From an optimization exercise on the open Yosys and OpenROAD flow, aimed at small area; shortcuts taken in it are not production practice.
RTL that was checked went through simulation tests only; none was proved equivalent to the original.
The series may have gaps, and a smaller design here may also do less where the tests do not look.
For runs 6 to 9, only the layout was checked, not whether the RTL still works.
Power figures rest on the tool's default switching activity, not on a simulated workload.

[design.v]
module DFT( output [31:0] real_value,
            output [31:0] imag_value,
            input [7:0] in,
            input clk, rst );
function [26:0] radd;
  input [26:0] a, b;
  input ci;
  integer i;
  reg c;
  begin
    c = ci;
    for (i = 0; i < 27; i = i + 1) begin
      radd[i] = a[i] ^ b[i] ^ c;
      c = (a[i] & b[i]) | (a[i] & c) | (b[i] & c);
    end
  end
endfunction
function [8:0] radd9;
  input [8:0] a, b;
  input ci;
  integer i;
  reg c;
  begin
    c = ci;
    for (i = 0; i < 9; i = i + 1) begin
      radd9[i] = a[i] ^ b[i] ^ c;
      c = (a[i] & b[i]) | (a[i] & c) | (b[i] & c);
    end
  end
endfunction
function [22:0] tab;
  input [2:0] c;
  input [2:0] d;
  begin
    case (c)
      3'd1: case (d) 3'd1: tab = 23'd1048576; 3'd2: tab = 23'd2097152; 3'd3: tab = 23'd3145728; 3'd4: tab = 23'd4194304; default: tab = 23'd0; endcase
      3'd2: case (d) 3'd1: tab = 23'd968758; 3'd2: tab = 23'd1937516; 3'd3: tab = 23'd2906274; 3'd4: tab = 23'd3875032; default: tab = 23'd0; endcase
      3'd3: case (d) 3'd1: tab = 23'd741456; 3'd2: tab = 23'd1482912; 3'd3: tab = 23'd2224368; 3'd4: tab = 23'd2965824; default: tab = 23'd0; endcase
      3'd4: case (d) 3'd1: tab = 23'd741455; 3'd2: tab = 23'd1482910; 3'd3: tab = 23'd2224365; 3'd4: tab = 23'd2965820; default: tab = 23'd0; endcase
      3'd5: case (d) 3'd1: tab = 23'd401272; 3'd2: tab = 23'd802544; 3'd3: tab = 23'd1203816; 3'd4: tab = 23'd1605088; default: tab = 23'd0; endcase
      3'd6: case (d) 3'd1: tab = 23'd401273; 3'd2: tab = 23'd802546; 3'd3: tab = 23'd1203819; 3'd4: tab = 23'd1605092; default: tab = 23'd0; endcase
      default: tab = 23'd0;
    endcase
  end
endfunction
reg [7:0] lo [0:7];    
reg [7:0] hi [0:7];    
reg [4:0] j;           
reg [3:0] k;           
reg ld;                
reg [26:0] accr, acci;
reg [25:0] outr, outi;
wire ldA = ld & ~k[0] & j[4] & j[0];
wire ldB = ld &  k[0] & ~j[4] & ~j[3] & j[0];
wire ldC = ld &  k[0] & ~j[4] &  j[3] & j[0];
wire ldD = ld &  k[0] &  j[4] & j[0];
integer q;
always @(posedge clk) begin
  lo[0] <= ldA ? in : lo[7];
  lo[1] <= ldB ? in : lo[0];
  hi[0] <= ldC ? in : hi[7];
  hi[1] <= ldD ? in : hi[0];
  for (q = 2; q < 8; q = q + 1) begin
    lo[q] <= lo[q-1];
    hi[q] <= hi[q-1];
  end
end
always @(posedge clk) begin
  if (rst) begin
    j <= 5'd16;
    k <= 4'd14;
    ld <= 1'b1;
  end else if (j == 5'd23) begin
    j <= 5'd0;
    k <= k + 4'd1;
    if (k == 4'd15) ld <= 1'b0;
  end else begin
    j <= j + 5'd1;
  end
end
wire [7:0] a = lo[0];
wire [7:0] b = hi[0];
wire [8:0] u = radd9({a[7], a}, {b[7], b} ^ {9{k[0]}}, k[0]);
reg [2:0] n;
always @(*) begin
  case (j[2:0])
    3'd0: n = 3'd3;
    3'd1: n = 3'd4;
    3'd2: n = 3'd0;
    3'd3: n = 3'd5;
    3'd4: n = 3'd1;
    3'd5: n = 3'd6;
    3'd6: n = 3'd2;
    3'd7: n = 3'd7;
  endcase
end
reg [3:0] g;
always @(*) begin
  case (j[4:3])
    2'd0: g = {u[2:0], 1'b0};
    2'd1: g = u[5:2];
    default: g = u[8:5];
  endcase
end
reg [2:0] dm;
reg dn;
always @(*) begin
  case (g)
    4'd0: begin dm = 3'd0; dn = 1'b0; end
    4'd1: begin dm = 3'd1; dn = 1'b0; end
    4'd2: begin dm = 3'd1; dn = 1'b0; end
    4'd3: begin dm = 3'd2; dn = 1'b0; end
    4'd4: begin dm = 3'd2; dn = 1'b0; end
    4'd5: begin dm = 3'd3; dn = 1'b0; end
    4'd6: begin dm = 3'd3; dn = 1'b0; end
    4'd7: begin dm = 3'd4; dn = 1'b0; end
    4'd8: begin dm = 3'd4; dn = 1'b1; end
    4'd9: begin dm = 3'd3; dn = 1'b1; end
    4'd10: begin dm = 3'd3; dn = 1'b1; end
    4'd11: begin dm = 3'd2; dn = 1'b1; end
    4'd12: begin dm = 3'd2; dn = 1'b1; end
    4'd13: begin dm = 3'd1; dn = 1'b1; end
    4'd14: begin dm = 3'd1; dn = 1'b1; end
    4'd15: begin dm = 3'd0; dn = 1'b0; end
  endcase
end
reg [2:0] rc, ic;
reg rs, is;
always @(*) begin
  case ({k, n})
    7'd0: begin rs = 1'b0; rc = 3'd1; is = 1'b0; ic = 3'd0; end
    7'd1: begin rs = 1'b0; rc = 3'd1; is = 1'b0; ic = 3'd0; end
    7'd2: begin rs = 1'b0; rc = 3'd1; is = 1'b0; ic = 3'd0; end
    7'd3: begin rs = 1'b0; rc = 3'd1; is = 1'b0; ic = 3'd0; end
    7'd4: begin rs = 1'b0; rc = 3'd1; is = 1'b0; ic = 3'd0; end
    7'd5: begin rs = 1'b0; rc = 3'd1; is = 1'b0; ic = 3'd0; end
    7'd6: begin rs = 1'b0; rc = 3'd1; is = 1'b0; ic = 3'd0; end
    7'd7: begin rs = 1'b0; rc = 3'd1; is = 1'b0; ic = 3'd0; end
    7'd8: begin rs = 1'b0; rc = 3'd1; is = 1'b0; ic = 3'd0; end
    7'd9: begin rs = 1'b0; rc = 3'd2; is = 1'b1; ic = 3'd5; end
    7'd10: begin rs = 1'b0; rc = 3'd4; is = 1'b1; ic = 3'd3; end
    7'd11: begin rs = 1'b0; rc = 3'd6; is = 1'b1; ic = 3'd2; end
    7'd12: begin rs = 1'b0; rc = 3'd0; is = 1'b1; ic = 3'd1; end
    7'd13: begin rs = 1'b1; rc = 3'd5; is = 1'b1; ic = 3'd2; end
    7'd14: begin rs = 1'b1; rc = 3'd3; is = 1'b1; ic = 3'd4; end
    7'd15: begin rs = 1'b1; rc = 3'd2; is = 1'b1; ic = 3'd6; end
    7'd16: begin rs = 1'b0; rc = 3'd1; is = 1'b0; ic = 3'd0; end
    7'd17: begin rs = 1'b0; rc = 3'd3; is = 1'b1; ic = 3'd3; end
    7'd18: begin rs = 1'b0; rc = 3'd0; is = 1'b1; ic = 3'd1; end
    7'd19: begin rs = 1'b1; rc = 3'd3; is = 1'b1; ic = 3'd3; end
    7'd20: begin rs = 1'b1; rc = 3'd1; is = 1'b0; ic = 3'd0; end
    7'd21: begin rs = 1'b1; rc = 3'd3; is = 1'b0; ic = 3'd3; end
    7'd22: begin rs = 1'b0; rc = 3'd0; is = 1'b0; ic = 3'd1; end
    7'd23: begin rs = 1'b0; rc = 3'd3; is = 1'b0; ic = 3'd3; end
    7'd24: begin rs = 1'b0; rc = 3'd1; is = 1'b0; ic = 3'd0; end
    7'd25: begin rs = 1'b0; rc = 3'd5; is = 1'b1; ic = 3'd2; end
    7'd26: begin rs = 1'b1; rc = 3'd3; is = 1'b1; ic = 3'd4; end
    7'd27: begin rs = 1'b1; rc = 3'd2; is = 1'b0; ic = 3'd6; end
    7'd28: begin rs = 1'b0; rc = 3'd0; is = 1'b0; ic = 3'd1; end
    7'd29: begin rs = 1'b0; rc = 3'd2; is = 1'b0; ic = 3'd5; end
    7'd30: begin rs = 1'b0; rc = 3'd4; is = 1'b1; ic = 3'd3; end
    7'd31: begin rs = 1'b1; rc = 3'd6; is = 1'b1; ic = 3'd2; end
    7'd32: begin rs = 1'b0; rc = 3'd1; is = 1'b0; ic = 3'd0; end
    7'd33: begin rs = 1'b0; rc = 3'd0; is = 1'b1; ic = 3'd1; end
    7'd34: begin rs = 1'b1; rc = 3'd1; is = 1'b0; ic = 3'd0; end
    7'd35: begin rs = 1'b0; rc = 3'd0; is = 1'b0; ic = 3'd1; end
    7'd36: begin rs = 1'b0; rc = 3'd1; is = 1'b0; ic = 3'd0; end
    7'd37: begin rs = 1'b0; rc = 3'd0; is = 1'b1; ic = 3'd1; end
    7'd38: begin rs = 1'b1; rc = 3'd1; is = 1'b0; ic = 3'd0; end
    7'd39: begin rs = 1'b0; rc = 3'd0; is = 1'b0; ic = 3'd1; end
    7'd40: begin rs = 1'b0; rc = 3'd1; is = 1'b0; ic = 3'd0; end
    7'd41: begin rs = 1'b1; rc = 3'd5; is = 1'b1; ic = 3'd2; end
    7'd42: begin rs = 1'b1; rc = 3'd3; is = 1'b0; ic = 3'd4; end
    7'd43: begin rs = 1'b0; rc = 3'd2; is = 1'b0; ic = 3'd6; end
    7'd44: begin rs = 1'b0; rc = 3'd0; is = 1'b1; ic = 3'd1; end
    7'd45: begin rs = 1'b1; rc = 3'd2; is = 1'b0; ic = 3'd5; end
    7'd46: begin rs = 1'b0; rc = 3'd4; is = 1'b0; ic = 3'd3; end
    7'd47: begin rs = 1'b0; rc = 3'd6; is = 1'b1; ic = 3'd2; end
    7'd48: begin rs = 1'b0; rc = 3'd1; is = 1'b0; ic = 3'd0; end
    7'd49: begin rs = 1'b1; rc = 3'd3; is = 1'b1; ic = 3'd3; end
    7'd50: begin rs = 1'b0; rc = 3'd0; is = 1'b0; ic = 3'd1; end
    7'd51: begin rs = 1'b0; rc = 3'd3; is = 1'b1; ic = 3'd3; end
    7'd52: begin rs = 1'b1; rc = 3'd1; is = 1'b0; ic = 3'd0; end
    7'd53: begin rs = 1'b0; rc = 3'd3; is = 1'b0; ic = 3'd3; end
    7'd54: begin rs = 1'b0; rc = 3'd0; is = 1'b1; ic = 3'd1; end
    7'd55: begin rs = 1'b1; rc = 3'd3; is = 1'b0; ic = 3'd3; end
    7'd56: begin rs = 1'b0; rc = 3'd1; is = 1'b0; ic = 3'd0; end
    7'd57: begin rs = 1'b1; rc = 3'd2; is = 1'b1; ic = 3'd5; end
    7'd58: begin rs = 1'b0; rc = 3'd4; is = 1'b0; ic = 3'd3; end
    7'd59: begin rs = 1'b1; rc = 3'd6; is = 1'b1; ic = 3'd2; end
    7'd60: begin rs = 1'b0; rc = 3'd0; is = 1'b0; ic = 3'd1; end
    7'd61: begin rs = 1'b0; rc = 3'd5; is = 1'b1; ic = 3'd2; end
    7'd62: begin rs = 1'b1; rc = 3'd3; is = 1'b0; ic = 3'd4; end
    7'd63: begin rs = 1'b0; rc = 3'd2; is = 1'b1; ic = 3'd6; end
    7'd64: begin rs = 1'b0; rc = 3'd1; is = 1'b0; ic = 3'd0; end
    7'd65: begin rs = 1'b1; rc = 3'd1; is = 1'b0; ic = 3'd0; end
    7'd66: begin rs = 1'b0; rc = 3'd1; is = 1'b0; ic = 3'd0; end
    7'd67: begin rs = 1'b1; rc = 3'd1; is = 1'b0; ic = 3'd0; end
    7'd68: begin rs = 1'b0; rc = 3'd1; is = 1'b0; ic = 3'd0; end
    7'd69: begin rs = 1'b1; rc = 3'd1; is = 1'b0; ic = 3'd0; end
    7'd70: begin rs = 1'b0; rc = 3'd1; is = 1'b0; ic = 3'd0; end
    7'd71: begin rs = 1'b1; rc = 3'd1; is = 1'b0; ic = 3'd0; end
    7'd72: begin rs = 1'b0; rc = 3'd1; is = 1'b0; ic = 3'd0; end
    7'd73: begin rs = 1'b1; rc = 3'd2; is = 1'b0; ic = 3'd5; end
    7'd74: begin rs = 1'b0; rc = 3'd4; is = 1'b1; ic = 3'd3; end
    7'd75: begin rs = 1'b1; rc = 3'd6; is = 1'b0; ic = 3'd2; end
    7'd76: begin rs = 1'b0; rc = 3'd0; is = 1'b1; ic = 3'd1; end
    7'd77: begin rs = 1'b0; rc = 3'd5; is = 1'b0; ic = 3'd2; end
    7'd78: begin rs = 1'b1; rc = 3'd3; is = 1'b1; ic = 3'd4; end
    7'd79: begin rs = 1'b0; rc = 3'd2; is = 1'b0; ic = 3'd6; end
    7'd80: begin rs = 1'b0; rc = 3'd1; is = 1'b0; ic = 3'd0; end
    7'd81: begin rs = 1'b1; rc = 3'd3; is = 1'b0; ic = 3'd3; end
    7'd82: begin rs = 1'b0; rc = 3'd0; is = 1'b1; ic = 3'd1; end
    7'd83: begin rs = 1'b0; rc = 3'd3; is = 1'b0; ic = 3'd3; end
    7'd84: begin rs = 1'b1; rc = 3'd1; is = 1'b0; ic = 3'd0; end
    7'd85: begin rs = 1'b0; rc = 3'd3; is = 1'b1; ic = 3'd3; end
    7'd86: begin rs = 1'b0; rc = 3'd0; is = 1'b0; ic = 3'd1; end
    7'd87: begin rs = 1'b1; rc = 3'd3; is = 1'b1; ic = 3'd3; end
    7'd88: begin rs = 1'b0; rc = 3'd1; is = 1'b0; ic = 3'd0; end
    7'd89: begin rs = 1'b1; rc = 3'd5; is = 1'b0; ic = 3'd2; end
    7'd90: begin rs = 1'b1; rc = 3'd3; is = 1'b1; ic = 3'd4; end
    7'd91: begin rs = 1'b0; rc = 3'd2; is = 1'b1; ic = 3'd6; end
    7'd92: begin rs = 1'b0; rc = 3'd0; is = 1'b0; ic = 3'd1; end
    7'd93: begin rs = 1'b1; rc = 3'd2; is = 1'b1; ic = 3'd5; end
    7'd94: begin rs = 1'b0; rc = 3'd4; is = 1'b1; ic = 3'd3; end
    7'd95: begin rs = 1'b0; rc = 3'd6; is = 1'b0; ic = 3'd2; end
    7'd96: begin rs = 1'b0; rc = 3'd1; is = 1'b0; ic = 3'd0; end
    7'd97: begin rs = 1'b0; rc = 3'd0; is = 1'b0; ic = 3'd1; end
    7'd98: begin rs = 1'b1; rc = 3'd1; is = 1'b0; ic = 3'd0; end
    7'd99: begin rs = 1'b0; rc = 3'd0; is = 1'b1; ic = 3'd1; end
    7'd100: begin rs = 1'b0; rc = 3'd1; is = 1'b0; ic = 3'd0; end
    7'd101: begin rs = 1'b0; rc = 3'd0; is = 1'b0; ic = 3'd1; end
    7'd102: begin rs = 1'b1; rc = 3'd1; is = 1'b0; ic = 3'd0; end
    7'd103: begin rs = 1'b0; rc = 3'd0; is = 1'b1; ic = 3'd1; end
    7'd104: begin rs = 1'b0; rc = 3'd1; is = 1'b0; ic = 3'd0; end
    7'd105: begin rs = 1'b0; rc = 3'd5; is = 1'b0; ic = 3'd2; end
    7'd106: begin rs = 1'b1; rc = 3'd3; is = 1'b0; ic = 3'd4; end
    7'd107: begin rs = 1'b1; rc = 3'd2; is = 1'b1; ic = 3'd6; end
    7'd108: begin rs = 1'b0; rc = 3'd0; is = 1'b1; ic = 3'd1; end
    7'd109: begin rs = 1'b0; rc = 3'd2; is = 1'b1; ic = 3'd5; end
    7'd110: begin rs = 1'b0; rc = 3'd4; is = 1'b0; ic = 3'd3; end
    7'd111: begin rs = 1'b1; rc = 3'd6; is = 1'b0; ic = 3'd2; end
    7'd112: begin rs = 1'b0; rc = 3'd1; is = 1'b0; ic = 3'd0; end
    7'd113: begin rs = 1'b0; rc = 3'd3; is = 1'b0; ic = 3'd3; end
    7'd114: begin rs = 1'b0; rc = 3'd0; is = 1'b0; ic = 3'd1; end
    7'd115: begin rs = 1'b1; rc = 3'd3; is = 1'b0; ic = 3'd3; end
    7'd116: begin rs = 1'b1; rc = 3'd1; is = 1'b0; ic = 3'd0; end
    7'd117: begin rs = 1'b1; rc = 3'd3; is = 1'b1; ic = 3'd3; end
    7'd118: begin rs = 1'b0; rc = 3'd0; is = 1'b1; ic = 3'd1; end
    7'd119: begin rs = 1'b0; rc = 3'd3; is = 1'b1; ic = 3'd3; end
    7'd120: begin rs = 1'b0; rc = 3'd1; is = 1'b0; ic = 3'd0; end
    7'd121: begin rs = 1'b0; rc = 3'd2; is = 1'b0; ic = 3'd5; end
    7'd122: begin rs = 1'b0; rc = 3'd4; is = 1'b0; ic = 3'd3; end
    7'd123: begin rs = 1'b0; rc = 3'd6; is = 1'b0; ic = 3'd2; end
    7'd124: begin rs = 1'b0; rc = 3'd0; is = 1'b0; ic = 3'd1; end
    7'd125: begin rs = 1'b1; rc = 3'd5; is = 1'b0; ic = 3'd2; end
    7'd126: begin rs = 1'b1; rc = 3'd3; is = 1'b0; ic = 3'd4; end
    7'd127: begin rs = 1'b1; rc = 3'd2; is = 1'b0; ic = 3'd6; end
  endcase
end
wire [22:0] mr = tab(rc, dm);
wire [22:0] mi = tab(ic, dm);
wire nr = dn ^ rs;
wire ni = dn ^ is;
wire first = (j == 5'd0);
wire shift = (j == 5'd8) | (j == 5'd16);
wire [26:0] br = first ? 27'd0  : shift ? {{3{accr[26]}}, accr[26:3]} : accr;
wire [26:0] bi = first ? 27'd63 : shift ? {{3{acci[26]}}, acci[26:3]} : acci;
wire [26:0] sr = radd(br, {4'd0, mr} ^ {27{nr}}, nr);
wire [26:0] si = radd(bi, {4'd0, mi} ^ {27{ni}}, ni);
always @(posedge clk) begin
  accr <= sr;
  acci <= si;
  if (j == 5'd23) begin
    outr <= sr[25:0];
    outi <= si[25:0];
  end
end
assign real_value = {{3{outr[25]}}, outr, 3'b000};
assign imag_value = {{3{outi[25]}}, outi, 3'b000};
endmodule
[run.sh]
#!/bin/bash
# synth_recipe.tcl (not shown) runs the flow's synth.tcl, then flattens the netlist and writes it again
# the make line also repeats each setting of config.mk as NAME=value (left out here)
make -C /OpenROAD-flow-scripts/flow DESIGN_CONFIG=/design/flow/config.mk WORK_HOME=/design/flow/orfs CLKGATE_MAP_FILE= SYNTH_SCRIPT=/design/flow/synth_recipe.tcl finish
[config.mk]
export PLATFORM = sky130hd
export DESIGN_NAME = DFT
export DESIGN_NICKNAME = DFT
export VERILOG_FILES = /design/flow/design.v
export SDC_FILE = /design/flow/constraint.sdc
export NUM_CORES = 4
export LEC_CHECK = 0
export ABC_AREA = 1
export CAP_MARGIN = 20
export CORE_MARGIN = 2
export CORE_UTILIZATION = 60
export SLEW_MARGIN = 20
[constraint.sdc]
create_clock -name core_clock -period 12.0 [get_ports {clk}]
set_input_delay 2.4000 -clock core_clock [delete_from_list [all_inputs] [get_ports {clk}]]
set_output_delay 2.4000 -clock core_clock [all_outputs]
set_load 0.01 [all_outputs]
==> metrics.cfg, run 1 <==
[run_status]
status=finished with violations
so_faults=negative setup slack

[worst_setup_path]
arrival_ns=13.62
cp.required_ns=12.28
cpMostUsedCell=fa_2
cp_slowest_cell=fa_2
end_kind=flop
crit_type=flop to flop
slowest_delay_ns=0.57
critical_path.max_fanout=6
cp-start-kind=flop

[sta]
fmax_mhz=75.0
slew_violations=0
setup_viol=17
post-route-period-util=1.11
hold_viol_final=0
period_needed_ns=13.34
fin_ws_ns=-1.34

[synth]
seq_area_frac_synth=0.503
synth_top_flop_cell=dfxtp_1
syn_area_per_cell_um2=9.23
yosys_warnings=3
synth_edf_count=52
ys_seq_elements=247
ys_async_sr_fraction=0
synth_cells=1177
ys_types=36
syn_area_um2=10900

[routing]
top_layer=met4
ant_nets=0
vias=7989
firstDrtPassIters=5
via_per_inst=5.11
route.detailed.drc=0
met3_length_um=916
wl_met2_um=11800
met1_length_um=10000

[job]
drv_cap=0

[final_layout]
final_common_cell=nand2_1
nNetsFinal=1400
diodes=0
synthToLayoutAreaGrowth_pct=23.8
layout_common_cells=286 x nand2_1, 192 x dfxtp_1, 113 x inv_1, 87 x buf_4, 84 x nand3_1

[placement]
place_hpwl_um=16200
gp_congestion=0.949
port_buffers=67

[cts]
htree_levels=1
clkSlewWorstSetupHoldPaths_ns=0.07
cts_sinks=247
clock_path_buffers=3
cts_tree=yes
insertion_delay_ns=0.53
cts_root_buf=clkbuf_16
numCtsBuffers=24
holdBufCountCts=0

[global_routing]
grt_first_pass_wirelength_um=39000
grtUsageTotal=0.247
grt_overflow=0
antenna_found_initial=0

[power_and_ir_drop]
p_total_mw=3.27
vdd_drop_max_mv=0.182
p_per_area_nw_per_um2=243

[worst_hold_path]
hold_class=flop to flop

[floorplanning]
io_pins=74

[run 1: stage by stage]
stage | setup slack (ns) | cell area, um2 | util | setup TNS [ns] | instances
finish | -1.34 | 13500 | 0.754 | -12.12 | 1564
floorplan | -1.38 | 11100 | - | -14.87 | 1182
global route | -1.80 | 13500 | 0.754 | -19.90 | 1564
detailed placement | -1.56 | 12400 | 0.694 | -17.45 | 1507
CTS | -1.36 | 13400 | 0.749 | -12.92 | 1560
global placement | -1.41 | 12400 | 0.694 | -15.42 | 1507
[run 1: cells in the mapped netlist, types with 2 or more instances]
master | n | area [um2]
a21oi_1 | 35 | 175
o21ai_1 | 5 | 25.0
nand3_1 | 88 | 440
inv_1 | 129 | 484
nand2_4 | 5 | 56.3
fa_1 | 57 | 1140
buf_2 | 7 | 35.0
nor2_4 | 3 | 33.8
nand2_1 | 301 | 1130
nand2_2 | 20 | 125
buf_1 | 6 | 22.5
nor3_1 | 5 | 25.0
o21ai_0 | 80 | 400
ha_1 | 15 | 188
edfxtp_1 | 52 | 1560
nand4_1 | 15 | 93.8
nor2_2 | 2 | 12.5
clkbuf_1 | 13 | 48.8
inv_2 | 12 | 45.0
nand3_2 | 4 | 40.0
xor2_1 | 25 | 219
buf_4 | 19 | 143
o211ai_1 | 21 | 158
dfxtp_1 | 195 | 3900
buf_6 | 2 | 22.5
nor2_1 | 38 | 143
xnor2_1 | 14 | 123
[run 1: worst max-delay path, delay by kind of cell (launching register included)]
kind	cells	cell delay (ns)
adder cells (fa/ha/maj)	32	11.41
AND/OR/NAND/NOR	11	0.94
flip-flops	1	0.36
buffers and inverters	5	0.22
XOR/XNOR	1	0.16
[run 1: repair_timing]
action	CTS	global route
setup buffers	10	4
pin swaps	37	10
cloned	0	0
endpoints found under the setup margin	20	22
gates resized for setup	37	16
[run 1: where the power goes]
group	switching [mW]	leakage [nW]	internal, mW	total, mW
Combinational	0.785	3.68	0.554	1.34
Clock	0.315	0.392	0.434	0.749
Sequential	0.0582	2.10	1.12	1.18
Total	1.16	6.17	2.11	3.27
[run 1: cells by family after synthesis]
| group | after synthesis | synth area share |
|---|---|---|
| AOI/OAI and AO/OA | 144 | 0.0717 |
| xor gates and xnor gates | 39 | 0.0314 |
| adders and majority gates | 72 | 0.122 |
| buffers and inverters | 189 | 0.0743 |
| DFF | 247 | 0.503 |
| other | 1 | 0.000345 |
| and+or+nand+nor | 485 | 0.197 |
[run 1: layer usage]
layer,global-route usage,vias to the layer above
li1,-,4024
met1,0.319,3751
met2,0.441,173
met3,0.0307,41
met4,0.0704,0
met5,0,-
[run 1: sequential cells by signal (all words and copies together) (netlist names)]
| register | cells |
|---|---|
| ld | 1 |
| j | 5 |
| outi | 26 |
| n | 3 |
| hi | 64 |
| k | 4 |
| accr | 27 |
| lo | 64 |
| acci | 27 |
| outr | 26 |
[run 1: final timing paths]
kind,cells after the start,end,from,slack (ns)
worst max-delay path,49,outr[25],hi[0][0],-1.34
worst min-delay path,0,lo[7][0],lo[6][0],0.32
worst max register to register,49,outr[25],hi[0][0],-1.34
worst min register to register,0,lo[7][0],lo[6][0],0.32
[run 1: layout make-up]
class / count / area, um2
flip-flops and latches: 247 / 5470
fillers: 1278 / 4390
multi-input cells: 746 / 4970
clock inverters: 7 / 60.1
inverters: 142 / 546
clock buffers: 36 / 748
well taps: 229 / 287
repair buffers: 157 / 1370
Run 1, clock network drawn from the DEF:
Scale: 4 px per um.
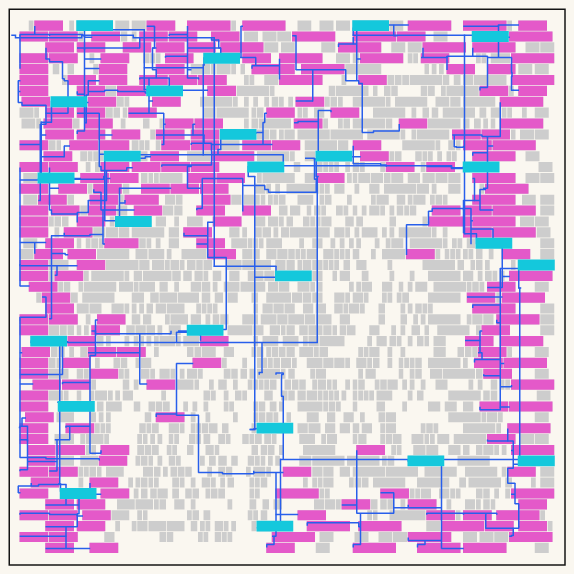
[cyan] cells driving clock nets | count: 24
[magenta] flip-flops | count: 247
[blue] clock wires | length: 2730 um
flops lie: spread over the die

Run 1, placement density heat map:
Scale: 3 px per um. The die is cut into 14 by 14 equal tiles; dark blue is low, red is high, 0 to 100% covered.
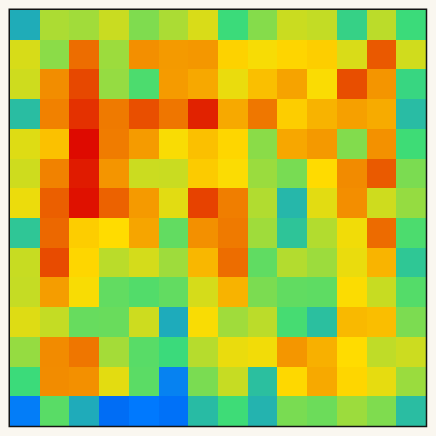
mean over tiles: 69%
tiles over 75% full: 39%
fullest tile: 99%
Core Region: 17800 um2
Initial Utilization: 0.609
Final Core Density: 0.754

Run 1, the whole layout, all layers:
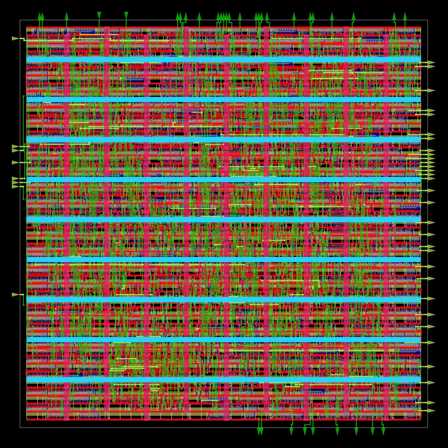
die area: 19200 um2
row count: 49
die width: 139 um
fin cells: 1564
DRT Wirelength: 23300 um

Run 1, M2 wires:
Scale: 3 px per um. Cells faint in the background.
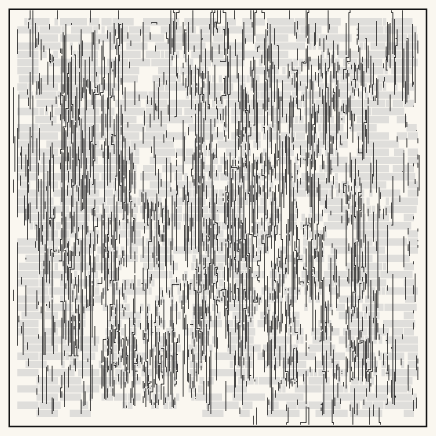

==> run 2: a larger rewrite; changed files in full <==
==> design.v <==
module DFT( output [31:0] real_value,
            output [31:0] imag_value,
            input [7:0] in,
            input clk, rst );
function [16:0] raddl;
  input [15:0] a, b;
  input ci;
  integer i;
  reg c;
  begin
    c = ci;
    for (i = 0; i < 16; i = i + 1) begin
      raddl[i] = a[i] ^ b[i] ^ c;
      c = (a[i] & b[i]) | (a[i] & c) | (b[i] & c);
    end
    raddl[16] = c;
  end
endfunction
function [9:0] raddh;
  input [9:0] a, b;
  input ci;
  integer i;
  reg c;
  begin
    c = ci;
    for (i = 0; i < 10; i = i + 1) begin
      raddh[i] = a[i] ^ b[i] ^ c;
      c = (a[i] & b[i]) | (a[i] & c) | (b[i] & c);
    end
  end
endfunction
function [25:0] radd;
  input [25:0] a, b;
  input ci;
  reg [16:0] l;
  reg [9:0] h0, h1;
  begin
    l = raddl(a[15:0], b[15:0], ci);
    h0 = raddh(a[25:16], b[25:16], 1'b0);
    h1 = raddh(a[25:16], b[25:16], 1'b1);
    radd = {l[16] ? h1 : h0, l[15:0]};
  end
endfunction
function [8:0] radd9;
  input [8:0] a, b;
  input ci;
  integer i;
  reg c;
  begin
    c = ci;
    for (i = 0; i < 9; i = i + 1) begin
      radd9[i] = a[i] ^ b[i] ^ c;
      c = (a[i] & b[i]) | (a[i] & c) | (b[i] & c);
    end
  end
endfunction
function [22:0] tab;
  input [2:0] c;
  input [2:0] d;
  begin
    case (c)
      3'd1: case (d) 3'd1: tab = 23'd1048576; 3'd2: tab = 23'd2097152; 3'd3: tab = 23'd3145728; 3'd4: tab = 23'd4194304; default: tab = 23'd0; endcase
      3'd2: case (d) 3'd1: tab = 23'd968758; 3'd2: tab = 23'd1937516; 3'd3: tab = 23'd2906274; 3'd4: tab = 23'd3875032; default: tab = 23'd0; endcase
      3'd3: case (d) 3'd1: tab = 23'd741456; 3'd2: tab = 23'd1482912; 3'd3: tab = 23'd2224368; 3'd4: tab = 23'd2965824; default: tab = 23'd0; endcase
      3'd4: case (d) 3'd1: tab = 23'd741455; 3'd2: tab = 23'd1482910; 3'd3: tab = 23'd2224365; 3'd4: tab = 23'd2965820; default: tab = 23'd0; endcase
      3'd5: case (d) 3'd1: tab = 23'd401272; 3'd2: tab = 23'd802544; 3'd3: tab = 23'd1203816; 3'd4: tab = 23'd1605088; default: tab = 23'd0; endcase
      3'd6: case (d) 3'd1: tab = 23'd401273; 3'd2: tab = 23'd802546; 3'd3: tab = 23'd1203819; 3'd4: tab = 23'd1605092; default: tab = 23'd0; endcase
      default: tab = 23'd0;
    endcase
  end
endfunction
reg [7:0] lo [0:7];    
reg [7:0] hi [0:7];    
reg [4:0] j;           
reg [3:0] k;           
reg ld;                
reg [25:0] accr, acci;
reg [25:0] outr, outi;
wire ldA = ld & ~k[0] & j[4] & j[0];
wire ldB = ld &  k[0] & ~j[4] & ~j[3] & j[0];
wire ldC = ld &  k[0] & ~j[4] &  j[3] & j[0];
wire ldD = ld &  k[0] &  j[4] & j[0];
integer q;
always @(posedge clk) begin
  lo[0] <= ldA ? in : lo[7];
  lo[1] <= ldB ? in : lo[0];
  hi[0] <= ldC ? in : hi[7];
  hi[1] <= ldD ? in : hi[0];
  for (q = 2; q < 8; q = q + 1) begin
    lo[q] <= lo[q-1];
    hi[q] <= hi[q-1];
  end
end
always @(posedge clk) begin
  if (rst) begin
    j <= 5'd16;
    k <= 4'd14;
    ld <= 1'b1;
  end else if (j == 5'd23) begin
    j <= 5'd0;
    k <= k + 4'd1;
    if (k == 4'd15) ld <= 1'b0;
  end else begin
    j <= j + 5'd1;
  end
end
wire [7:0] a = lo[7];
wire [7:0] b = hi[7];
wire kn0 = k[0] ^ (j == 5'd23);    
wire [8:0] un = radd9({a[7], a}, {b[7], b} ^ {9{kn0}}, kn0);
reg [8:0] u;
always @(posedge clk) u <= un;
reg [2:0] n;
always @(*) begin
  case (j[2:0])
    3'd0: n = 3'd3;
    3'd1: n = 3'd4;
    3'd2: n = 3'd0;
    3'd3: n = 3'd5;
    3'd4: n = 3'd1;
    3'd5: n = 3'd6;
    3'd6: n = 3'd2;
    3'd7: n = 3'd7;
  endcase
end
reg [3:0] g;
always @(*) begin
  case (j[4:3])
    2'd0: g = {u[2:0], 1'b0};
    2'd1: g = u[5:2];
    default: g = u[8:5];
  endcase
end
reg [2:0] dm;
reg dn;
always @(*) begin
  case (g)
    4'd0: begin dm = 3'd0; dn = 1'b0; end
    4'd1: begin dm = 3'd1; dn = 1'b0; end
    4'd2: begin dm = 3'd1; dn = 1'b0; end
    4'd3: begin dm = 3'd2; dn = 1'b0; end
    4'd4: begin dm = 3'd2; dn = 1'b0; end
    4'd5: begin dm = 3'd3; dn = 1'b0; end
    4'd6: begin dm = 3'd3; dn = 1'b0; end
    4'd7: begin dm = 3'd4; dn = 1'b0; end
    4'd8: begin dm = 3'd4; dn = 1'b1; end
    4'd9: begin dm = 3'd3; dn = 1'b1; end
    4'd10: begin dm = 3'd3; dn = 1'b1; end
    4'd11: begin dm = 3'd2; dn = 1'b1; end
    4'd12: begin dm = 3'd2; dn = 1'b1; end
    4'd13: begin dm = 3'd1; dn = 1'b1; end
    4'd14: begin dm = 3'd1; dn = 1'b1; end
    4'd15: begin dm = 3'd0; dn = 1'b0; end
  endcase
end
wire [3:0] m = ({4{n[0]}} & k) + ({4{n[1]}} & {k[2:0], 1'b0}) + ({4{n[2]}} & {k[1:0], 2'b00});
wire altc = k[0] & n[1];
wire alt_r = altc & (n[2] == (k[1] ^ k[2]));
wire alt_i = altc & (n[2] != (k[1] ^ k[2]));
reg [2:0] rc, ic;
reg rs, is;
always @(*) begin
  case (m)
    4'd0: begin rs = 1'b0; rc = 3'd1; is = 1'b0; ic = 3'd0; end
    4'd1: begin rs = 1'b0; rc = 3'd2; is = 1'b1; ic = (alt_i ? 3'd6 : 3'd5); end
    4'd2: begin rs = 1'b0; rc = (alt_r ? 3'd4 : 3'd3); is = 1'b1; ic = (alt_i ? 3'd4 : 3'd3); end
    4'd3: begin rs = 1'b0; rc = (alt_r ? 3'd6 : 3'd5); is = 1'b1; ic = 3'd2; end
    4'd4: begin rs = 1'b0; rc = 3'd0; is = 1'b1; ic = 3'd1; end
    4'd5: begin rs = 1'b1; rc = (alt_r ? 3'd6 : 3'd5); is = 1'b1; ic = 3'd2; end
    4'd6: begin rs = 1'b1; rc = (alt_r ? 3'd4 : 3'd3); is = 1'b1; ic = (alt_i ? 3'd4 : 3'd3); end
    4'd7: begin rs = 1'b1; rc = 3'd2; is = 1'b1; ic = (alt_i ? 3'd6 : 3'd5); end
    4'd8: begin rs = 1'b1; rc = 3'd1; is = 1'b0; ic = 3'd0; end
    4'd9: begin rs = 1'b1; rc = 3'd2; is = 1'b0; ic = (alt_i ? 3'd6 : 3'd5); end
    4'd10: begin rs = 1'b1; rc = (alt_r ? 3'd4 : 3'd3); is = 1'b0; ic = (alt_i ? 3'd4 : 3'd3); end
    4'd11: begin rs = 1'b1; rc = (alt_r ? 3'd6 : 3'd5); is = 1'b0; ic = 3'd2; end
    4'd12: begin rs = 1'b0; rc = 3'd0; is = 1'b0; ic = 3'd1; end
    4'd13: begin rs = 1'b0; rc = (alt_r ? 3'd6 : 3'd5); is = 1'b0; ic = 3'd2; end
    4'd14: begin rs = 1'b0; rc = (alt_r ? 3'd4 : 3'd3); is = 1'b0; ic = (alt_i ? 3'd4 : 3'd3); end
    4'd15: begin rs = 1'b0; rc = 3'd2; is = 1'b0; ic = (alt_i ? 3'd6 : 3'd5); end
  endcase
end
wire [22:0] mr = tab(rc, dm);
wire [22:0] mi = tab(ic, dm);
wire nr = dn ^ rs;
wire ni = dn ^ is;
wire first = (j == 5'd0);
wire shift = (j == 5'd8) | (j == 5'd16);
wire [25:0] br = first ? 26'd0  : shift ? {{3{accr[25]}}, accr[25:3]} : accr;
wire [25:0] bi = first ? 26'd63 : shift ? {{3{acci[25]}}, acci[25:3]} : acci;
wire [25:0] sr = radd(br, {3'd0, mr} ^ {26{nr}}, nr);
wire [25:0] si = radd(bi, {3'd0, mi} ^ {26{ni}}, ni);
always @(posedge clk) begin
  accr <= sr;
  acci <= si;
  if (j == 5'd23) begin
    outr <= sr[25:0];
    outi <= si[25:0];
  end
end
assign real_value = {{3{outr[25]}}, outr, 3'b000};
assign imag_value = {{3{outi[25]}}, outi, 3'b000};
endmodule
==> config.mk <==
export PLATFORM = sky130hd
export DESIGN_NAME = DFT
export DESIGN_NICKNAME = DFT
export VERILOG_FILES = /design/flow/design.v
export SDC_FILE = /design/flow/constraint.sdc
export NUM_CORES = 4
export LEC_CHECK = 0
export ABC_AREA = 1
export CAP_MARGIN = 20
export CORE_MARGIN = 2
export CORE_UTILIZATION = 60
export CTS_BUF_LIST = sky130_fd_sc_hd__clkbuf_8
export SLEW_MARGIN = 20
Run 2, M2 wires:
Scale: 3 px per um. Cells faint in the background.
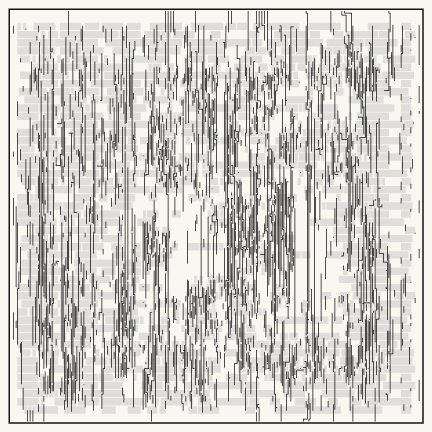
nets with wire on the layer: 1036
main direction: vertical

Run 2, clock network drawn from the DEF:
Scale: 4 px per um.
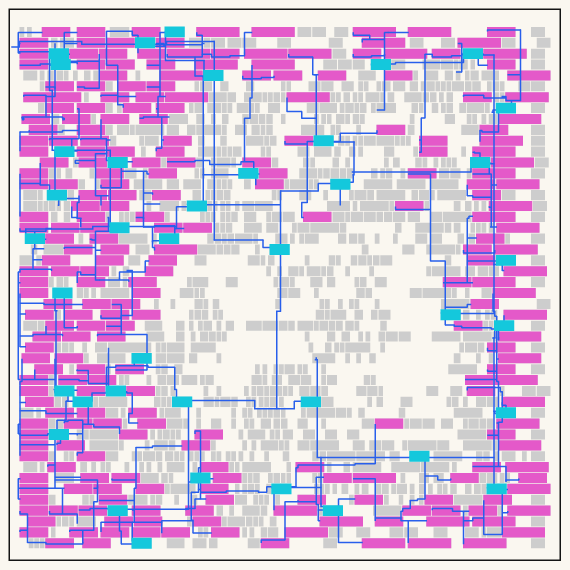
[blue] clock wires | length: 2970 um
[magenta] flip-flops | count: 254
[cyan] cells driving clock nets | count: 39
flops lie: spread over the die
routed clock nets: 40

==> run 2 against run 1 <==
  * Now clean on timing, DRC and antenna
  * Combinational power increased by 25%
  * Clock-buffer cell count is 11 higher
  * Sequential power grew 8%
  * Final area down 8.4%
  * Worst hold slack improved by 0.0081 ns
  * Register-to-register slack better by 2.5 ns
  * Critical path depth fell by 8
  * Clock skew increased by 0.00053 ns
  * Sequential cell count up 7
  * Die area shrank 1.6%
  * Clock power fell by 4.0%
  * Global-route usage is 0.83 points lower
  * Critical path type unchanged
  * Largest cell class unchanged
  * Largest power group unchanged
==> metrics.cfg, run 2 <==
[placement]
place_hpwl_um=15600  ; was 16200 um
port_buffers=67  ; unchanged
gp_congestion=0.969  ; was 0.949
place_ws_ns=1.18  ; was -1.56 ns

[routing]
drt_iter0_markers=399  ; was 481
via_per_inst=5.08  ; was 5.11
drt-total-wl_um=21600  ; was 23300 um
route.detailed.drc=0  ; unchanged
ant_nets=0  ; unchanged
wl_per_cell_um=15.1  ; was 14.9 um
vias=7284  ; was 7989
firstDrtPassIters=5  ; unchanged

[synth]
synth_top_flop_cell=dfxtp_1  ; unchanged
synth_most_common_cell=dfxtp_1  ; was nand2_1
yosys_warnings=3  ; unchanged
synth_common_cells=202 x dfxtp_1, 189 x nand2_1, 149 x inv_1, 83 x o21ai_0  ; was 301 x nand2_1, 195 x dfxtp_1, 129 x inv_1, 88 x nand3_1, 80 x o21ai_0
synth_cells=1095  ; was 1177
seq_area_frac_synth=0.525  ; was 0.503
synth_top_cell_by_area=dfxtp_1  ; unchanged
syn_area_per_cell_um2=9.75  ; was 9.23 um2
synth_top_area_frac=0.379  ; was 0.359
synth_edf_count=52  ; unchanged
yosys-top-cells-area=dfxtp_1 38%, edfxtp_1 15%, fa_1 7.3%  ; was dfxtp_1 36%, edfxtp_1 14%, fa_1 11%
ys_seq_elements=254  ; was 247
ys_types=41  ; was 36
ys_async_sr_fraction=0  ; unchanged
syn_area_um2=10700  ; was 10900 um2

[worst_hold_path]
whs_path_depth=0  ; unchanged
hold_class=flop to flop  ; unchanged
whs_endpoint=lo[7][2]  ; was lo[7][0]
min-delay-start=lo[6][2]  ; was lo[6][0]

[cts]
ctsResizeCount=0  ; was 37
cts_root_buf=clkbuf_8  ; was clkbuf_16
insertion_delay_ns=0.54  ; was 0.53 ns
htree_levels=2  ; was 1
holdBufCountCts=0  ; unchanged
numCtsBuffers=39  ; was 24
cts_setup_buffers=0  ; was 10
cts_sinks=254  ; was 247
cts_tree=yes  ; unchanged
clock_path_buffers=3  ; unchanged
clkSlewWorstSetupHoldPaths_ns=0.07  ; about the same

[floorplanning]
io_pins=74  ; unchanged
die_h_um=137  ; was 139 um
dieWidth_um=137  ; was 139 um
dieArea_um2=18900  ; was 19200 um2
row_count=48  ; was 49

[final_layout]
top_regs=hi (64), lo (64)  ; unchanged
final_common_cell=dfxtp_1  ; was nand2_1
layout_common_cells=202 x dfxtp_1, 189 x nand2_1, 157 x inv_1, 83 x o21ai_0, 67 x clkdlybuf4s50_1  ; was 286 x nand2_1, 192 x dfxtp_1, 113 x inv_1, 87 x buf_4, 84 x nand3_1
layout-drive-gt1-share=0.103  ; was 0.213
diodes=0  ; unchanged
nNetsFinal=1260  ; was 1400
fill_cells=1329  ; was 1278
synthToLayoutAreaGrowth_pct=15.4  ; was 23.8%

[worst_setup_path]
cp-start-kind=flop  ; unchanged
critical_path.max_fanout=7  ; was 6
cpMostUsedCell=fa_1  ; was fa_2
end_kind=flop  ; unchanged
cp.required_ns=12.28  ; about the same
slowest_delay_ns=0.54  ; was 0.57 ns
ff2ff_setup_slack_ns=1.19  ; was -1.34 ns
cp_slowest_cell=fa_1  ; was fa_2
worst_r2r_endpoint=outr[25]  ; unchanged
worstReg2RegStart=k[0]  ; was hi[0][0]
arrival_ns=11.10  ; was 13.62 ns
r2r_cells=41  ; was 49
crit_type=flop to flop  ; unchanged

[sta]
fin_ws_ns=1.19  ; was -1.34 ns
rsz0062_at_grt=false  ; was true
fin_worst_skew_ns=0.0134  ; was 0.0128 ns
worstMarginPinSlew_ns=0.738  ; was 0.741 ns
post-route-period-util=0.901  ; was 1.11
slew_headroom=0.507  ; was 0.506
hold_viol_final=0  ; unchanged
fmax_mhz=92.5  ; was 75.0 MHz
fin_hold_ws_ns=0.325  ; was 0.316 ns
slew_violations=0  ; unchanged
setup_viol=0  ; was 17
tns_ns=0  ; was -12.12 ns
period_needed_ns=10.81  ; was 13.34 ns

[global_routing]
grt_pass1_vias=7288  ; was 7950
grt_overflow=0  ; unchanged
grt_first_pass_wirelength_um=35200  ; was 39000 um
antenna_found_initial=0  ; unchanged
grtUsageTotal=0.239  ; was 0.247
grt_max_degree=49  ; was 57

[power_and_ir_drop]
power.leakage_nw=5.70  ; was 6.17 nW
p_per_area_nw_per_um2=298  ; was 243 nW/um2
vdd_drop_max_mv=0.210  ; was 0.182 mV

[run_status]
status=timing/DRC/antenna clean  ; was finished with violations

[job]
drv_cap=0  ; unchanged

Run 2, placement density heat map:
Scale: 3 px per um. The die is cut into 14 by 14 equal tiles; dark blue is low, red is high, 0 to 100% covered.
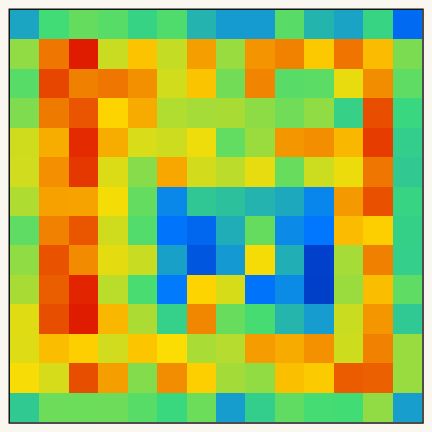
emptiest ninth of the die: center
mean over tiles: 64%
tiles over 75% full: 34%
fullest tile: 97%
Final Core Density: 0.710
Core Region: 17400 um2
Initial Utilization: 0.615

## run 2: kinds of logic (layout without fill, tap and decap cells)
group                    count (synthesis)  count (layout)  synth area share
AND/OR/NAND/NOR                        368             368             0.159
flip-flops                             254             254             0.525
multiplexers                             1               1          0.000937
XOR/XNOR                                73              73            0.0606
AO/OA/AOI/OAI                          137             137            0.0715
other                                    1               6          0.000351
adder cells (fa/ha/maj)                 71              71             0.111
buffers and inverters                  190             299            0.0719
## run 2: through the flow
| step | power (mW) | area (um2) | instances |
|---|---|---|---|
| global route | 3.98 | 12300 | 1434 |
| detailed placement | 2.97 | 11500 | 1363 |
| floorplan | 2.54 | 10700 | 1100 |
| CTS | 3.70 | 12300 | 1434 |
| global placement | 2.93 | 11500 | 1363 |
| finish | 3.67 | 12300 | 1434 |
## run 2: area by class of cell
cell class	count	area [um2]	area share
Sequential cell	254	5610	0.455
Multi-Input combinational cell	656	4330	0.351
Timing Repair Buffer	75	731	0.0593
Clock buffer	47	647	0.0525
Inverter	153	574	0.0466
Tap cell	225	282	0.0228
Clock inverter	24	158	0.0128
## run 2: worst max-delay path by stage
stage	startpoint	to	slack, ns	cells past startpoint
6_report	k[0]	outr[25]	1.19	41
4_1_cts	k[0]	outr[25]	1.17	41
3_5_place_dp	k[0]	outr[25]	1.18	41
2_1_floorplan	k[0]	outr[25]	1.97	41
5_1_grt	k[0]	outr[25]	0.62	41
3_3_place_gp	k[0]	outr[25]	1.41	41
## run 2: critical path: cells and delay by family, from the launching register on
kind / cells / cell delay, ns
adders and majority gates: 17 / 7.67
and+or+nand+nor: 17 / 1.43
buffers and inverters: 5 / 0.60
DFF: 1 / 0.45
xor gates and xnor gates: 1 / 0.23
AOI/OAI and AO/OA: 1 / 0.20
## run 2: routing by layer
| metal | up-vias | GRT usage | share of wire |
|---|---|---|---|
| met5 | - | 0 | 0 |
| met3 | 63 | 0.0401 | 0.045 |
| met4 | 0 | 0.112 | 0.044 |
| li1 | 3628 | - | - |
| met1 | 3375 | 0.293 | 0.43 |
| met2 | 218 | 0.412 | 0.49 |
## run 2: power breakdown
part / total, mW / internal (mW) / switching, mW / leakage (nW)
Clock: 0.719 / 0.385 / 0.334 / 0.453
Sequential: 1.27 / 1.20 / 0.0619 / 2.16
Combinational: 1.68 / 0.627 / 1.06 / 3.09
Run 2, the whole layout, all layers:
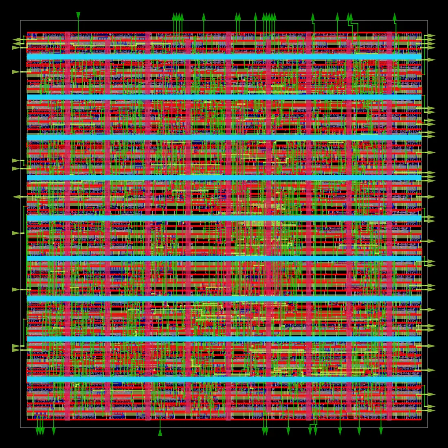

==> run 3, diff against run 2 <==
--- a/config.mk
+++ b/config.mk
@@ -9,5 +9,4 @@
 export CAP_MARGIN = 20
 export CORE_MARGIN = 2
 export CORE_UTILIZATION = 60
-export CTS_BUF_LIST = sky130_fd_sc_hd__clkbuf_8
 export SLEW_MARGIN = 20
Run 3, the whole layout, all layers:
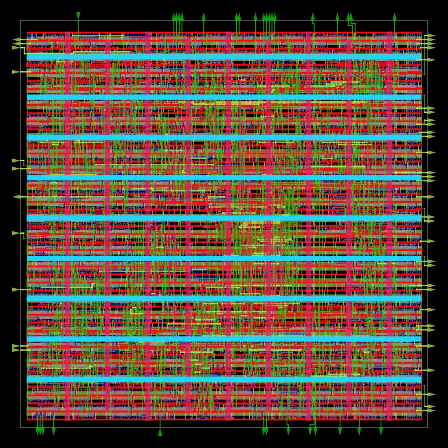
I/O pins: 74
Final Core Density: 0.710
row count: 48
fin cells: 1407

Run 3, placement density heat map:
Scale: 3 px per um. The die is cut into 14 by 14 equal tiles; dark blue is low, red is high, 0 to 100% covered.
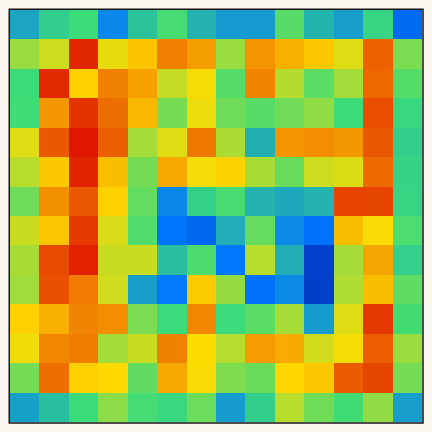
mean over tiles: 64%
emptiest ninth of the die: center
tiles over 75% full: 35%
fullest tile: 97%

==> run 3 against run 2 <==
  * Still clean on timing, DRC and antenna
  * Core utilization fell by 0.050 points
  * Clock-buffer cell count fell by 12
  * Global-route usage rose by 0.097 points
  * Non-clock buffer count did not move
  * Synthesized area did not move
  * Combinational power barely moved
  * Worst setup slack improved by 0.0068 ns
  * Sequential share of layout area barely moved
  * Register-to-register slack barely moved
  * Critical path depth did not move
  * Synthesized cell count did not move
  * Die area did not move
  * Critical endpoint unchanged
  * Largest cell class unchanged
  * Highest routed layer unchanged
==> metrics.cfg, run 3 <==
[synth]
synth_top_area_frac=0.379  ; unchanged
synth_edf_count=52  ; unchanged
ys_async_sr_fraction=0  ; unchanged
yosys_warnings=3  ; unchanged
synth_most_common_cell=dfxtp_1  ; unchanged
synth_top_flop_cell=dfxtp_1  ; unchanged
ys_seq_elements=254  ; unchanged
seq_area_frac_synth=0.525  ; unchanged
yosys-top-cells-area=dfxtp_1 38%, edfxtp_1 15%, fa_1 7.3%  ; unchanged
syn_area_um2=10700  ; unchanged
synth_cells=1095  ; unchanged
syn_area_per_cell_um2=9.75  ; unchanged

[worst_setup_path]
path_depth=41  ; unchanged
critical_path.max_fanout=7  ; unchanged
cpMostUsedCell=fa_1  ; unchanged
r2r_cells=41  ; unchanged
worstReg2RegStart=k[0]  ; unchanged
worst_r2r_endpoint=outr[25]  ; unchanged
ff2ff_setup_slack_ns=1.19  ; about the same
cp.required_ns=12.27  ; was 12.28 ns
end_kind=flop  ; unchanged
crit_start=k[0]  ; unchanged
cp_slowest_cell=fa_1  ; unchanged
slowest_delay_ns=0.54  ; about the same
cp-start-kind=flop  ; unchanged
crit_type=flop to flop  ; unchanged
critical_path.top_delay_family=adder cells  ; unchanged

[cts]
htree_levels=1  ; was 2
holdBufCountCts=0  ; unchanged
cts_setup_buffers=0  ; unchanged
clkSlewWorstSetupHoldPaths_ns=0.07  ; about the same
cts_sinks=254  ; unchanged
cts_tree=yes  ; unchanged
cts_root_buf=clkbuf_16  ; was clkbuf_8
clock_path_buffers=3  ; unchanged
ctsResizeCount=0  ; unchanged
numCtsBuffers=24  ; was 39

[sta]
slew_headroom=0.487  ; was 0.507
rsz0062_at_grt=false  ; unchanged
tns_ns=0  ; unchanged
slew_violations=0  ; unchanged
post-route-period-util=0.901  ; about the same
setup_viol=0  ; unchanged
fin_ws_ns=1.19  ; about the same
fmax_mhz=92.5  ; about the same
fin_worst_skew_ns=0.0215  ; was 0.0134 ns
period_needed_ns=10.81  ; about the same

[placement]
placed_area_um2=11500  ; unchanged
place_hpwl_um=15600  ; unchanged
place_ws_ns=1.18  ; unchanged
gp_congestion=0.969  ; unchanged
port_buffers=67  ; unchanged

[final_layout]
synthToLayoutAreaGrowth_pct=15.4  ; about the same
final_common_cell=dfxtp_1  ; unchanged
layout_common_cells=202 x dfxtp_1, 189 x nand2_1, 149 x inv_1, 83 x o21ai_0, 67 x clkdlybuf4s50_1  ; was 202 x dfxtp_1, 189 x nand2_1, 157 x inv_1, 83 x o21ai_0, 67 x clkdlybuf4s50_1
nNetsFinal=1245  ; was 1260
fin_area_um2=12300  ; about the same
diodes=0  ; unchanged
top_regs=hi (64), lo (64)  ; unchanged

[power_and_ir_drop]
swShare=0.390  ; was 0.396
power_frac_seq=0.343  ; was 0.345
p_switching_mw=1.44  ; was 1.45 mW
power.leakage_nw=5.64  ; was 5.70 nW
power_frac_clock=0.200  ; was 0.196
p_per_area_nw_per_um2=300  ; was 298 nW/um2
p_int_mw=2.26  ; was 2.22 mW
vdd_drop_max_mv=0.192  ; was 0.210 mV
p_total_mw=3.70  ; was 3.67 mW
p_comb_frac=0.457  ; was 0.459

[routing]
firstDrtPassIters=6  ; was 5
route.detailed.drc=0  ; unchanged
vias=7237  ; was 7284
via_per_inst=5.14  ; was 5.08
drt_iter0_markers=374  ; was 399
ant_nets=0  ; unchanged
wl_per_cell_um=15.5  ; was 15.1 um
drt-total-wl_um=21800  ; was 21600 um

[floorplanning]
initial_core_util=0.615  ; unchanged
dieArea_um2=18900  ; unchanged
die_h_um=137  ; unchanged
dieWidth_um=137  ; unchanged
core_um2=17400  ; unchanged

[global_routing]
grt_pass1_vias=7216  ; was 7288
grt_first_pass_wirelength_um=35300  ; was 35200 um
grtUsageTotal=0.240  ; was 0.239
grt_overflow=0  ; unchanged
grt_max_degree=49  ; unchanged
antenna_found_initial=0  ; unchanged

[run_status]
status=timing/DRC/antenna clean  ; unchanged

Run 3, M2 wires:
Scale: 3 px per um. Cells faint in the background.
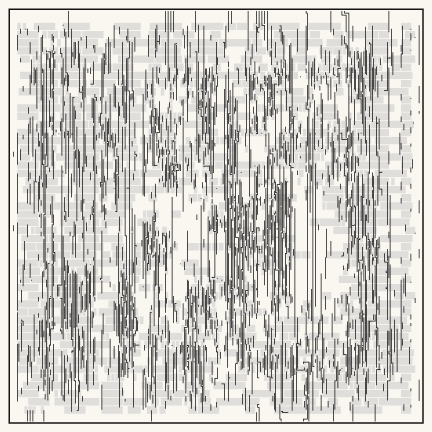
share of all routed wire: 49%
longest straight run: 90.2 um
nets with wire on the layer: 1040
wire length on this layer: 10700 um

==> run 3: changes by cell type in the layout (fill, tap and decap cells not counted), sizes merged <==
cell,change
inv,-6
bufinv,-1
clkinv,-9
clkbuf,-12
clkinvlp,+1
==> run 3: worst min-delay path by stage <==
stage                         from       end  slack, ns  cells past startpoint
after floorplan           hi[1][0]  hi[2][0]       0.31                      0
after global placement    lo[3][2]  lo[4][2]       0.31                      0
after detailed placement  hi[3][4]  hi[4][4]       0.31                      0
after CTS                 lo[3][7]  lo[4][7]       0.32                      0
after global routing      hi[5][5]  hi[6][5]       0.33                      0
final                     hi[4][6]  hi[5][6]       0.32                      0
==> run 3: final cells by class <==
cell class | count | area (um2)
repair buffers | 75 | 731
fillers | 1303 | 5040
clock inverters | 9 | 72.6
flip-flops and latches | 254 | 5610
clock buffers | 35 | 723
multi-input cells | 656 | 4330
inverters | 153 | 574
well taps | 225 | 282
==> run 3: power by group through the flow <==
stage	clock (mW)	sequential, mW	combinational (mW)
2_1_floorplan	0	1.26	1.28
3_3_place_gp	0	1.28	1.65
3_5_place_dp	0	1.28	1.69
4_1_cts	0.754	1.27	1.71
5_1_grt	0.787	1.28	1.94
6_report	0.741	1.27	1.69
==> run 3: cell families after synthesis <==
group,synth area share
simple gates,0.159
buf+inv,0.0719
other cells,0.000351
compound gates,0.0715
flops,0.525
fa+ha+maj,0.111
mux,0.000937
xor+xnor,0.0606
==> run 3: worst reg2reg max path, delay by kind of cell (launching register included) <==
kind	cells	cell delay [ns]
DFF	1	0.44
buffers and inverters	5	0.60
xor gates and xnor gates	1	0.23
adders and majority gates	17	7.67
AOI/OAI and AO/OA	1	0.20
and+or+nand+nor	17	1.42
==> run 3: metrics by stage <==
stage	hold slack, ns	std cells
floorplan	0.310	1100
global placement	0.310	1363
detailed placement	0.312	1363
CTS	0.322	1407
global route	0.330	1407
finish	0.323	1407
==> run 3: per-layer routing <==
layer	up-vias	track usage	part of all wire
met5	-	0	0
met4	0	0.103	0.041
met3	56	0.0335	0.047
met2	227	0.418	0.49
met1	3359	0.299	0.42
li1	3595	-	-
Run 3, clock network drawn from the DEF:
Scale: 4 px per um.
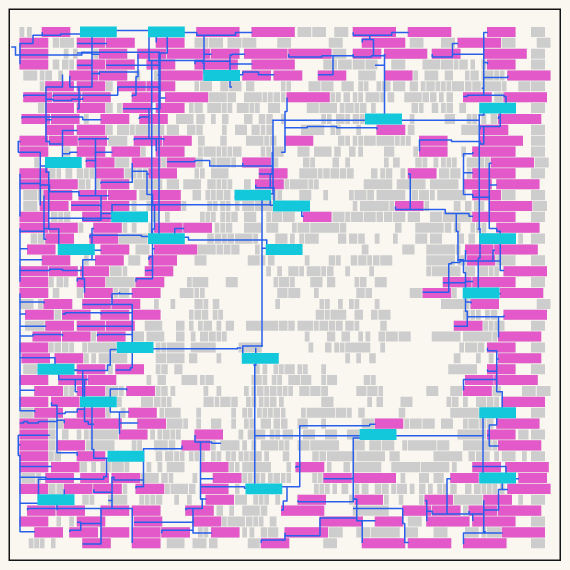

==> run 4, diff against run 3 <==
--- a/design.v
+++ b/design.v
@@ -16,15 +16,26 @@
     raddl[16] = c;
   end
 endfunction
-function [9:0] raddh;
+function [9:0] raddh0;
   input [9:0] a, b;
-  input ci;
-  integer i;
-  reg c;
-  begin
-    c = ci;
+  integer i;
+  reg c;
+  begin
+    c = 1'b0;
     for (i = 0; i < 10; i = i + 1) begin
-      raddh[i] = a[i] ^ b[i] ^ c;
+      raddh0[i] = a[i] ^ b[i] ^ c;
+      c = (a[i] & b[i]) | (a[i] & c) | (b[i] & c);
+    end
+  end
+endfunction
+function [9:0] raddh1;
+  input [9:0] a, b;
+  integer i;
+  reg c;
+  begin
+    c = 1'b1;
+    for (i = 0; i < 10; i = i + 1) begin
+      raddh1[i] = a[i] ^ b[i] ^ c;
       c = (a[i] & b[i]) | (a[i] & c) | (b[i] & c);
     end
   end
@@ -33,12 +44,9 @@
   input [25:0] a, b;
   input ci;
   reg [16:0] l;
-  reg [9:0] h0, h1;
   begin
     l = raddl(a[15:0], b[15:0], ci);
-    h0 = raddh(a[25:16], b[25:16], 1'b0);
-    h1 = raddh(a[25:16], b[25:16], 1'b1);
-    radd = {l[16] ? h1 : h0, l[15:0]};
+    radd = {l[16] ? raddh1(a[25:16], b[25:16]) : raddh0(a[25:16], b[25:16]), l[15:0]};
   end
 endfunction
 function [8:0] radd9;
--- a/config.mk
+++ b/config.mk
@@ -9,4 +9,6 @@
 export CAP_MARGIN = 20
 export CORE_MARGIN = 2
 export CORE_UTILIZATION = 60
+export CTS_CLUSTER_DIAMETER = 80
+export CTS_CLUSTER_SIZE = 24
 export SLEW_MARGIN = 20
Run 4, clock network drawn from the DEF:
Scale: 4 px per um.
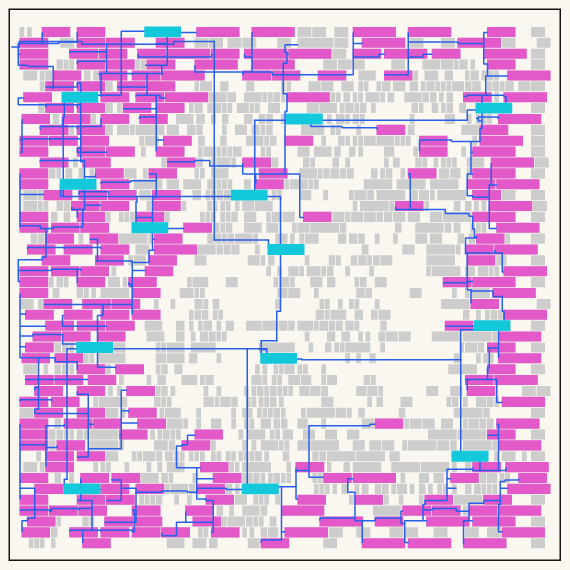
[magenta] flip-flops | count: 254
[cyan] cells driving clock nets | count: 14
[blue] clock wires | length: 2340 um
routed clock nets: 15
flops lie: spread over the die
clock skew: 0.0122 ns
Clk. pwr: 0.503 mW
Clock Latency Late Sink: 0.48 ns

Run 4, zoomed window:
Window x 24 to 44, y 93 to 113 um. Cells in gray, sequential cells in the stronger gray; small squares are vias.
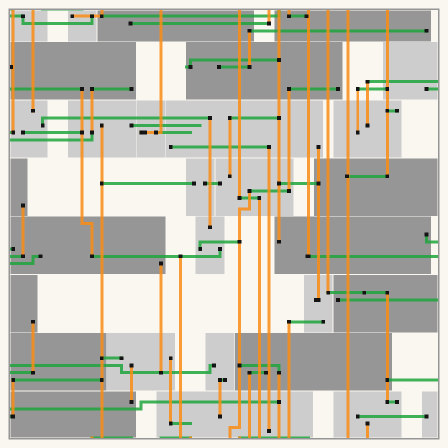
| color | layer |
|---|---|
| orange | met2 |
| green | met1 |
most frequent: dfxtp_1 (11), inv_1 (4), xor2_1 (3)
sequential cells in the window: 11
cells with their middle in the window: 27
netlist names of flops here include: hi (6), acci (3)

==> run 4 against run 3 <==
  * Still clean on timing, DRC and antenna
  * Fmax shrank 0.22%
  * Sequential power hardly changed
  * Synthesized area is the same
  * Power shrank 6.7%
  * Sequential share of layout area up 1.4 points
  * Register-to-register slack got worse by 0.02 ns
  * Clock-buffer cell count fell by 15
  * First-iteration DRC count fell by 5.1%
  * Core utilization is 2.1 points lower
  * Wire length fell by 4.4%
  * Worst setup slack lost 0.024 ns
  * Critical path type unchanged
==> metrics.cfg, run 4 <==
[sta]
fmax_mhz=92.3  ; was 92.5 MHz
slew_violations=0  ; unchanged
worstMarginPinSlew_ns=0.756  ; was 0.768 ns
hold_viol_final=0  ; unchanged
slew_headroom=0.494  ; was 0.487
rsz0062_at_grt=false  ; unchanged
period_needed_ns=10.83  ; was 10.81 ns
post-route-period-util=0.903  ; was 0.901
tns_ns=0  ; unchanged
setup_viol=0  ; unchanged

[floorplanning]
initial_core_util=0.615  ; unchanged
dieWidth_um=137  ; unchanged
io_pins=74  ; unchanged
core_um2=17400  ; unchanged
dieArea_um2=18900  ; unchanged
row_count=48  ; unchanged
die_h_um=137  ; unchanged

[power_and_ir_drop]
swShare=0.397  ; was 0.390
power_frac_clock=0.146  ; was 0.200
power_frac_seq=0.367  ; was 0.343
p_switching_mw=1.37  ; was 1.44 mW
power.leakage_nw=5.46  ; was 5.64 nW
p_per_area_nw_per_um2=288  ; was 300 nW/um2
p_comb_frac=0.488  ; was 0.457
vdd_drop_max_mv=0.184  ; was 0.192 mV
p_int_mw=2.08  ; was 2.26 mW

[synth]
yosys-top-cells-area=dfxtp_1 38%, edfxtp_1 15%, fa_1 7.3%  ; unchanged
ys_types=41  ; unchanged
ys_seq_elements=254  ; unchanged
yosys_warnings=3  ; unchanged
seq_area_frac_synth=0.525  ; unchanged
synth_edf_count=52  ; unchanged
synth_common_cells=202 x dfxtp_1, 189 x nand2_1, 149 x inv_1, 83 x o21ai_0  ; unchanged
synth_cells=1095  ; unchanged
syn_area_per_cell_um2=9.75  ; unchanged
synth_top_cell_by_area=dfxtp_1  ; unchanged
synth_most_common_cell=dfxtp_1  ; unchanged
synth_top_area_frac=0.379  ; unchanged
synth_top_flop_cell=dfxtp_1  ; unchanged
syn_area_um2=10700  ; unchanged
ys_async_sr_fraction=0  ; unchanged

[cts]
cts_sinks=254  ; unchanged
cts_setup_buffers=0  ; unchanged
clock_path_buffers=3  ; unchanged
clkSlewWorstSetupHoldPaths_ns=0.09  ; was 0.07 ns
htree_levels=1  ; unchanged
ctsResizeCount=0  ; unchanged
cts_root_buf=clkbuf_16  ; unchanged
cts_tree=yes  ; unchanged
holdBufCountCts=0  ; unchanged
numCtsBuffers=14  ; was 24

[final_layout]
diodes=0  ; unchanged
layout-drive-gt1-share=0.0707  ; was 0.0880
layout_common_cells=202 x dfxtp_1, 189 x nand2_1, 150 x inv_1, 83 x o21ai_0, 67 x clkdlybuf4s50_1  ; was 202 x dfxtp_1, 189 x nand2_1, 149 x inv_1, 83 x o21ai_0, 67 x clkdlybuf4s50_1
fin_util=0.689  ; was 0.710
top_regs=hi (64), lo (64)  ; unchanged
final_common_cell=dfxtp_1  ; unchanged
fill_cells=1367  ; was 1303
finalNonFillerCells=1385  ; was 1407
synthToLayoutAreaGrowth_pct=12.0  ; was 15.4%
nNetsFinal=1235  ; was 1245

[worst_hold_path]
whs_path_depth=0  ; unchanged
whs_endpoint=lo[4][7]  ; was hi[5][6]
min-delay-start=lo[3][7]  ; was hi[4][6]
hold_class=flop to flop  ; unchanged

[global_routing]
grt_max_degree=49  ; unchanged
antenna_found_initial=0  ; unchanged
grt_first_pass_wirelength_um=33800  ; was 35300 um
grt_overflow=0  ; unchanged
grtUsageTotal=0.229  ; was 0.240
grt_pass1_vias=6919  ; was 7216

[worst_setup_path]
slowest_delay_ns=0.54  ; about the same
ff2ff_setup_slack_ns=1.17  ; was 1.19 ns
critical_path.max_fanout=7  ; unchanged
r2r_cells=41  ; unchanged
arrival_ns=11.06  ; was 11.08 ns
cp-start-kind=flop  ; unchanged
cp.required_ns=12.23  ; was 12.27 ns
worst_r2r_endpoint=outr[25]  ; unchanged
end_kind=flop  ; unchanged
worstReg2RegStart=k[0]  ; unchanged
crit_type=flop to flop  ; unchanged
cp_slowest_cell=fa_1  ; unchanged
cpMostUsedCell=fa_1  ; unchanged

[routing]
route.detailed.drc=0  ; unchanged
firstDrtPassIters=5  ; was 6
via_per_inst=5.14  ; about the same
wl_per_cell_um=15.1  ; was 15.5 um
drt_iter0_markers=355  ; was 374
ant_nets=0  ; unchanged

[placement]
dp.cells=1363  ; unchanged
port_buffers=67  ; unchanged
gp_congestion=0.969  ; unchanged
place_hpwl_um=15600  ; unchanged

[run_status]
status=timing/DRC/antenna clean  ; unchanged

[job]
drv_cap=0  ; unchanged

Run 4, M2 wires:
Scale: 3 px per um. Cells faint in the background.
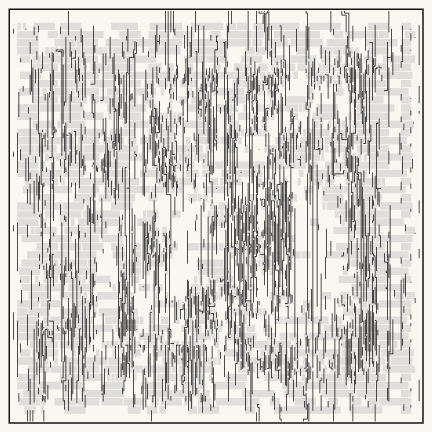
wire length on this layer: 10000 um
longest straight run: 101 um
main direction: vertical
DRT Wirelength: 20900 um
vias: 7112
met2 usage: 0.394

[run 4: cell counts after synthesis]
Identical to the previous run, type by type.
[run 4: stage by stage]
stage	worst slack (ns)	power, mW	hold WS, ns	area, um2
floorplan	1.97	2.54	0.310	10700
global placement	1.41	2.93	0.310	11500
detailed placement	1.18	2.97	0.312	11500
CTS	1.16	3.48	0.324	12000
global route	0.617	3.75	0.328	12000
finish	1.17	3.45	0.323	12000
[run 4: worst max-delay path by stage]
stage / startpoint / end / cells past startpoint
2_1_floorplan: k[0] / outr[25] / 41
3_3_place_gp: k[0] / outr[25] / 41
3_5_place_dp: k[0] / outr[25] / 41
4_1_cts: k[0] / outr[25] / 41
5_1_grt: k[0] / outr[25] / 41
6_report: k[0] / outr[25] / 41
[run 4: final cells by class]
| cell class | count | area (um2) | area share |
|---|---|---|---|
| multi-input cells | 656 | 4330 | 0.362 |
| repair buffers | 75 | 731 | 0.0611 |
| inverters | 153 | 574 | 0.0480 |
| clock inverters | 2 | 8.76 | 0.000733 |
| clock buffers | 20 | 425 | 0.0356 |
| flip-flops and latches | 254 | 5610 | 0.469 |
| well taps | 225 | 282 | 0.0235 |
[run 4: worst max-delay path: cells and delay by family (launching register included)]
kind            cells  cell delay, ns
fa+ha+maj          17            7.68
simple gates       17            1.41
buf+inv             5            0.61
flops               1            0.45
xor+xnor            1            0.23
compound gates      1            0.20
[run 4: logic make-up after synthesis]
family,Yosys count,synth area share
AO/OA/AOI/OAI,137,0.0715
XOR/XNOR,73,0.0606
adder cells (fa/ha/maj),71,0.111
buffers and inverters,190,0.0719
flip-flops,254,0.525
multiplexers,1,0.000937
other,1,0.000351
AND/OR/NAND/NOR,368,0.159
[run 4: power groups by stage]
stage / clock network [mW] / logic (mW) / registers, mW
6_report: 0.503 / 1.68 / 1.26
5_1_grt: 0.543 / 1.93 / 1.28
4_1_cts: 0.516 / 1.70 / 1.26
3_5_place_dp: 0 / 1.69 / 1.28
3_3_place_gp: 0 / 1.65 / 1.28
2_1_floorplan: 0 / 1.28 / 1.26
[run 4: metal layers]
layer,share of wire,routed length (um),track usage,vias to the layer above
met4,0.040,827,0.0951,0
li1,-,-,-,3558
met1,0.44,9090,0.292,3314
met3,0.043,906,0.0276,45
met5,0,0,0,-
met2,0.48,10000,0.394,195
Run 4, placement density heat map:
Scale: 3 px per um. The die is cut into 14 by 14 equal tiles; dark blue is low, red is high, 0 to 100% covered.
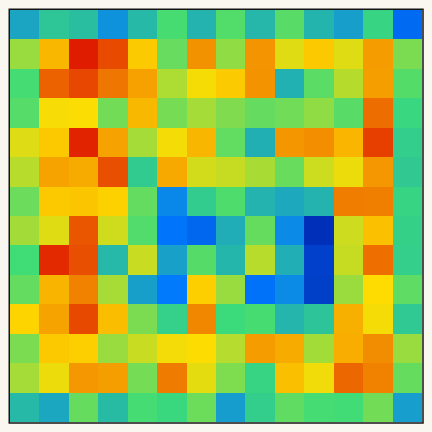

==> run 5, diff against run 4 <==
==> flow/run.sh (new file) <==
#!/bin/bash
# The standard layout, with the port buffers made from the smallest buffer cell.
set -euo pipefail
export BUFFER_PORTS_ARGS="-buffer_cell sky130_fd_sc_hd__buf_1"
bash standard.sh > standard.log 2>&1
==> standard.sh (new file) <==
#!/bin/bash
# synth_recipe.tcl (not shown) runs the flow's synth.tcl, then flattens the netlist and writes it again
# the make line also repeats each setting of config.mk as NAME=value (left out here)
make -C /OpenROAD-flow-scripts/flow DESIGN_CONFIG=/design/flow/config.mk WORK_HOME=/design/flow/orfs CLKGATE_MAP_FILE= SYNTH_SCRIPT=/design/flow/synth_recipe.tcl "${@:-finish}"
removed: run.sh
Run 5, placement density heat map:
Scale: 3 px per um. The die is cut into 14 by 14 equal tiles; dark blue is low, red is high, 0 to 100% covered.
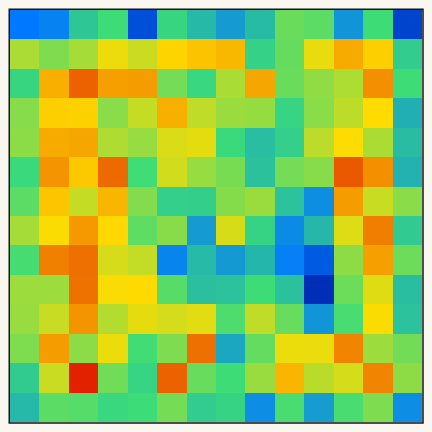
emptiest ninth of the die: center
mean over tiles: 60%
tiles over 75% full: 21%
densest ninth of the die: middle left

Run 5, M2 wires:
Scale: 3 px per um. Cells faint in the background.
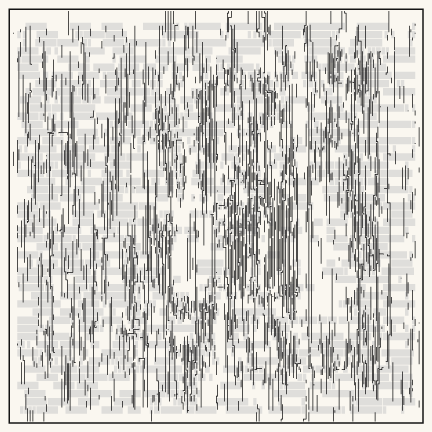
nets with wire on the layer: 1000
wire length on this layer: 10300 um
main direction: vertical
longest straight run: 47.8 um
share of all routed wire: 49%
DRT Wirelength: 21000 um
met2 usage: 0.403
vias: 7125

==> run 5 against run 4 <==
  * Clock skew grew 0.0094 ns
  * Worst setup slack gained 0.058 ns
  * Sequential share of layout area rose by 1.8 points
  * Fmax increased by 0.54%
  * Wire length grew 0.75%
  * Via count up 0.18%
  * Still clean
  * Synthesized area unchanged
==> metrics.cfg, run 5 <==
[sta]
fmax_mhz=92.8  ; was 92.3 MHz
tns_ns=0  ; unchanged
fin_ws_ns=1.23  ; was 1.17 ns
setup_viol=0  ; unchanged
post-route-period-util=0.898  ; was 0.903
rsz0062_at_grt=false  ; unchanged
slew_violations=0  ; unchanged
worstMarginPinSlew_ns=0.736  ; was 0.756 ns
period_needed_ns=10.77  ; was 10.83 ns
fin_worst_skew_ns=0.0217  ; was 0.0122 ns
hold_viol_final=0  ; unchanged
slew_headroom=0.509  ; was 0.494

[synth]
synth_top_flop_cell=dfxtp_1  ; unchanged
syn_area_per_cell_um2=9.75  ; unchanged
ys_seq_elements=254  ; unchanged
yosys_warnings=3  ; unchanged
synth_edf_count=52  ; unchanged
synth_top_cell_by_area=dfxtp_1  ; unchanged
ys_types=41  ; unchanged
seq_area_frac_synth=0.525  ; unchanged
yosys-top-cells-area=dfxtp_1 38%, edfxtp_1 15%, fa_1 7.3%  ; unchanged
synth_cells=1095  ; unchanged
synth_top_area_frac=0.379  ; unchanged
synth_common_cells=202 x dfxtp_1, 189 x nand2_1, 149 x inv_1, 83 x o21ai_0  ; unchanged
synth_most_common_cell=dfxtp_1  ; unchanged
ys_async_sr_fraction=0  ; unchanged
syn_area_um2=10700  ; unchanged

[worst_setup_path]
worstReg2RegStart=k[0]  ; unchanged
cp.required_ns=12.24  ; was 12.23 ns
slowest_delay_ns=0.58  ; was 0.54 ns
cpMostUsedCell=fa_1  ; unchanged
arrival_ns=11.02  ; was 11.06 ns
worst_r2r_endpoint=outr[25]  ; unchanged
cp_slowest_cell=fa_1  ; unchanged
ff2ff_setup_slack_ns=1.23  ; was 1.17 ns
crit_type=flop to flop  ; unchanged
cp-start-kind=flop  ; unchanged
critical_path.max_fanout=7  ; unchanged
r2r_cells=41  ; unchanged
end_kind=flop  ; unchanged

[cts]
cts_setup_buffers=0  ; unchanged
cts_tree=yes  ; unchanged
cts_sinks=254  ; unchanged
htree_levels=1  ; unchanged
ctsResizeCount=0  ; unchanged
cts_root_buf=clkbuf_16  ; unchanged
clkSlewWorstSetupHoldPaths_ns=0.09  ; about the same
numCtsBuffers=14  ; unchanged
holdBufCountCts=0  ; unchanged
clock_path_buffers=3  ; unchanged
insertion_delay_ns=0.49  ; was 0.48 ns

[routing]
drt_iter0_markers=328  ; was 355
met3_length_um=927  ; was 906 um
ant_nets=0  ; unchanged
wl_met2_um=10300  ; was 10000 um
wl_per_cell_um=15.2  ; was 15.1 um
via_per_inst=5.14  ; about the same
met1_length_um=9220  ; was 9090 um
firstDrtPassIters=5  ; unchanged
top_layer=met4  ; unchanged
route.detailed.drc=0  ; unchanged

[placement]
gp_congestion=1.00  ; was 0.969
dp.cells=1363  ; unchanged
port_buffers=67  ; unchanged
place_ws_ns=1.26  ; was 1.18 ns
place_hpwl_um=15500  ; was 15600 um

[floorplanning]
die_h_um=137  ; unchanged
dieArea_um2=18900  ; unchanged
core_um2=17400  ; unchanged
row_count=48  ; unchanged
io_pins=74  ; unchanged
initial_core_util=0.615  ; unchanged
dieWidth_um=137  ; unchanged

[worst_hold_path]
whs_path_depth=0  ; unchanged
hold_class=flop to flop  ; unchanged
min-delay-start=lo[4][7]  ; was lo[3][7]
whs_endpoint=lo[5][7]  ; was lo[4][7]

[final_layout]
fin_util=0.663  ; was 0.689
top_regs=hi (64), lo (64)  ; unchanged
layout_common_cells=202 x dfxtp_1, 189 x nand2_1, 149 x inv_1, 83 x o21ai_0, 67 x buf_1  ; was 202 x dfxtp_1, 189 x nand2_1, 150 x inv_1, 83 x o21ai_0, 67 x clkdlybuf4s50_1
diodes=0  ; unchanged
finalNonFillerCells=1385  ; unchanged
fill_cells=1372  ; was 1367
synthToLayoutAreaGrowth_pct=7.80  ; was 12.0%
final_common_cell=dfxtp_1  ; unchanged
nNetsFinal=1235  ; unchanged
layout-drive-gt1-share=0.0698  ; was 0.0707

[power_and_ir_drop]
swShare=0.403  ; was 0.397
p_total_mw=3.43  ; was 3.45 mW
vdd_drop_max_mv=0.157  ; was 0.184 mV
power_frac_seq=0.369  ; was 0.367
p_int_mw=2.05  ; was 2.08 mW
power.leakage_nw=5.26  ; was 5.46 nW
p_comb_frac=0.488  ; about the same
p_per_area_nw_per_um2=298  ; was 288 nW/um2
p_switching_mw=1.38  ; was 1.37 mW
power_frac_clock=0.143  ; was 0.146

[global_routing]
grt_max_degree=57  ; was 49
grt_overflow=0  ; unchanged
grt_pass1_vias=6893  ; was 6919
grtUsageTotal=0.231  ; was 0.229
grt_first_pass_wirelength_um=34300  ; was 33800 um
antenna_found_initial=0  ; unchanged

[job]
drv_cap=0  ; unchanged

[run_status]
status=timing/DRC/antenna clean  ; unchanged

Run 5, zoomed window:
Window x 24 to 44, y 93 to 113 um. Cells in gray, sequential cells in the stronger gray; small squares are vias.
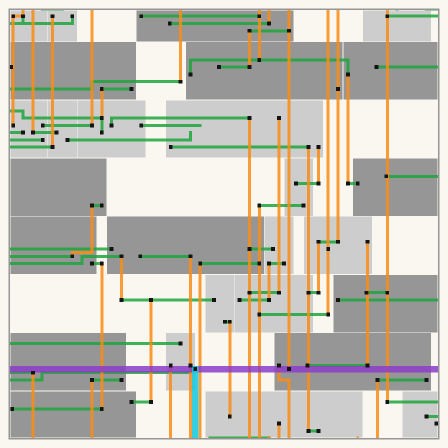
| color | layer |
|---|---|
| green | met1 |
| orange | met2 |
| cyan | met4 |
| purple | met3 |
netlist names of flops here include: hi (4), lo (4), acci (3)
cells with their middle in the window: 27
sequential cells in the window: 12
most frequent: dfxtp_1 (12), inv_1 (4), xor2_1 (3)

-- run 5: worst max path at each step --
| stage | start | to |
|---|---|---|
| after detailed placement | k[0] | outr[25] |
| after global routing | k[0] | outr[25] |
| after global placement | k[0] | outr[25] |
| after floorplan | k[0] | outr[25] |
| final | k[0] | outr[25] |
| after CTS | k[0] | outr[25] |
-- run 5: cell type report --
class	count	area (um2)	area share
tap	225	282	0.0245
inverter	153	574	0.0499
sequential	254	5610	0.487
clock inverter	1	8.76	0.000761
timing repair buffer	75	312	0.0271
multi-input combinational	656	4330	0.376
clock buffer	21	399	0.0347
-- run 5: layer usage --
metal / global-route usage / vias to the layer above
met1: 0.300 / 3343
met4: 0.0733 / 0
met2: 0.403 / 179
li1: - / 3559
met5: 0 / -
met3: 0.0294 / 44
-- run 5: metrics by stage --
step,instance area (um2),hold slack [ns]
2_1_floorplan,10700,0.310
3_3_place_gp,11100,0.310
3_5_place_dp,11100,0.312
4_1_cts,11500,0.324
5_1_grt,11500,0.336
6_report,11500,0.322
-- run 5: critical path: cells and delay by family, from the launching register on --
family / cells / cell delay, ns
adder cells (fa/ha/maj): 17 / 7.65
buffers and inverters: 5 / 0.61
XOR/XNOR: 1 / 0.26
AO/OA/AOI/OAI: 1 / 0.19
flip-flops: 1 / 0.45
AND/OR/NAND/NOR: 17 / 1.40
-- run 5: kinds of logic (layout without fill, tap and decap cells) --
family,after synthesis,in the layout,synth area share
compound gates,137,137,0.0715
mux,1,1,0.000937
fa+ha+maj,71,71,0.111
xor+xnor,73,73,0.0606
flops,254,254,0.525
buf+inv,190,250,0.0719
simple gates,368,368,0.159
other cells,1,6,0.000351
-- run 5: power groups by stage --
| stage | Clock [mW] | Combinational (mW) | Sequential (mW) |
|---|---|---|---|
| final | 0.493 | 1.68 | 1.27 |
| after CTS | 0.507 | 1.69 | 1.27 |
| after global placement | 0 | 1.64 | 1.28 |
| after detailed placement | 0 | 1.69 | 1.28 |
| after global routing | 0.536 | 1.92 | 1.28 |
| after floorplan | 0 | 1.28 | 1.26 |
Run 5, clock network drawn from the DEF:
Scale: 4 px per um.
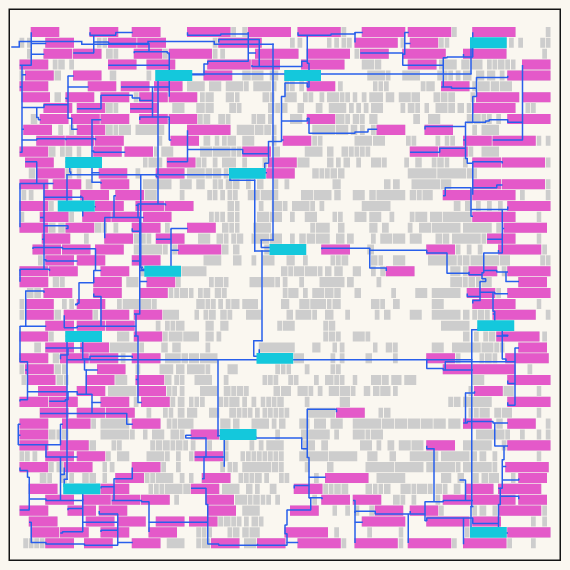

==> run 6, diff against run 5 <==
--- a/design.v
+++ b/design.v
@@ -2,51 +2,52 @@
             output [31:0] imag_value,
             input [7:0] in,
             input clk, rst );
-function [16:0] raddl;
-  input [15:0] a, b;
+function [12:0] raddl;
+  input [11:0] a, b;
   input ci;
   integer i;
   reg c;
   begin
     c = ci;
-    for (i = 0; i < 16; i = i + 1) begin
+    for (i = 0; i < 12; i = i + 1) begin
       raddl[i] = a[i] ^ b[i] ^ c;
       c = (a[i] & b[i]) | (a[i] & c) | (b[i] & c);
     end
-    raddl[16] = c;
-  end
-endfunction
-function [9:0] raddh0;
-  input [9:0] a, b;
+    raddl[12] = c;
+  end
+endfunction
+function [13:0] raddh;
+  input [13:0] a, b;
   integer i;
   reg c;
   begin
     c = 1'b0;
-    for (i = 0; i < 10; i = i + 1) begin
-      raddh0[i] = a[i] ^ b[i] ^ c;
+    for (i = 0; i < 14; i = i + 1) begin
+      raddh[i] = a[i] ^ b[i] ^ c;
       c = (a[i] & b[i]) | (a[i] & c) | (b[i] & c);
     end
   end
 endfunction
-function [9:0] raddh1;
-  input [9:0] a, b;
-  integer i;
-  reg c;
-  begin
-    c = 1'b1;
-    for (i = 0; i < 10; i = i + 1) begin
-      raddh1[i] = a[i] ^ b[i] ^ c;
-      c = (a[i] & b[i]) | (a[i] & c) | (b[i] & c);
+function [13:0] rinc;
+  input [13:0] a;
+  input ci;
+  integer i;
+  reg c;
+  begin
+    c = ci;
+    for (i = 0; i < 14; i = i + 1) begin
+      rinc[i] = a[i] ^ c;
+      c = c & a[i];
     end
   end
 endfunction
 function [25:0] radd;
   input [25:0] a, b;
   input ci;
-  reg [16:0] l;
-  begin
-    l = raddl(a[15:0], b[15:0], ci);
-    radd = {l[16] ? raddh1(a[25:16], b[25:16]) : raddh0(a[25:16], b[25:16]), l[15:0]};
+  reg [12:0] l;
+  begin
+    l = raddl(a[11:0], b[11:0], ci);
+    radd = {rinc(raddh(a[25:12], b[25:12]), l[12]), l[11:0]};
   end
 endfunction
 function [8:0] radd9;
==> run.sh (new file) <==
#!/bin/bash
# synth_recipe.tcl (not shown) runs the flow's synth.tcl, then flattens the netlist and writes it again
# the make line also repeats each setting of config.mk as NAME=value (left out here)
make -C /OpenROAD-flow-scripts/flow DESIGN_CONFIG=/design/flow/config.mk WORK_HOME=/design/flow/orfs CLKGATE_MAP_FILE= SYNTH_SCRIPT=/design/flow/synth_recipe.tcl finish
--- a/config.mk
+++ b/config.mk
@@ -9,6 +9,4 @@
 export CAP_MARGIN = 20
 export CORE_MARGIN = 2
 export CORE_UTILIZATION = 60
-export CTS_CLUSTER_DIAMETER = 80
-export CTS_CLUSTER_SIZE = 24
 export SLEW_MARGIN = 20
removed: flow/run.sh
removed: standard.sh
Run 6, clock network drawn from the DEF:
Scale: 4 px per um.
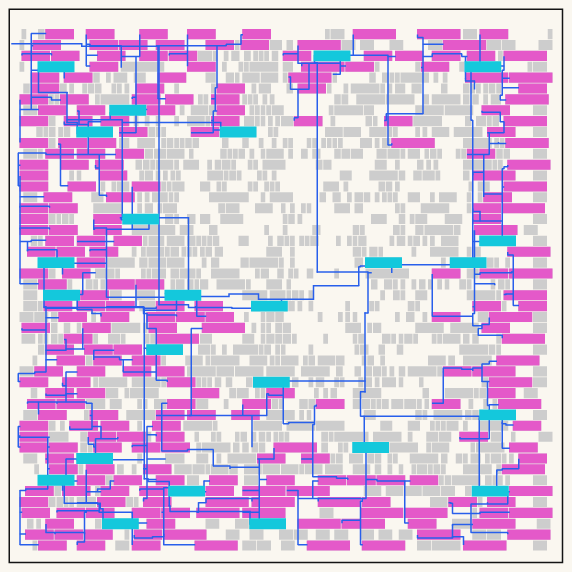
[magenta] flip-flops | count: 254
[cyan] cells driving clock nets | count: 24
[blue] clock wires | length: 2570 um
routed clock nets: 25
clock share of power: 0.218
Clock Latency Late Sink: 0.53 ns

Run 6, placement density heat map:
Scale: 3 px per um. The die is cut into 14 by 14 equal tiles; dark blue is low, red is high, 0 to 100% covered.
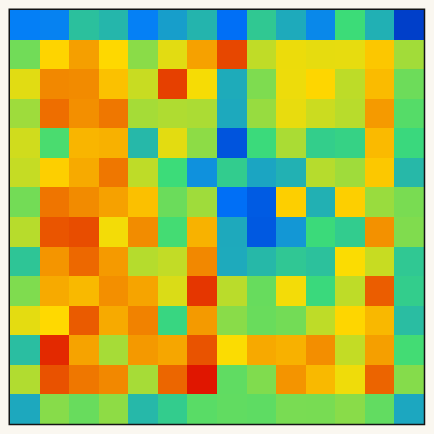
fullest tile: 97%
mean over tiles: 64%
tiles over 75% full: 35%

Run 6, M2 wires:
Scale: 3 px per um. Cells faint in the background.
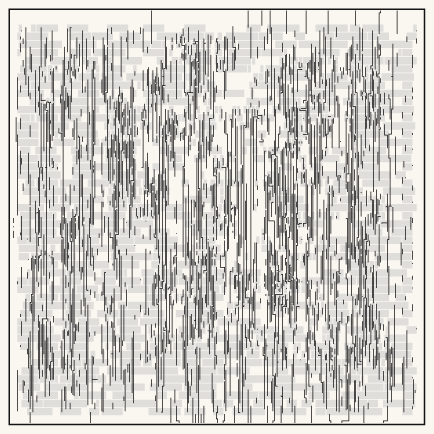
nets with wire on the layer: 1030
share of all routed wire: 51%

==> run 6 against run 5 <==
  * Still clean
  * Final area grew 7.8%
  * Wire length is 2.1% higher
  * Clock-buffer cell count rose by 14
  * Fmax grew 7.1%
  * Critical path type unchanged
==> metrics.cfg, run 6 <==
[run_status]
status=timing/DRC/antenna clean  ; unchanged

[placement]
place_hpwl_um=15300  ; was 15500 um
port_buffers=67  ; unchanged
gp_congestion=0.939  ; was 1.00

[synth]
syn_area_per_cell_um2=10.2  ; was 9.75 um2
yosys_warnings=3  ; unchanged
synth_edf_count=52  ; unchanged
ys_seq_elements=254  ; unchanged
ys_async_sr_fraction=0  ; unchanged
synth_top_flop_cell=dfxtp_1  ; unchanged
synth_common_cells=202 x dfxtp_1, 197 x nand2_1, 112 x inv_1, 69 x nor2_1, 57 x o21ai_0  ; was 202 x dfxtp_1, 189 x nand2_1, 149 x inv_1, 83 x o21ai_0
seq_area_frac_synth=0.521  ; was 0.525
ys_types=40  ; was 41

[worst_setup_path]
r2r_cells=40  ; was 41
end_kind=flop  ; unchanged
ff2ff_setup_slack_ns=1.94  ; was 1.23 ns
slowest_delay_ns=0.57  ; was 0.58 ns
cp-start-kind=flop  ; unchanged
cp.required_ns=12.26  ; was 12.24 ns
worstReg2RegStart=j[4]  ; was k[0]
cp_slowest_cell=dfxtp_1  ; was fa_1
crit_type=flop to flop  ; unchanged

[sta]
period_needed_ns=10.06  ; was 10.77 ns
tns_ns=0  ; unchanged
worstMarginPinSlew_ns=0.837  ; was 0.736 ns
fin_hold_ws_ns=0.322  ; about the same
slew_violations=0  ; unchanged
fmax_mhz=99.4  ; was 92.8 MHz
rsz0062_at_grt=false  ; unchanged
post-route-period-util=0.838  ; was 0.898
setup_viol=0  ; unchanged

[worst_hold_path]
hold_class=flop to flop  ; unchanged
whs_path_depth=0  ; unchanged

[global_routing]
grt_pass1_vias=7178  ; was 6893
antenna_found_initial=0  ; unchanged
grt_max_degree=51  ; was 57
grt_overflow=0  ; unchanged
grtUsageTotal=0.241  ; was 0.231

[cts]
cts_setup_buffers=0  ; unchanged
ctsResizeCount=0  ; unchanged
holdBufCountCts=0  ; unchanged
clock_path_buffers=3  ; unchanged
cts_root_buf=clkbuf_16  ; unchanged
numCtsBuffers=24  ; was 14
htree_levels=1  ; unchanged
clkSlewWorstSetupHoldPaths_ns=0.06  ; was 0.09 ns

[final_layout]
nNetsFinal=1226  ; was 1235
fill_cells=1278  ; was 1372
final_common_cell=dfxtp_1  ; unchanged
top_regs=hi (64), lo (64)  ; unchanged
layout-drive-gt1-share=0.0931  ; was 0.0698
layout_common_cells=202 x dfxtp_1, 197 x nand2_1, 112 x inv_1, 68 x nor2_1, 67 x clkdlybuf4s50_1  ; was 202 x dfxtp_1, 189 x nand2_1, 149 x inv_1, 83 x o21ai_0, 67 x buf_1
seqCellArea_um2=5610  ; unchanged
diodes=0  ; unchanged
multi_input_comb_area_um2=4530  ; was 4330 um2
synthToLayoutAreaGrowth_pct=15.3  ; was 7.80%

[routing]
met3_length_um=1030  ; was 927 um
drt_iter0_markers=358  ; was 328
top_layer=met4  ; unchanged
via_per_inst=5.18  ; was 5.14
ant_nets=0  ; unchanged
vias=7070  ; was 7125
route.detailed.drc=0  ; unchanged
wl_per_cell_um=15.7  ; was 15.2 um
wl_met2_um=11000  ; was 10300 um

[floorplanning]
core_um2=17400  ; about the same
dieWidth_um=138  ; was 137 um
io_pins=74  ; unchanged
row_count=48  ; unchanged

[power_and_ir_drop]
p_total_mw=3.52  ; was 3.43 mW
power.leakage_nw=5.69  ; was 5.26 nW
vdd_drop_max_mv=0.186  ; was 0.157 mV

run 6: cell count changes in the layout (fill, tap and decap cells not counted), sizes merged, moves of 11 or more:
cell	before	now
xor2	59	36
buf	75	5
nand4	8	23
inv	154	120
nor2	63	74
a21oi	23	35
o21ai	85	64
clkdlybuf4s50	0	67
clkbuf	21	35
fa	39	55
run 6: per-layer routing:
layer	vias to the layer above	track usage
met5	-	0
met4	0	0.0737
met3	42	0.0358
met2	186	0.442
met1	3338	0.290
li1	3504	-
run 6: kinds of logic (layout without fill, tap and decap cells):
logic type / Yosys count / after routing / share of synthesized area
muxes: 1 / 1 / 0.000930
and+or+nand+nor: 388 / 388 / 0.172
AOI/OAI and AO/OA: 114 / 114 / 0.0583
xor gates and xnor gates: 43 / 43 / 0.0367
other: 1 / 6 / 0.000348
buffers and inverters: 158 / 238 / 0.0619
adders and majority gates: 95 / 95 / 0.149
DFF: 254 / 254 / 0.521
run 6: final cells by class:
| class | count | share of cell area |
|---|---|---|
| inverters | 122 | 0.0370 |
| multi-input cells | 647 | 0.365 |
| clock buffers | 35 | 0.0574 |
| repair buffers | 72 | 0.0571 |
| well taps | 225 | 0.0227 |
| flip-flops and latches | 254 | 0.452 |
| clock inverters | 9 | 0.00968 |
run 6: where the power goes:
group	leakage [nW]	switching [mW]	internal, mW	total [mW]
registers	2.16	0.0614	1.20	1.26
logic	3.12	0.912	0.578	1.49
clock network	0.412	0.311	0.457	0.768
run 6: worst max-delay path, delay by kind of cell, from the launching register on:
kind,cells,cell delay [ns]
adders and majority gates,25,6.94
xor gates and xnor gates,4,0.64
AOI/OAI and AO/OA,1,0.46
and+or+nand+nor,6,0.74
buffers and inverters,4,0.43
DFF,1,0.57
run 6: how the worst max path moves through the flow:
stage | startpoint | endpoint | slack [ns] | cells after the start
after floorplan | k[0] | outr[25] | 2.86 | 39
after global placement | j[4] | outr[25] | 2.16 | 40
after CTS | j[4] | outr[25] | 1.91 | 40
after detailed placement | j[4] | outr[25] | 1.99 | 40
final | j[4] | outr[25] | 1.94 | 40
after global routing | j[4] | outr[25] | 1.31 | 40
run 6: metrics by stage:
stage	setup WS (ns)	instance area, um2	util	std cells
after global routing	1.31	12400	0.713	1364
after CTS	1.91	12400	0.713	1364
after detailed placement	1.99	11600	0.665	1320
after floorplan	2.86	10800	-	1059
final	1.94	12400	0.713	1364
after global placement	2.16	11600	0.665	1320
Run 6, zoomed window:
Window x 24 to 44, y 93 to 113 um. Cells in gray, sequential cells in the stronger gray; small squares are vias.
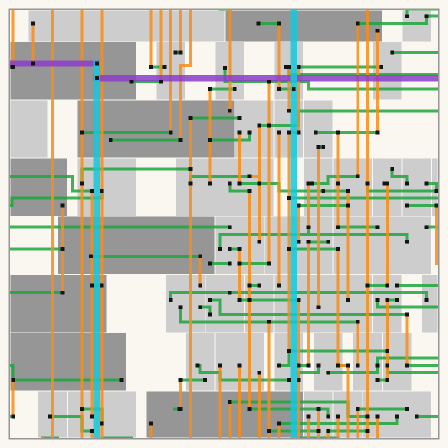

==> run 7, diff against run 6 <==
--- a/config.mk
+++ b/config.mk
@@ -9,4 +9,6 @@
 export CAP_MARGIN = 20
 export CORE_MARGIN = 2
 export CORE_UTILIZATION = 60
+export CTS_CLUSTER_DIAMETER = 80
+export CTS_CLUSTER_SIZE = 24
 export SLEW_MARGIN = 20
Run 7, zoomed window:
Window x 24 to 44, y 93 to 113 um. Cells in gray, sequential cells in the stronger gray; small squares are vias.
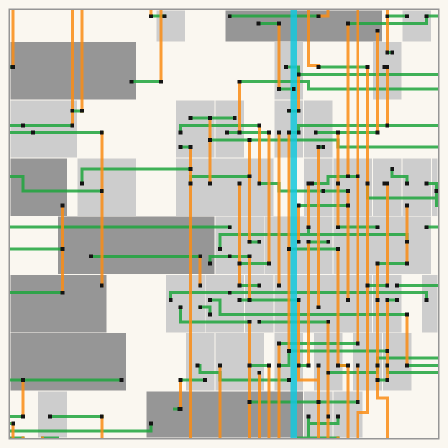
| color | layer |
|---|---|
| cyan | met4 |
| green | met1 |
| orange | met2 |
most frequent: inv_1 (9), nand2_1 (6), dfxtp_1 (6)
cells with their middle in the window: 38
sequential cells in the window: 6
netlist names of flops here include: j (3), hi (2)

Run 7, placement density heat map:
Scale: 3 px per um. The die is cut into 14 by 14 equal tiles; dark blue is low, red is high, 0 to 100% covered.
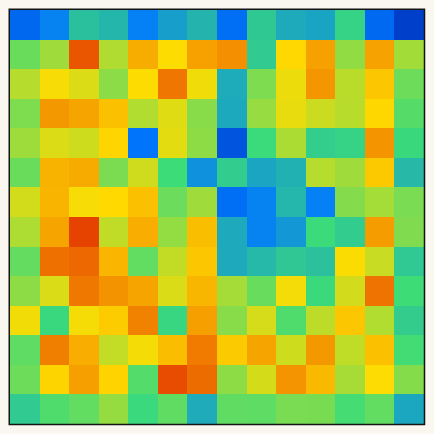
tiles over 75% full: 28%
mean over tiles: 62%
fullest tile: 93%

==> run 7 against run 6 <==
  * Register-to-register slack better by 0.06 ns
  * Combinational power hardly changed
  * Synthesized area stayed put
  * Highest routed layer unchanged
  * Sequential power hardly changed
  * Critical path type unchanged
  * Clock-buffer cell count is 16 lower
  * Wire length is 1.7% lower
  * Critical path depth stayed put
==> metrics.cfg, run 7 <==
[synth]
yosys_warnings=3  ; unchanged
synth_top_cell_by_area=dfxtp_1  ; unchanged
synth_cells=1054  ; unchanged
synth_most_common_cell=dfxtp_1  ; unchanged
synth_edf_count=52  ; unchanged
seq_area_frac_synth=0.521  ; unchanged
syn_area_um2=10800  ; unchanged
synth_top_flop_cell=dfxtp_1  ; unchanged
syn_area_per_cell_um2=10.2  ; unchanged
ys_async_sr_fraction=0  ; unchanged
synth_common_cells=202 x dfxtp_1, 197 x nand2_1, 112 x inv_1, 69 x nor2_1, 57 x o21ai_0  ; unchanged
ys_types=40  ; unchanged
ys_seq_elements=254  ; unchanged
yosys-top-cells-area=dfxtp_1 38%, edfxtp_1 15%, fa_1 10%  ; unchanged
synth_top_area_frac=0.376  ; unchanged

[power_and_ir_drop]
p_int_mw=2.04  ; was 2.24 mW
power_frac_seq=0.384  ; was 0.359
p_comb_frac=0.453  ; was 0.423
vdd_drop_max_mv=0.171  ; was 0.186 mV
swShare=0.379  ; was 0.365
p_switching_mw=1.24  ; was 1.28 mW
p_total_mw=3.28  ; was 3.52 mW
p_per_area_nw_per_um2=273  ; was 284 nW/um2
power.leakage_nw=5.50  ; was 5.69 nW

[sta]
period_needed_ns=10.00  ; was 10.06 ns
rsz0062_at_grt=false  ; unchanged
fmax_mhz=100  ; was 99.4 MHz
post-route-period-util=0.833  ; was 0.838
setup_viol=0  ; unchanged
tns_ns=0  ; unchanged
fin_hold_ws_ns=0.317  ; was 0.322 ns
worstMarginPinSlew_ns=0.840  ; was 0.837 ns
hold_viol_final=0  ; unchanged
slew_violations=0  ; unchanged
slew_headroom=0.439  ; was 0.441

[floorplanning]
core_um2=17400  ; unchanged
dieWidth_um=138  ; unchanged
die_h_um=138  ; unchanged
initial_core_util=0.618  ; unchanged
row_count=48  ; unchanged
io_pins=74  ; unchanged
dieArea_um2=19000  ; unchanged

[final_layout]
nNetsFinal=1217  ; was 1226
seqCellArea_um2=5610  ; unchanged
fill_cells=1353  ; was 1278
top_regs=hi (64), lo (64)  ; unchanged
final_common_cell=dfxtp_1  ; unchanged
diodes=0  ; unchanged
fin_util=0.692  ; was 0.713
layout_common_cells=202 x dfxtp_1, 197 x nand2_1, 112 x inv_1, 68 x nor2_1, 67 x clkdlybuf4s50_1  ; unchanged
synthToLayoutAreaGrowth_pct=11.9  ; was 15.3%
layout-drive-gt1-share=0.0769  ; was 0.0931
multi_input_comb_area_um2=4530  ; unchanged
fin_area_um2=12000  ; was 12400 um2

[worst_setup_path]
end_kind=flop  ; unchanged
slowest_delay_ns=0.58  ; was 0.57 ns
r2r_cells=40  ; unchanged
cp_slowest_cell=dfxtp_1  ; unchanged
worstReg2RegStart=j[4]  ; unchanged
cp-start-kind=flop  ; unchanged
crit_type=flop to flop  ; unchanged
arrival_ns=10.24  ; was 10.32 ns
cp.required_ns=12.24  ; was 12.26 ns
worst_r2r_endpoint=outr[25]  ; unchanged
critical_path.max_fanout=9  ; unchanged
cpMostUsedCell=ha_1  ; unchanged
ff2ff_setup_slack_ns=2.00  ; was 1.94 ns

[routing]
via_per_inst=5.19  ; was 5.18
wl_per_cell_um=15.7  ; about the same
vias=6976  ; was 7070
ant_nets=0  ; unchanged
drt-total-wl_um=21100  ; was 21500 um
drt_iter0_markers=412  ; was 358
firstDrtPassIters=5  ; was 6
route.detailed.drc=0  ; unchanged

[cts]
holdBufCountCts=0  ; unchanged
clkSlewWorstSetupHoldPaths_ns=0.09  ; was 0.06 ns
cts_root_buf=clkbuf_16  ; unchanged
numCtsBuffers=15  ; was 24
cts_setup_buffers=0  ; unchanged
clock_path_buffers=3  ; unchanged
cts_sinks=254  ; unchanged
cts_tree=yes  ; unchanged
htree_levels=1  ; unchanged
ctsResizeCount=0  ; unchanged

[global_routing]
grtUsageTotal=0.236  ; was 0.241
antenna_found_initial=0  ; unchanged
grt_first_pass_wirelength_um=34800  ; was 35500 um
grt_overflow=0  ; unchanged
grt_pass1_vias=7030  ; was 7178
grt_max_degree=51  ; unchanged

[job]
drv_cap=0  ; unchanged

[placement]
port_buffers=67  ; unchanged
gp_congestion=0.939  ; unchanged
placed_area_um2=11600  ; unchanged
place_hpwl_um=15300  ; unchanged

[worst_hold_path]
hold_class=flop to flop  ; unchanged
min-delay-start=lo[4][5]  ; was lo[5][7]
whs_endpoint=lo[5][5]  ; was lo[6][7]
whs_path_depth=0  ; unchanged

[run_status]
status=timing/DRC/antenna clean  ; unchanged

Run 7, clock network drawn from the DEF:
Scale: 4 px per um.
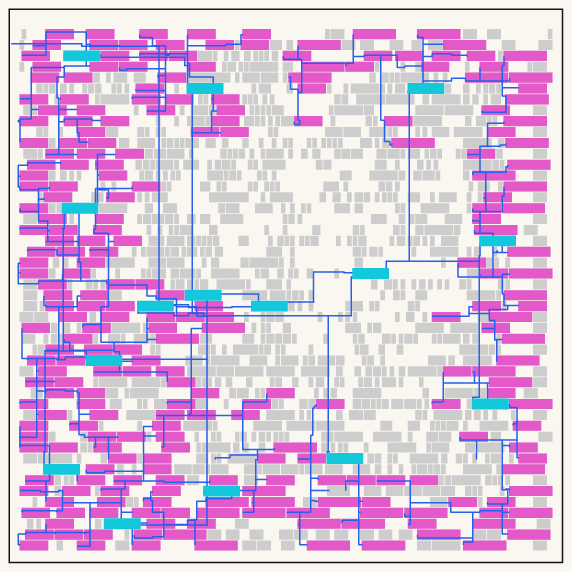
[cyan] cells driving clock nets | count: 15
[magenta] flip-flops | count: 254
[blue] clock wires | length: 2460 um
flops lie: spread over the die
routed clock nets: 16
Clock Latency Late Sink: 0.50 ns
clock skew: 0.0228 ns
Clk. pwr: 0.536 mW
clock share of power: 0.163

==> run 7: cell type report <==
type,instances,share of cell area
well taps,225,0.0234
multi-input cells,647,0.376
clock inverters,4,0.00623
inverters,122,0.0381
clock buffers,19,0.0324
repair buffers,72,0.0588
flip-flops and latches,254,0.465
==> run 7: power groups by stage <==
stage	clock (mW)	combinational (mW)	sequential (mW)
floorplan	0	1.12	1.26
global placement	0	1.46	1.28
detailed placement	0	1.51	1.28
CTS	0.551	1.52	1.26
global route	0.580	1.75	1.28
finish	0.536	1.49	1.26
==> run 7: worst max-delay path, delay by kind of cell (launching register included) <==
family          cells  cell delay (ns)
xor+xnor            4             0.65
compound gates      1             0.43
simple gates        6             0.74
flops               1             0.58
buf+inv             4             0.43
fa+ha+maj          25             6.90
==> run 7: metrics by stage <==
stage / worst slack (ns) / std cells
floorplan: 2.86 / 1059
finish: 2.00 / 1343
global placement: 2.16 / 1320
global route: 1.37 / 1343
detailed placement: 1.99 / 1320
CTS: 1.98 / 1343
==> run 7: worst max path at each step <==
stage | end | from | cells past startpoint
after detailed placement | outr[25] | j[4] | 40
final | outr[25] | j[4] | 40
after CTS | outr[25] | j[4] | 40
after global routing | outr[25] | j[4] | 40
after floorplan | outr[25] | k[0] | 39
after global placement | outr[25] | j[4] | 40
==> run 7: kinds of logic after synthesis <==
logic type,Yosys count,share of synthesized area
flip-flops,254,0.521
buffers and inverters,158,0.0619
AND/OR/NAND/NOR,388,0.172
other,1,0.000348
XOR/XNOR,43,0.0367
multiplexers,1,0.000930
AO/OA/AOI/OAI,114,0.0583
adder cells (fa/ha/maj),95,0.149
==> run 7: routing by layer <==
| metal | part of all wire | vias to the layer above | GRT usage |
|---|---|---|---|
| met3 | 0.040 | 35 | 0.0311 |
| li1 | - | 3475 | - |
| met1 | 0.43 | 3311 | 0.293 |
| met5 | 0 | - | 0.00278 |
| met2 | 0.51 | 155 | 0.430 |
| met4 | 0.028 | 0 | 0.0663 |
Run 7, M2 wires:
Scale: 3 px per um. Cells faint in the background.
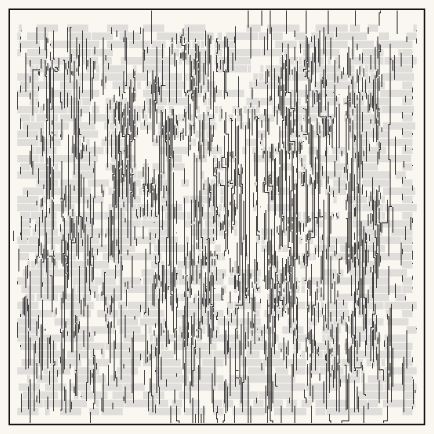

==> run 8, diff against run 7 <==
--- a/design.v
+++ b/design.v
@@ -2,52 +2,51 @@
             output [31:0] imag_value,
             input [7:0] in,
             input clk, rst );
-function [12:0] raddl;
-  input [11:0] a, b;
+function [20:0] raddl;
+  input [19:0] a, b;
   input ci;
   integer i;
   reg c;
   begin
     c = ci;
-    for (i = 0; i < 12; i = i + 1) begin
+    for (i = 0; i < 20; i = i + 1) begin
       raddl[i] = a[i] ^ b[i] ^ c;
       c = (a[i] & b[i]) | (a[i] & c) | (b[i] & c);
     end
-    raddl[12] = c;
-  end
-endfunction
-function [13:0] raddh;
-  input [13:0] a, b;
+    raddl[20] = c;
+  end
+endfunction
+function [5:0] raddh0;
+  input [5:0] a, b;
   integer i;
   reg c;
   begin
     c = 1'b0;
-    for (i = 0; i < 14; i = i + 1) begin
-      raddh[i] = a[i] ^ b[i] ^ c;
-      c = (a[i] & b[i]) | (a[i] & c) | (b[i] & c);
-    end
-  end
-endfunction
-function [13:0] rinc;
-  input [13:0] a;
-  input ci;
-  integer i;
-  reg c;
-  begin
-    c = ci;
-    for (i = 0; i < 14; i = i + 1) begin
-      rinc[i] = a[i] ^ c;
-      c = c & a[i];
+    for (i = 0; i < 6; i = i + 1) begin
+      raddh0[i] = a[i] ^ b[i] ^ c;
+      c = (a[i] & b[i]) | (a[i] & c) | (b[i] & c);
+    end
+  end
+endfunction
+function [5:0] raddh1;
+  input [5:0] a, b;
+  integer i;
+  reg c;
+  begin
+    c = 1'b1;
+    for (i = 0; i < 6; i = i + 1) begin
+      raddh1[i] = a[i] ^ b[i] ^ c;
+      c = (a[i] & b[i]) | (a[i] & c) | (b[i] & c);
     end
   end
 endfunction
 function [25:0] radd;
   input [25:0] a, b;
   input ci;
-  reg [12:0] l;
-  begin
-    l = raddl(a[11:0], b[11:0], ci);
-    radd = {rinc(raddh(a[25:12], b[25:12]), l[12]), l[11:0]};
+  reg [20:0] l;
+  begin
+    l = raddl(a[19:0], b[19:0], ci);
+    radd = {l[20] ? raddh1(a[25:20], b[25:20]) : raddh0(a[25:20], b[25:20]), l[19:0]};
   end
 endfunction
 function [8:0] radd9;
@@ -117,8 +116,6 @@
 wire [7:0] b = hi[7];
 wire kn0 = k[0] ^ (j == 5'd23);    
 wire [8:0] un = radd9({a[7], a}, {b[7], b} ^ {9{kn0}}, kn0);
-reg [8:0] u;
-always @(posedge clk) u <= un;
 reg [2:0] n;
 always @(*) begin
   case (j[2:0])
@@ -133,34 +130,41 @@
   endcase
 end
 reg [3:0] g;
-always @(*) begin
-  case (j[4:3])
-    2'd0: g = {u[2:0], 1'b0};
-    2'd1: g = u[5:2];
-    default: g = u[8:5];
+wire [1:0] pn = (j == 5'd23) ? 2'd0 : (j == 5'd7) ? 2'd1 : (j == 5'd15) ? 2'd2 : j[4:3];
+always @(*) begin
+  case (pn)
+    2'd0: g = {un[2:0], 1'b0};
+    2'd1: g = un[5:2];
+    default: g = un[8:5];
+  endcase
+end
+reg [2:0] dmn;
+reg dnn;
+always @(*) begin
+  case (g)
+    4'd0: begin dmn = 3'd0; dnn = 1'b0; end
+    4'd1: begin dmn = 3'd1; dnn = 1'b0; end
+    4'd2: begin dmn = 3'd1; dnn = 1'b0; end
+    4'd3: begin dmn = 3'd2; dnn = 1'b0; end
+    4'd4: begin dmn = 3'd2; dnn = 1'b0; end
+    4'd5: begin dmn = 3'd3; dnn = 1'b0; end
+    4'd6: begin dmn = 3'd3; dnn = 1'b0; end
+    4'd7: begin dmn = 3'd4; dnn = 1'b0; end
+    4'd8: begin dmn = 3'd4; dnn = 1'b1; end
+    4'd9: begin dmn = 3'd3; dnn = 1'b1; end
+    4'd10: begin dmn = 3'd3; dnn = 1'b1; end
+    4'd11: begin dmn = 3'd2; dnn = 1'b1; end
+    4'd12: begin dmn = 3'd2; dnn = 1'b1; end
+    4'd13: begin dmn = 3'd1; dnn = 1'b1; end
+    4'd14: begin dmn = 3'd1; dnn = 1'b1; end
+    4'd15: begin dmn = 3'd0; dnn = 1'b0; end
   endcase
 end
 reg [2:0] dm;
 reg dn;
-always @(*) begin
-  case (g)
-    4'd0: begin dm = 3'd0; dn = 1'b0; end
-    4'd1: begin dm = 3'd1; dn = 1'b0; end
-    4'd2: begin dm = 3'd1; dn = 1'b0; end
-    4'd3: begin dm = 3'd2; dn = 1'b0; end
-    4'd4: begin dm = 3'd2; dn = 1'b0; end
-    4'd5: begin dm = 3'd3; dn = 1'b0; end
-    4'd6: begin dm = 3'd3; dn = 1'b0; end
-    4'd7: begin dm = 3'd4; dn = 1'b0; end
-    4'd8: begin dm = 3'd4; dn = 1'b1; end
-    4'd9: begin dm = 3'd3; dn = 1'b1; end
-    4'd10: begin dm = 3'd3; dn = 1'b1; end
-    4'd11: begin dm = 3'd2; dn = 1'b1; end
-    4'd12: begin dm = 3'd2; dn = 1'b1; end
-    4'd13: begin dm = 3'd1; dn = 1'b1; end
-    4'd14: begin dm = 3'd1; dn = 1'b1; end
-    4'd15: begin dm = 3'd0; dn = 1'b0; end
-  endcase
+always @(posedge clk) begin
+  dm <= dmn;
+  dn <= dnn;
 end
 wire [3:0] m = ({4{n[0]}} & k) + ({4{n[1]}} & {k[2:0], 1'b0}) + ({4{n[2]}} & {k[1:0], 2'b00});
 wire altc = k[0] & n[1];
==> flow/run.sh (new file) <==
#!/bin/bash
# The standard layout, with the port buffers made from the smallest buffer cell.
set -euo pipefail
export BUFFER_PORTS_ARGS="-buffer_cell sky130_fd_sc_hd__buf_1"
bash standard.sh > standard.log 2>&1
==> standard.sh (new file) <==
#!/bin/bash
# synth_recipe.tcl (not shown) runs the flow's synth.tcl, then flattens the netlist and writes it again
# the make line also repeats each setting of config.mk as NAME=value (left out here)
make -C /OpenROAD-flow-scripts/flow DESIGN_CONFIG=/design/flow/config.mk WORK_HOME=/design/flow/orfs CLKGATE_MAP_FILE= SYNTH_SCRIPT=/design/flow/synth_recipe.tcl "${@:-finish}"
removed: run.sh
Run 8, M2 wires:
Scale: 3 px per um. Cells faint in the background.
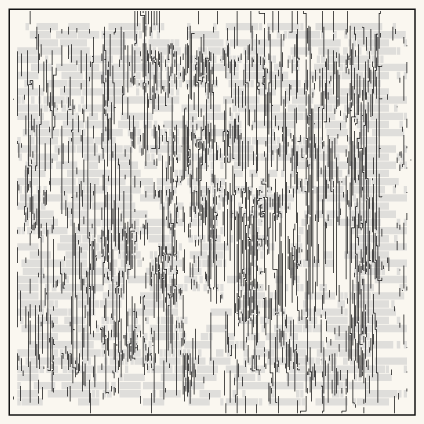
share of all routed wire: 50%
nets with wire on the layer: 961
longest straight run: 78.5 um

Run 8, the whole layout, all layers:
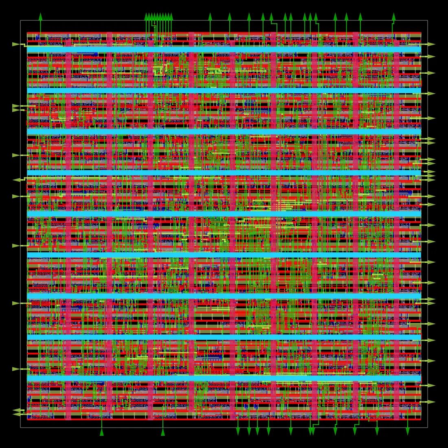
cell area after layout: 11100 um2
fin cells: 1311

Run 8, clock network drawn from the DEF:
Scale: 4 px per um.
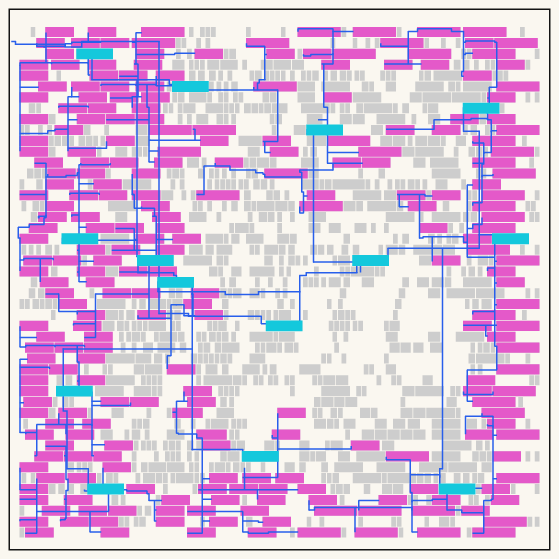
[magenta] flip-flops | count: 249
[blue] clock wires | length: 2310 um
[cyan] cells driving clock nets | count: 14
flops lie: spread over the die

==> run 8 against run 7 <==
  * Final area down 7.8%
  * Global-route usage down 0.17 points
  * Clock skew down 0.0039 ns
  * Synthesized cell count down 3.0%
  * Worst hold slack better by 0.0032 ns
  * Power down 4.5%
  * First-iteration DRC count down 3.4%
  * Critical path type unchanged
  * Largest power group unchanged
  * Largest cell class unchanged
  * Cell count down 2.4%
==> metrics.cfg, run 8 <==
[run_status]
status=timing/DRC/antenna clean  ; unchanged

[sta]
fmax_mhz=88.0  ; was 100 MHz
worstMarginPinSlew_ns=0.758  ; was 0.840 ns
slew_headroom=0.492  ; was 0.439
fin_worst_skew_ns=0.0190  ; was 0.0228 ns
fin_ws_ns=0.637  ; was 2.00 ns
fin_hold_ws_ns=0.320  ; was 0.317 ns
period_needed_ns=11.36  ; was 10.00 ns
setup_viol=0  ; unchanged
rsz0062_at_grt=false  ; unchanged
post-route-period-util=0.947  ; was 0.833
tns_ns=0  ; unchanged
hold_viol_final=0  ; unchanged
slew_violations=0  ; unchanged

[synth]
ys_async_sr_fraction=0  ; unchanged
yosys_warnings=3  ; unchanged
synth_top_area_frac=0.385  ; was 0.376
synth_top_cell_by_area=dfxtp_1  ; unchanged
yosys-top-cells-area=dfxtp_1 38%, edfxtp_1 15%, fa_1 9.0%  ; was dfxtp_1 38%, edfxtp_1 15%, fa_1 10%
synth_common_cells=197 x dfxtp_1, 178 x nand2_1, 137 x inv_1, 73 x o21ai_0, 58 x nor2_1  ; was 202 x dfxtp_1, 197 x nand2_1, 112 x inv_1, 69 x nor2_1, 57 x o21ai_0
syn_area_per_cell_um2=10.0  ; was 10.2 um2
syn_area_um2=10300  ; was 10800 um2
synth_top_flop_cell=dfxtp_1  ; unchanged
synth_edf_count=52  ; unchanged
ys_seq_elements=249  ; was 254
seq_area_frac_synth=0.537  ; was 0.521
synth_cells=1022  ; was 1054
synth_most_common_cell=dfxtp_1  ; unchanged
ys_types=46  ; was 40

[global_routing]
grt_overflow=0  ; unchanged
grtUsageTotal=0.234  ; was 0.236
grt_max_degree=56  ; was 51
grt_first_pass_wirelength_um=33600  ; was 34800 um
antenna_found_initial=0  ; unchanged
grt_pass1_vias=6719  ; was 7030

[worst_setup_path]
slowest_delay_ns=0.54  ; was 0.58 ns
arrival_ns=11.61  ; was 10.24 ns
end_kind=flop  ; unchanged
cp_slowest_cell=fa_1  ; was dfxtp_1
cp-start-kind=flop  ; unchanged
cpMostUsedCell=fa_1  ; was ha_1
crit_type=flop to flop  ; unchanged
critical_path.max_fanout=8  ; was 9
cp.required_ns=12.25  ; was 12.24 ns

[routing]
wl_per_cell_um=15.6  ; was 15.7 um
ant_nets=0  ; unchanged
drt-total-wl_um=20400  ; was 21100 um
vias=6775  ; was 6976
firstDrtPassIters=5  ; unchanged
drt_iter0_markers=398  ; was 412
via_per_inst=5.17  ; was 5.19
route.detailed.drc=0  ; unchanged

[power_and_ir_drop]
p_per_area_nw_per_um2=282  ; was 273 nW/um2
p_total_mw=3.13  ; was 3.28 mW
vdd_drop_max_mv=0.158  ; was 0.171 mV
power.leakage_nw=4.96  ; was 5.50 nW

[final_layout]
layout-drive-gt1-share=0.0550  ; was 0.0769
nNetsFinal=1168  ; was 1217
fin_util=0.667  ; was 0.692
seqCellArea_um2=5510  ; was 5610 um2
final_common_cell=dfxtp_1  ; unchanged
multi_input_comb_area_um2=4060  ; was 4530 um2
synthToLayoutAreaGrowth_pct=8.32  ; was 11.9%
top_regs=hi (64), lo (64)  ; unchanged
layout_common_cells=195 x dfxtp_1, 178 x nand2_1, 137 x inv_1, 73 x o21ai_0, 67 x buf_1  ; was 202 x dfxtp_1, 197 x nand2_1, 112 x inv_1, 68 x nor2_1, 67 x clkdlybuf4s50_1
diodes=0  ; unchanged
fill_cells=1310  ; was 1353

[cts]
insertion_delay_ns=0.50  ; about the same
numCtsBuffers=14  ; was 15
cts_setup_buffers=0  ; unchanged
holdBufCountCts=0  ; unchanged
clock_path_buffers=3  ; unchanged
clkSlewWorstSetupHoldPaths_ns=0.09  ; about the same
cts_sinks=249  ; was 254
htree_levels=1  ; unchanged
cts_root_buf=clkbuf_16  ; unchanged
cts_tree=yes  ; unchanged

[floorplanning]
die_h_um=135  ; was 138 um
core_um2=16600  ; was 17400 um2
dieWidth_um=135  ; was 138 um
io_pins=74  ; unchanged
row_count=47  ; was 48
initial_core_util=0.616  ; was 0.618
dieArea_um2=18100  ; was 19000 um2

[placement]
gp_congestion=0.922  ; was 0.939
port_buffers=67  ; unchanged
place_hpwl_um=15000  ; was 15300 um
place_ws_ns=0.438  ; was 1.99 ns

[job]
drv_cap=0  ; unchanged

[worst_hold_path]
hold_class=flop to flop  ; unchanged

[run 8: report_power, final]
part | switching [mW] | internal, mW
clock network | 0.258 | 0.220
registers | 0.0633 | 1.17
logic | 0.890 | 0.535
total | 1.21 | 1.92
[run 8: path summary, 6_finish.rpt]
path	endpoint	startpoint	cells past startpoint	slack, ns
max	outr[23]	k[0]	34	0.64
min	lo[2][6]	lo[1][6]	0	0.32
max reg2reg	outr[23]	k[0]	34	0.64
min reg2reg	lo[2][6]	lo[1][6]	0	0.32
[run 8: per-stage QoR]
| step | instance area [um2] | std cells |
|---|---|---|
| 2_1_floorplan | 10300 | 1027 |
| 3_3_place_gp | 10700 | 1290 |
| 3_5_place_dp | 10700 | 1290 |
| 4_1_cts | 11100 | 1311 |
| 5_1_grt | 11100 | 1311 |
| 6_report | 11100 | 1311 |
[run 8: kinds of logic after synthesis]
| group | Yosys count | synth area share |
|---|---|---|
| XOR/XNOR | 67 | 0.0587 |
| multiplexers | 1 | 0.000976 |
| other | 1 | 0.000366 |
| buffers and inverters | 177 | 0.0698 |
| AO/OA/AOI/OAI | 145 | 0.0814 |
| adder cells (fa/ha/maj) | 72 | 0.122 |
| AND/OR/NAND/NOR | 310 | 0.130 |
| flip-flops | 249 | 0.537 |
[run 8: area by class of cell]
class	count	share of cell area
sequential	249	0.496
tap	220	0.0248
multi-input combinational	601	0.366
inverter	144	0.0487
timing repair buffer	76	0.0287
clock inverter	4	0.00338
clock buffer	17	0.0326
[run 8: what timing repair did]
action                     4_1_cts  5_1_grt
gates resized for setup          0        4
setup endpoints to repair        0        8
hold endpoints to repair         0        0
[run 8: critical path: cells and delay by family, from the launching register on]
family,cells,cell delay [ns]
fa+ha+maj,21,9.01
xor+xnor,3,0.53
compound gates,3,0.49
flops,1,0.39
simple gates,3,0.39
buf+inv,4,0.29
[run 8: per-layer routing]
metal,GRT usage,part of all wire
met5,0,0
met4,0.0860,0.036
met3,0.0323,0.041
met2,0.407,0.50
met1,0.300,0.43
Run 8, placement density heat map:
Scale: 3 px per um. The die is cut into 13 by 13 equal tiles; dark blue is low, red is high, 0 to 100% covered.
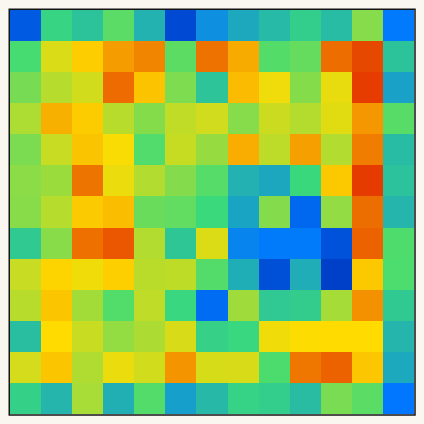

==> run 9, diff against run 8 <==
--- a/config.mk
+++ b/config.mk
@@ -9,6 +9,6 @@
 export CAP_MARGIN = 20
 export CORE_MARGIN = 2
 export CORE_UTILIZATION = 60
-export CTS_CLUSTER_DIAMETER = 80
-export CTS_CLUSTER_SIZE = 24
+export CTS_CLUSTER_DIAMETER = 120
+export CTS_CLUSTER_SIZE = 34
 export SLEW_MARGIN = 20
Run 9, placement density heat map:
Scale: 3 px per um. The die is cut into 13 by 13 equal tiles; dark blue is low, red is high, 0 to 100% covered.
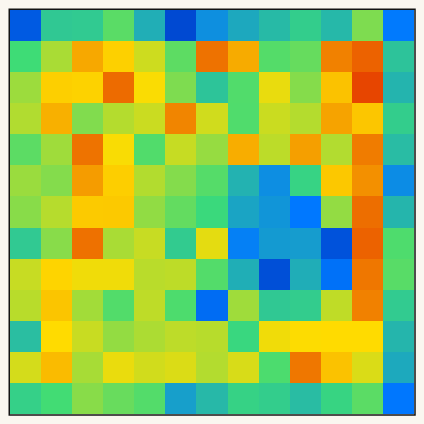
fullest tile: 92%
mean over tiles: 59%
tiles over 75% full: 23%

Run 9, M2 wires:
Scale: 3 px per um. Cells faint in the background.
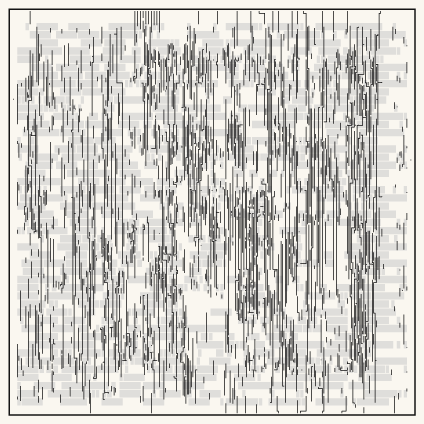
nets with wire on the layer: 956
longest straight run: 66.0 um
main direction: vertical
met2 usage: 0.405
vias: 6717
DRT Wirelength: 20300 um

Run 9, clock network drawn from the DEF:
Scale: 4 px per um.
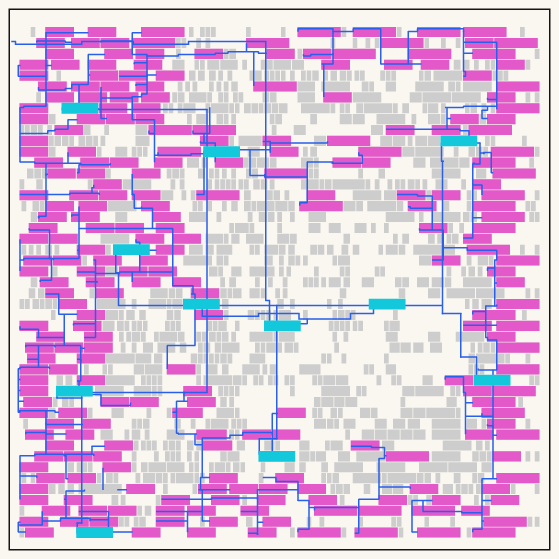
[cyan] cells driving clock nets | count: 11
[magenta] flip-flops | count: 249
[blue] clock wires | length: 2250 um
routed clock nets: 12
flops lie: spread over the die

==> run 9 against run 8 <==
  * Sequential share of layout area up 0.36 points
  * Worst hold slack better by 0.0020 ns
  * Synthesized cell count unchanged
  * Register-to-register slack worse by 0.03 ns
  * Wire length down 0.78%
  * Cell count down 0.38%
  * Fmax down 0.27%
  * Power down 1.8%
  * Sequential power about the same
  * Largest cell class unchanged
  * Highest routed layer unchanged
==> metrics.cfg, run 9 <==
[cts]
ctsResizeCount=0  ; unchanged
clock_path_buffers=3  ; unchanged
cts_tree=yes  ; unchanged
numCtsBuffers=11  ; was 14
holdBufCountCts=0  ; unchanged
cts_setup_buffers=0  ; unchanged
insertion_delay_ns=0.48  ; was 0.50 ns
htree_levels=1  ; unchanged
cts_root_buf=clkbuf_16  ; unchanged
clkSlewWorstSetupHoldPaths_ns=0.12  ; was 0.09 ns
cts_sinks=249  ; unchanged

[power_and_ir_drop]
p_per_area_nw_per_um2=279  ; was 282 nW/um2
power.leakage_nw=4.91  ; was 4.96 nW
vdd_drop_max_mv=0.169  ; was 0.158 mV

[job]
drv_cap=0  ; unchanged

[routing]
drt_iter0_markers=398  ; unchanged
route.detailed.drc=0  ; unchanged
via_per_inst=5.14  ; was 5.17
wl_per_cell_um=15.5  ; was 15.6 um
firstDrtPassIters=5  ; unchanged
ant_nets=0  ; unchanged

[floorplanning]
row_count=47  ; unchanged
io_pins=74  ; unchanged
die_h_um=135  ; unchanged
dieWidth_um=135  ; unchanged
core_um2=16600  ; unchanged
dieArea_um2=18100  ; unchanged
initial_core_util=0.616  ; unchanged

[run_status]
status=timing/DRC/antenna clean  ; unchanged

[sta]
slew_violations=0  ; unchanged
setup_viol=0  ; unchanged
fin_hold_ws_ns=0.322  ; was 0.320 ns
post-route-period-util=0.949  ; was 0.947
hold_viol_final=0  ; unchanged
fin_worst_skew_ns=0.0345  ; was 0.0190 ns
slew_headroom=0.498  ; was 0.492
worstMarginPinSlew_ns=0.753  ; was 0.758 ns
tns_ns=0  ; unchanged
fmax_mhz=87.8  ; was 88.0 MHz
rsz0062_at_grt=false  ; unchanged
period_needed_ns=11.39  ; was 11.36 ns

[final_layout]
fin_util=0.663  ; was 0.667
layout-drive-gt1-share=0.0506  ; was 0.0550
synthToLayoutAreaGrowth_pct=7.57  ; was 8.32%
layout_common_cells=194 x dfxtp_1, 178 x nand2_1, 137 x inv_1, 73 x o21ai_0, 67 x buf_1  ; was 195 x dfxtp_1, 178 x nand2_1, 137 x inv_1, 73 x o21ai_0, 67 x buf_1
nNetsFinal=1165  ; was 1168
diodes=0  ; unchanged
final_common_cell=dfxtp_1  ; unchanged
top_regs=hi (64), lo (64)  ; unchanged

[synth]
ys_seq_elements=249  ; unchanged
synth_fa_ha_area_frac=0.122  ; unchanged
ys_types=46  ; unchanged
synth_top_area_frac=0.385  ; unchanged
synth_top_cell_by_area=dfxtp_1  ; unchanged
syn_area_per_cell_um2=10.0  ; unchanged
syn_area_um2=10300  ; unchanged
synth_top_flop_cell=dfxtp_1  ; unchanged
synth-simple-area-share=0.130  ; unchanged
ys_async_sr_fraction=0  ; unchanged
synth_xor_area_frac=0.0587  ; unchanged
synth_most_common_cell=dfxtp_1  ; unchanged
synth_common_cells=197 x dfxtp_1, 178 x nand2_1, 137 x inv_1, 73 x o21ai_0, 58 x nor2_1  ; unchanged
synthMuxAreaShare=0.000976  ; unchanged
yosys_warnings=3  ; unchanged
yosys-top-cells-area=dfxtp_1 38%, edfxtp_1 15%, fa_1 9.0%  ; unchanged
seq_area_frac_synth=0.537  ; unchanged
synth_cells=1022  ; unchanged
synth-compound-area-share=0.0814  ; unchanged
synth_edf_count=52  ; unchanged
synth_top_family_by_area=simple AND/OR/NAND/NOR gates  ; unchanged

[worst_hold_path]
min-delay-start=hi[3][0]  ; was lo[1][6]
whs_path_depth=0  ; unchanged
hold_class=flop to flop  ; unchanged
whs_endpoint=hi[4][0]  ; was lo[2][6]

[worst_setup_path]
critical_path.max_fanout=8  ; unchanged
slowest_delay_ns=0.54  ; about the same
cp_slowest_cell=fa_1  ; unchanged
cpMostUsedCell=fa_1  ; unchanged
critical_path.top_delay_family=adder cells  ; unchanged
crit_type=flop to flop  ; unchanged
arrival_ns=11.64  ; was 11.61 ns
worstReg2RegStart=k[0]  ; unchanged
end_kind=flop  ; unchanged
ff2ff_setup_slack_ns=0.61  ; was 0.64 ns
cp.required_ns=12.24  ; was 12.25 ns
worst_r2r_endpoint=outr[23]  ; unchanged
cp-start-kind=flop  ; unchanged
critPathBufInv=4  ; unchanged
r2r_cells=34  ; unchanged

[global_routing]
grt_first_pass_wirelength_um=33400  ; was 33600 um
grt_overflow=0  ; unchanged
top_usage_layer=met2  ; unchanged
grt_pass1_vias=6699  ; was 6719
grt_max_degree=56  ; unchanged
grtUsageTotal=0.233  ; was 0.234
antenna_found_initial=0  ; unchanged
grtUsageMet3=0.0364  ; was 0.0323
use_met1=0.300  ; about the same

[placement]
port_buffers=67  ; unchanged
place_hpwl_um=15000  ; unchanged
gp_congestion=0.922  ; unchanged

==> run 9: layout make-up <==
type                       count  area, um2
clock buffer                  15        290
clock inverter                 1       30.0
fill                        1324       5610
inverter                     144        541
multi-input combinational    601       4060
sequential                   249       5510
tap                          220        275
timing repair buffer          76        319
==> run 9: layer usage <==
metal,wire [um],part of all wire
met1,8800,0.43
met2,10100,0.50
met3,761,0.038
met4,624,0.031
met5,0,0
==> run 9: stage by stage <==
stage / std cells / power (mW) / setup WS [ns] / area, um2
2_1_floorplan: 1027 / 2.32 / 1.03 / 10300
3_3_place_gp: 1290 / 2.63 / 0.546 / 10700
3_5_place_dp: 1290 / 2.67 / 0.438 / 10700
4_1_cts: 1306 / 3.10 / 0.361 / 11000
5_1_grt: 1306 / 3.36 / 0.0426 / 11000
6_report: 1306 / 3.08 / 0.606 / 11000
==> run 9: worst register-to-register path: cells and delay by family, from the launching register on <==
family | cells | cell delay [ns]
AND/OR/NAND/NOR | 3 | 0.39
AO/OA/AOI/OAI | 3 | 0.50
flip-flops | 1 | 0.40
XOR/XNOR | 3 | 0.54
buffers and inverters | 4 | 0.31
adder cells (fa/ha/maj) | 21 | 9.04
==> run 9: logic make-up after synthesis <==
kind of cell / after synthesis
AND/OR/NAND/NOR: 310
flip-flops: 249
buffers and inverters: 177
AO/OA/AOI/OAI: 145
adder cells (fa/ha/maj): 72
XOR/XNOR: 67
other: 1
multiplexers: 1
==> run 9: worst max path at each step <==
stage | from | to | cells after the start
3_3_place_gp | k[0] | outr[23] | 35
3_5_place_dp | k[0] | outr[23] | 35
5_1_grt | k[0] | outr[23] | 34
4_1_cts | k[0] | outr[23] | 36
6_report | k[0] | outr[23] | 34
2_1_floorplan | k[0] | outr[23] | 35
==> run 9: power by group <==
part	switching, mW	internal (mW)	total (mW)
logic	0.892	0.536	1.43
registers	0.0631	1.17	1.23
clock network	0.243	0.177	0.420

## port drivers added, routing unchanged
The flow's constraints put no driver on any port. The routed layouts listed below were extracted and timed again, unchanged, in two steps.
Step 1: set_driving_cell puts a clkbuf_16 on clk and a buf_2 on each other input, an assumption about the parent block.
Step 2, shift: input delay + t, output delay - t, t = (earliest + latest rising clock arrival at the registers) / 2. This alone moves slack from input paths to output paths.
Slacks: ideal ports / drivers / drivers and shift; pairs: ideal ports / drivers.
run	t (ns)	setup WS [ns]	worst setup path at the end	worst slew at a driven data input, ns
run 1	0.568	-1.337 / -1.337 / -1.337	register to register	0.03
run 2	0.568	1.186 / 1.186 / 1.186	register to register	0.03
run 3	0.550	1.193 / 1.193 / 1.193	register to register	0.03
run 4	0.514	1.169 / 1.169 / 1.169	register to register	0.03
run 5	0.520	1.227 / 1.227 / 1.227	register to register	0.03
run 6	0.569	1.940 / 1.940 / 1.940	register to register	0.03
run 7	0.532	1.998 / 1.998 / 1.998	register to register	0.03
run 8	0.532	0.637 / 0.637 / 0.637	register to register	0.03
run 9	0.514	0.606 / 0.606 / 0.606	register to register	0.03
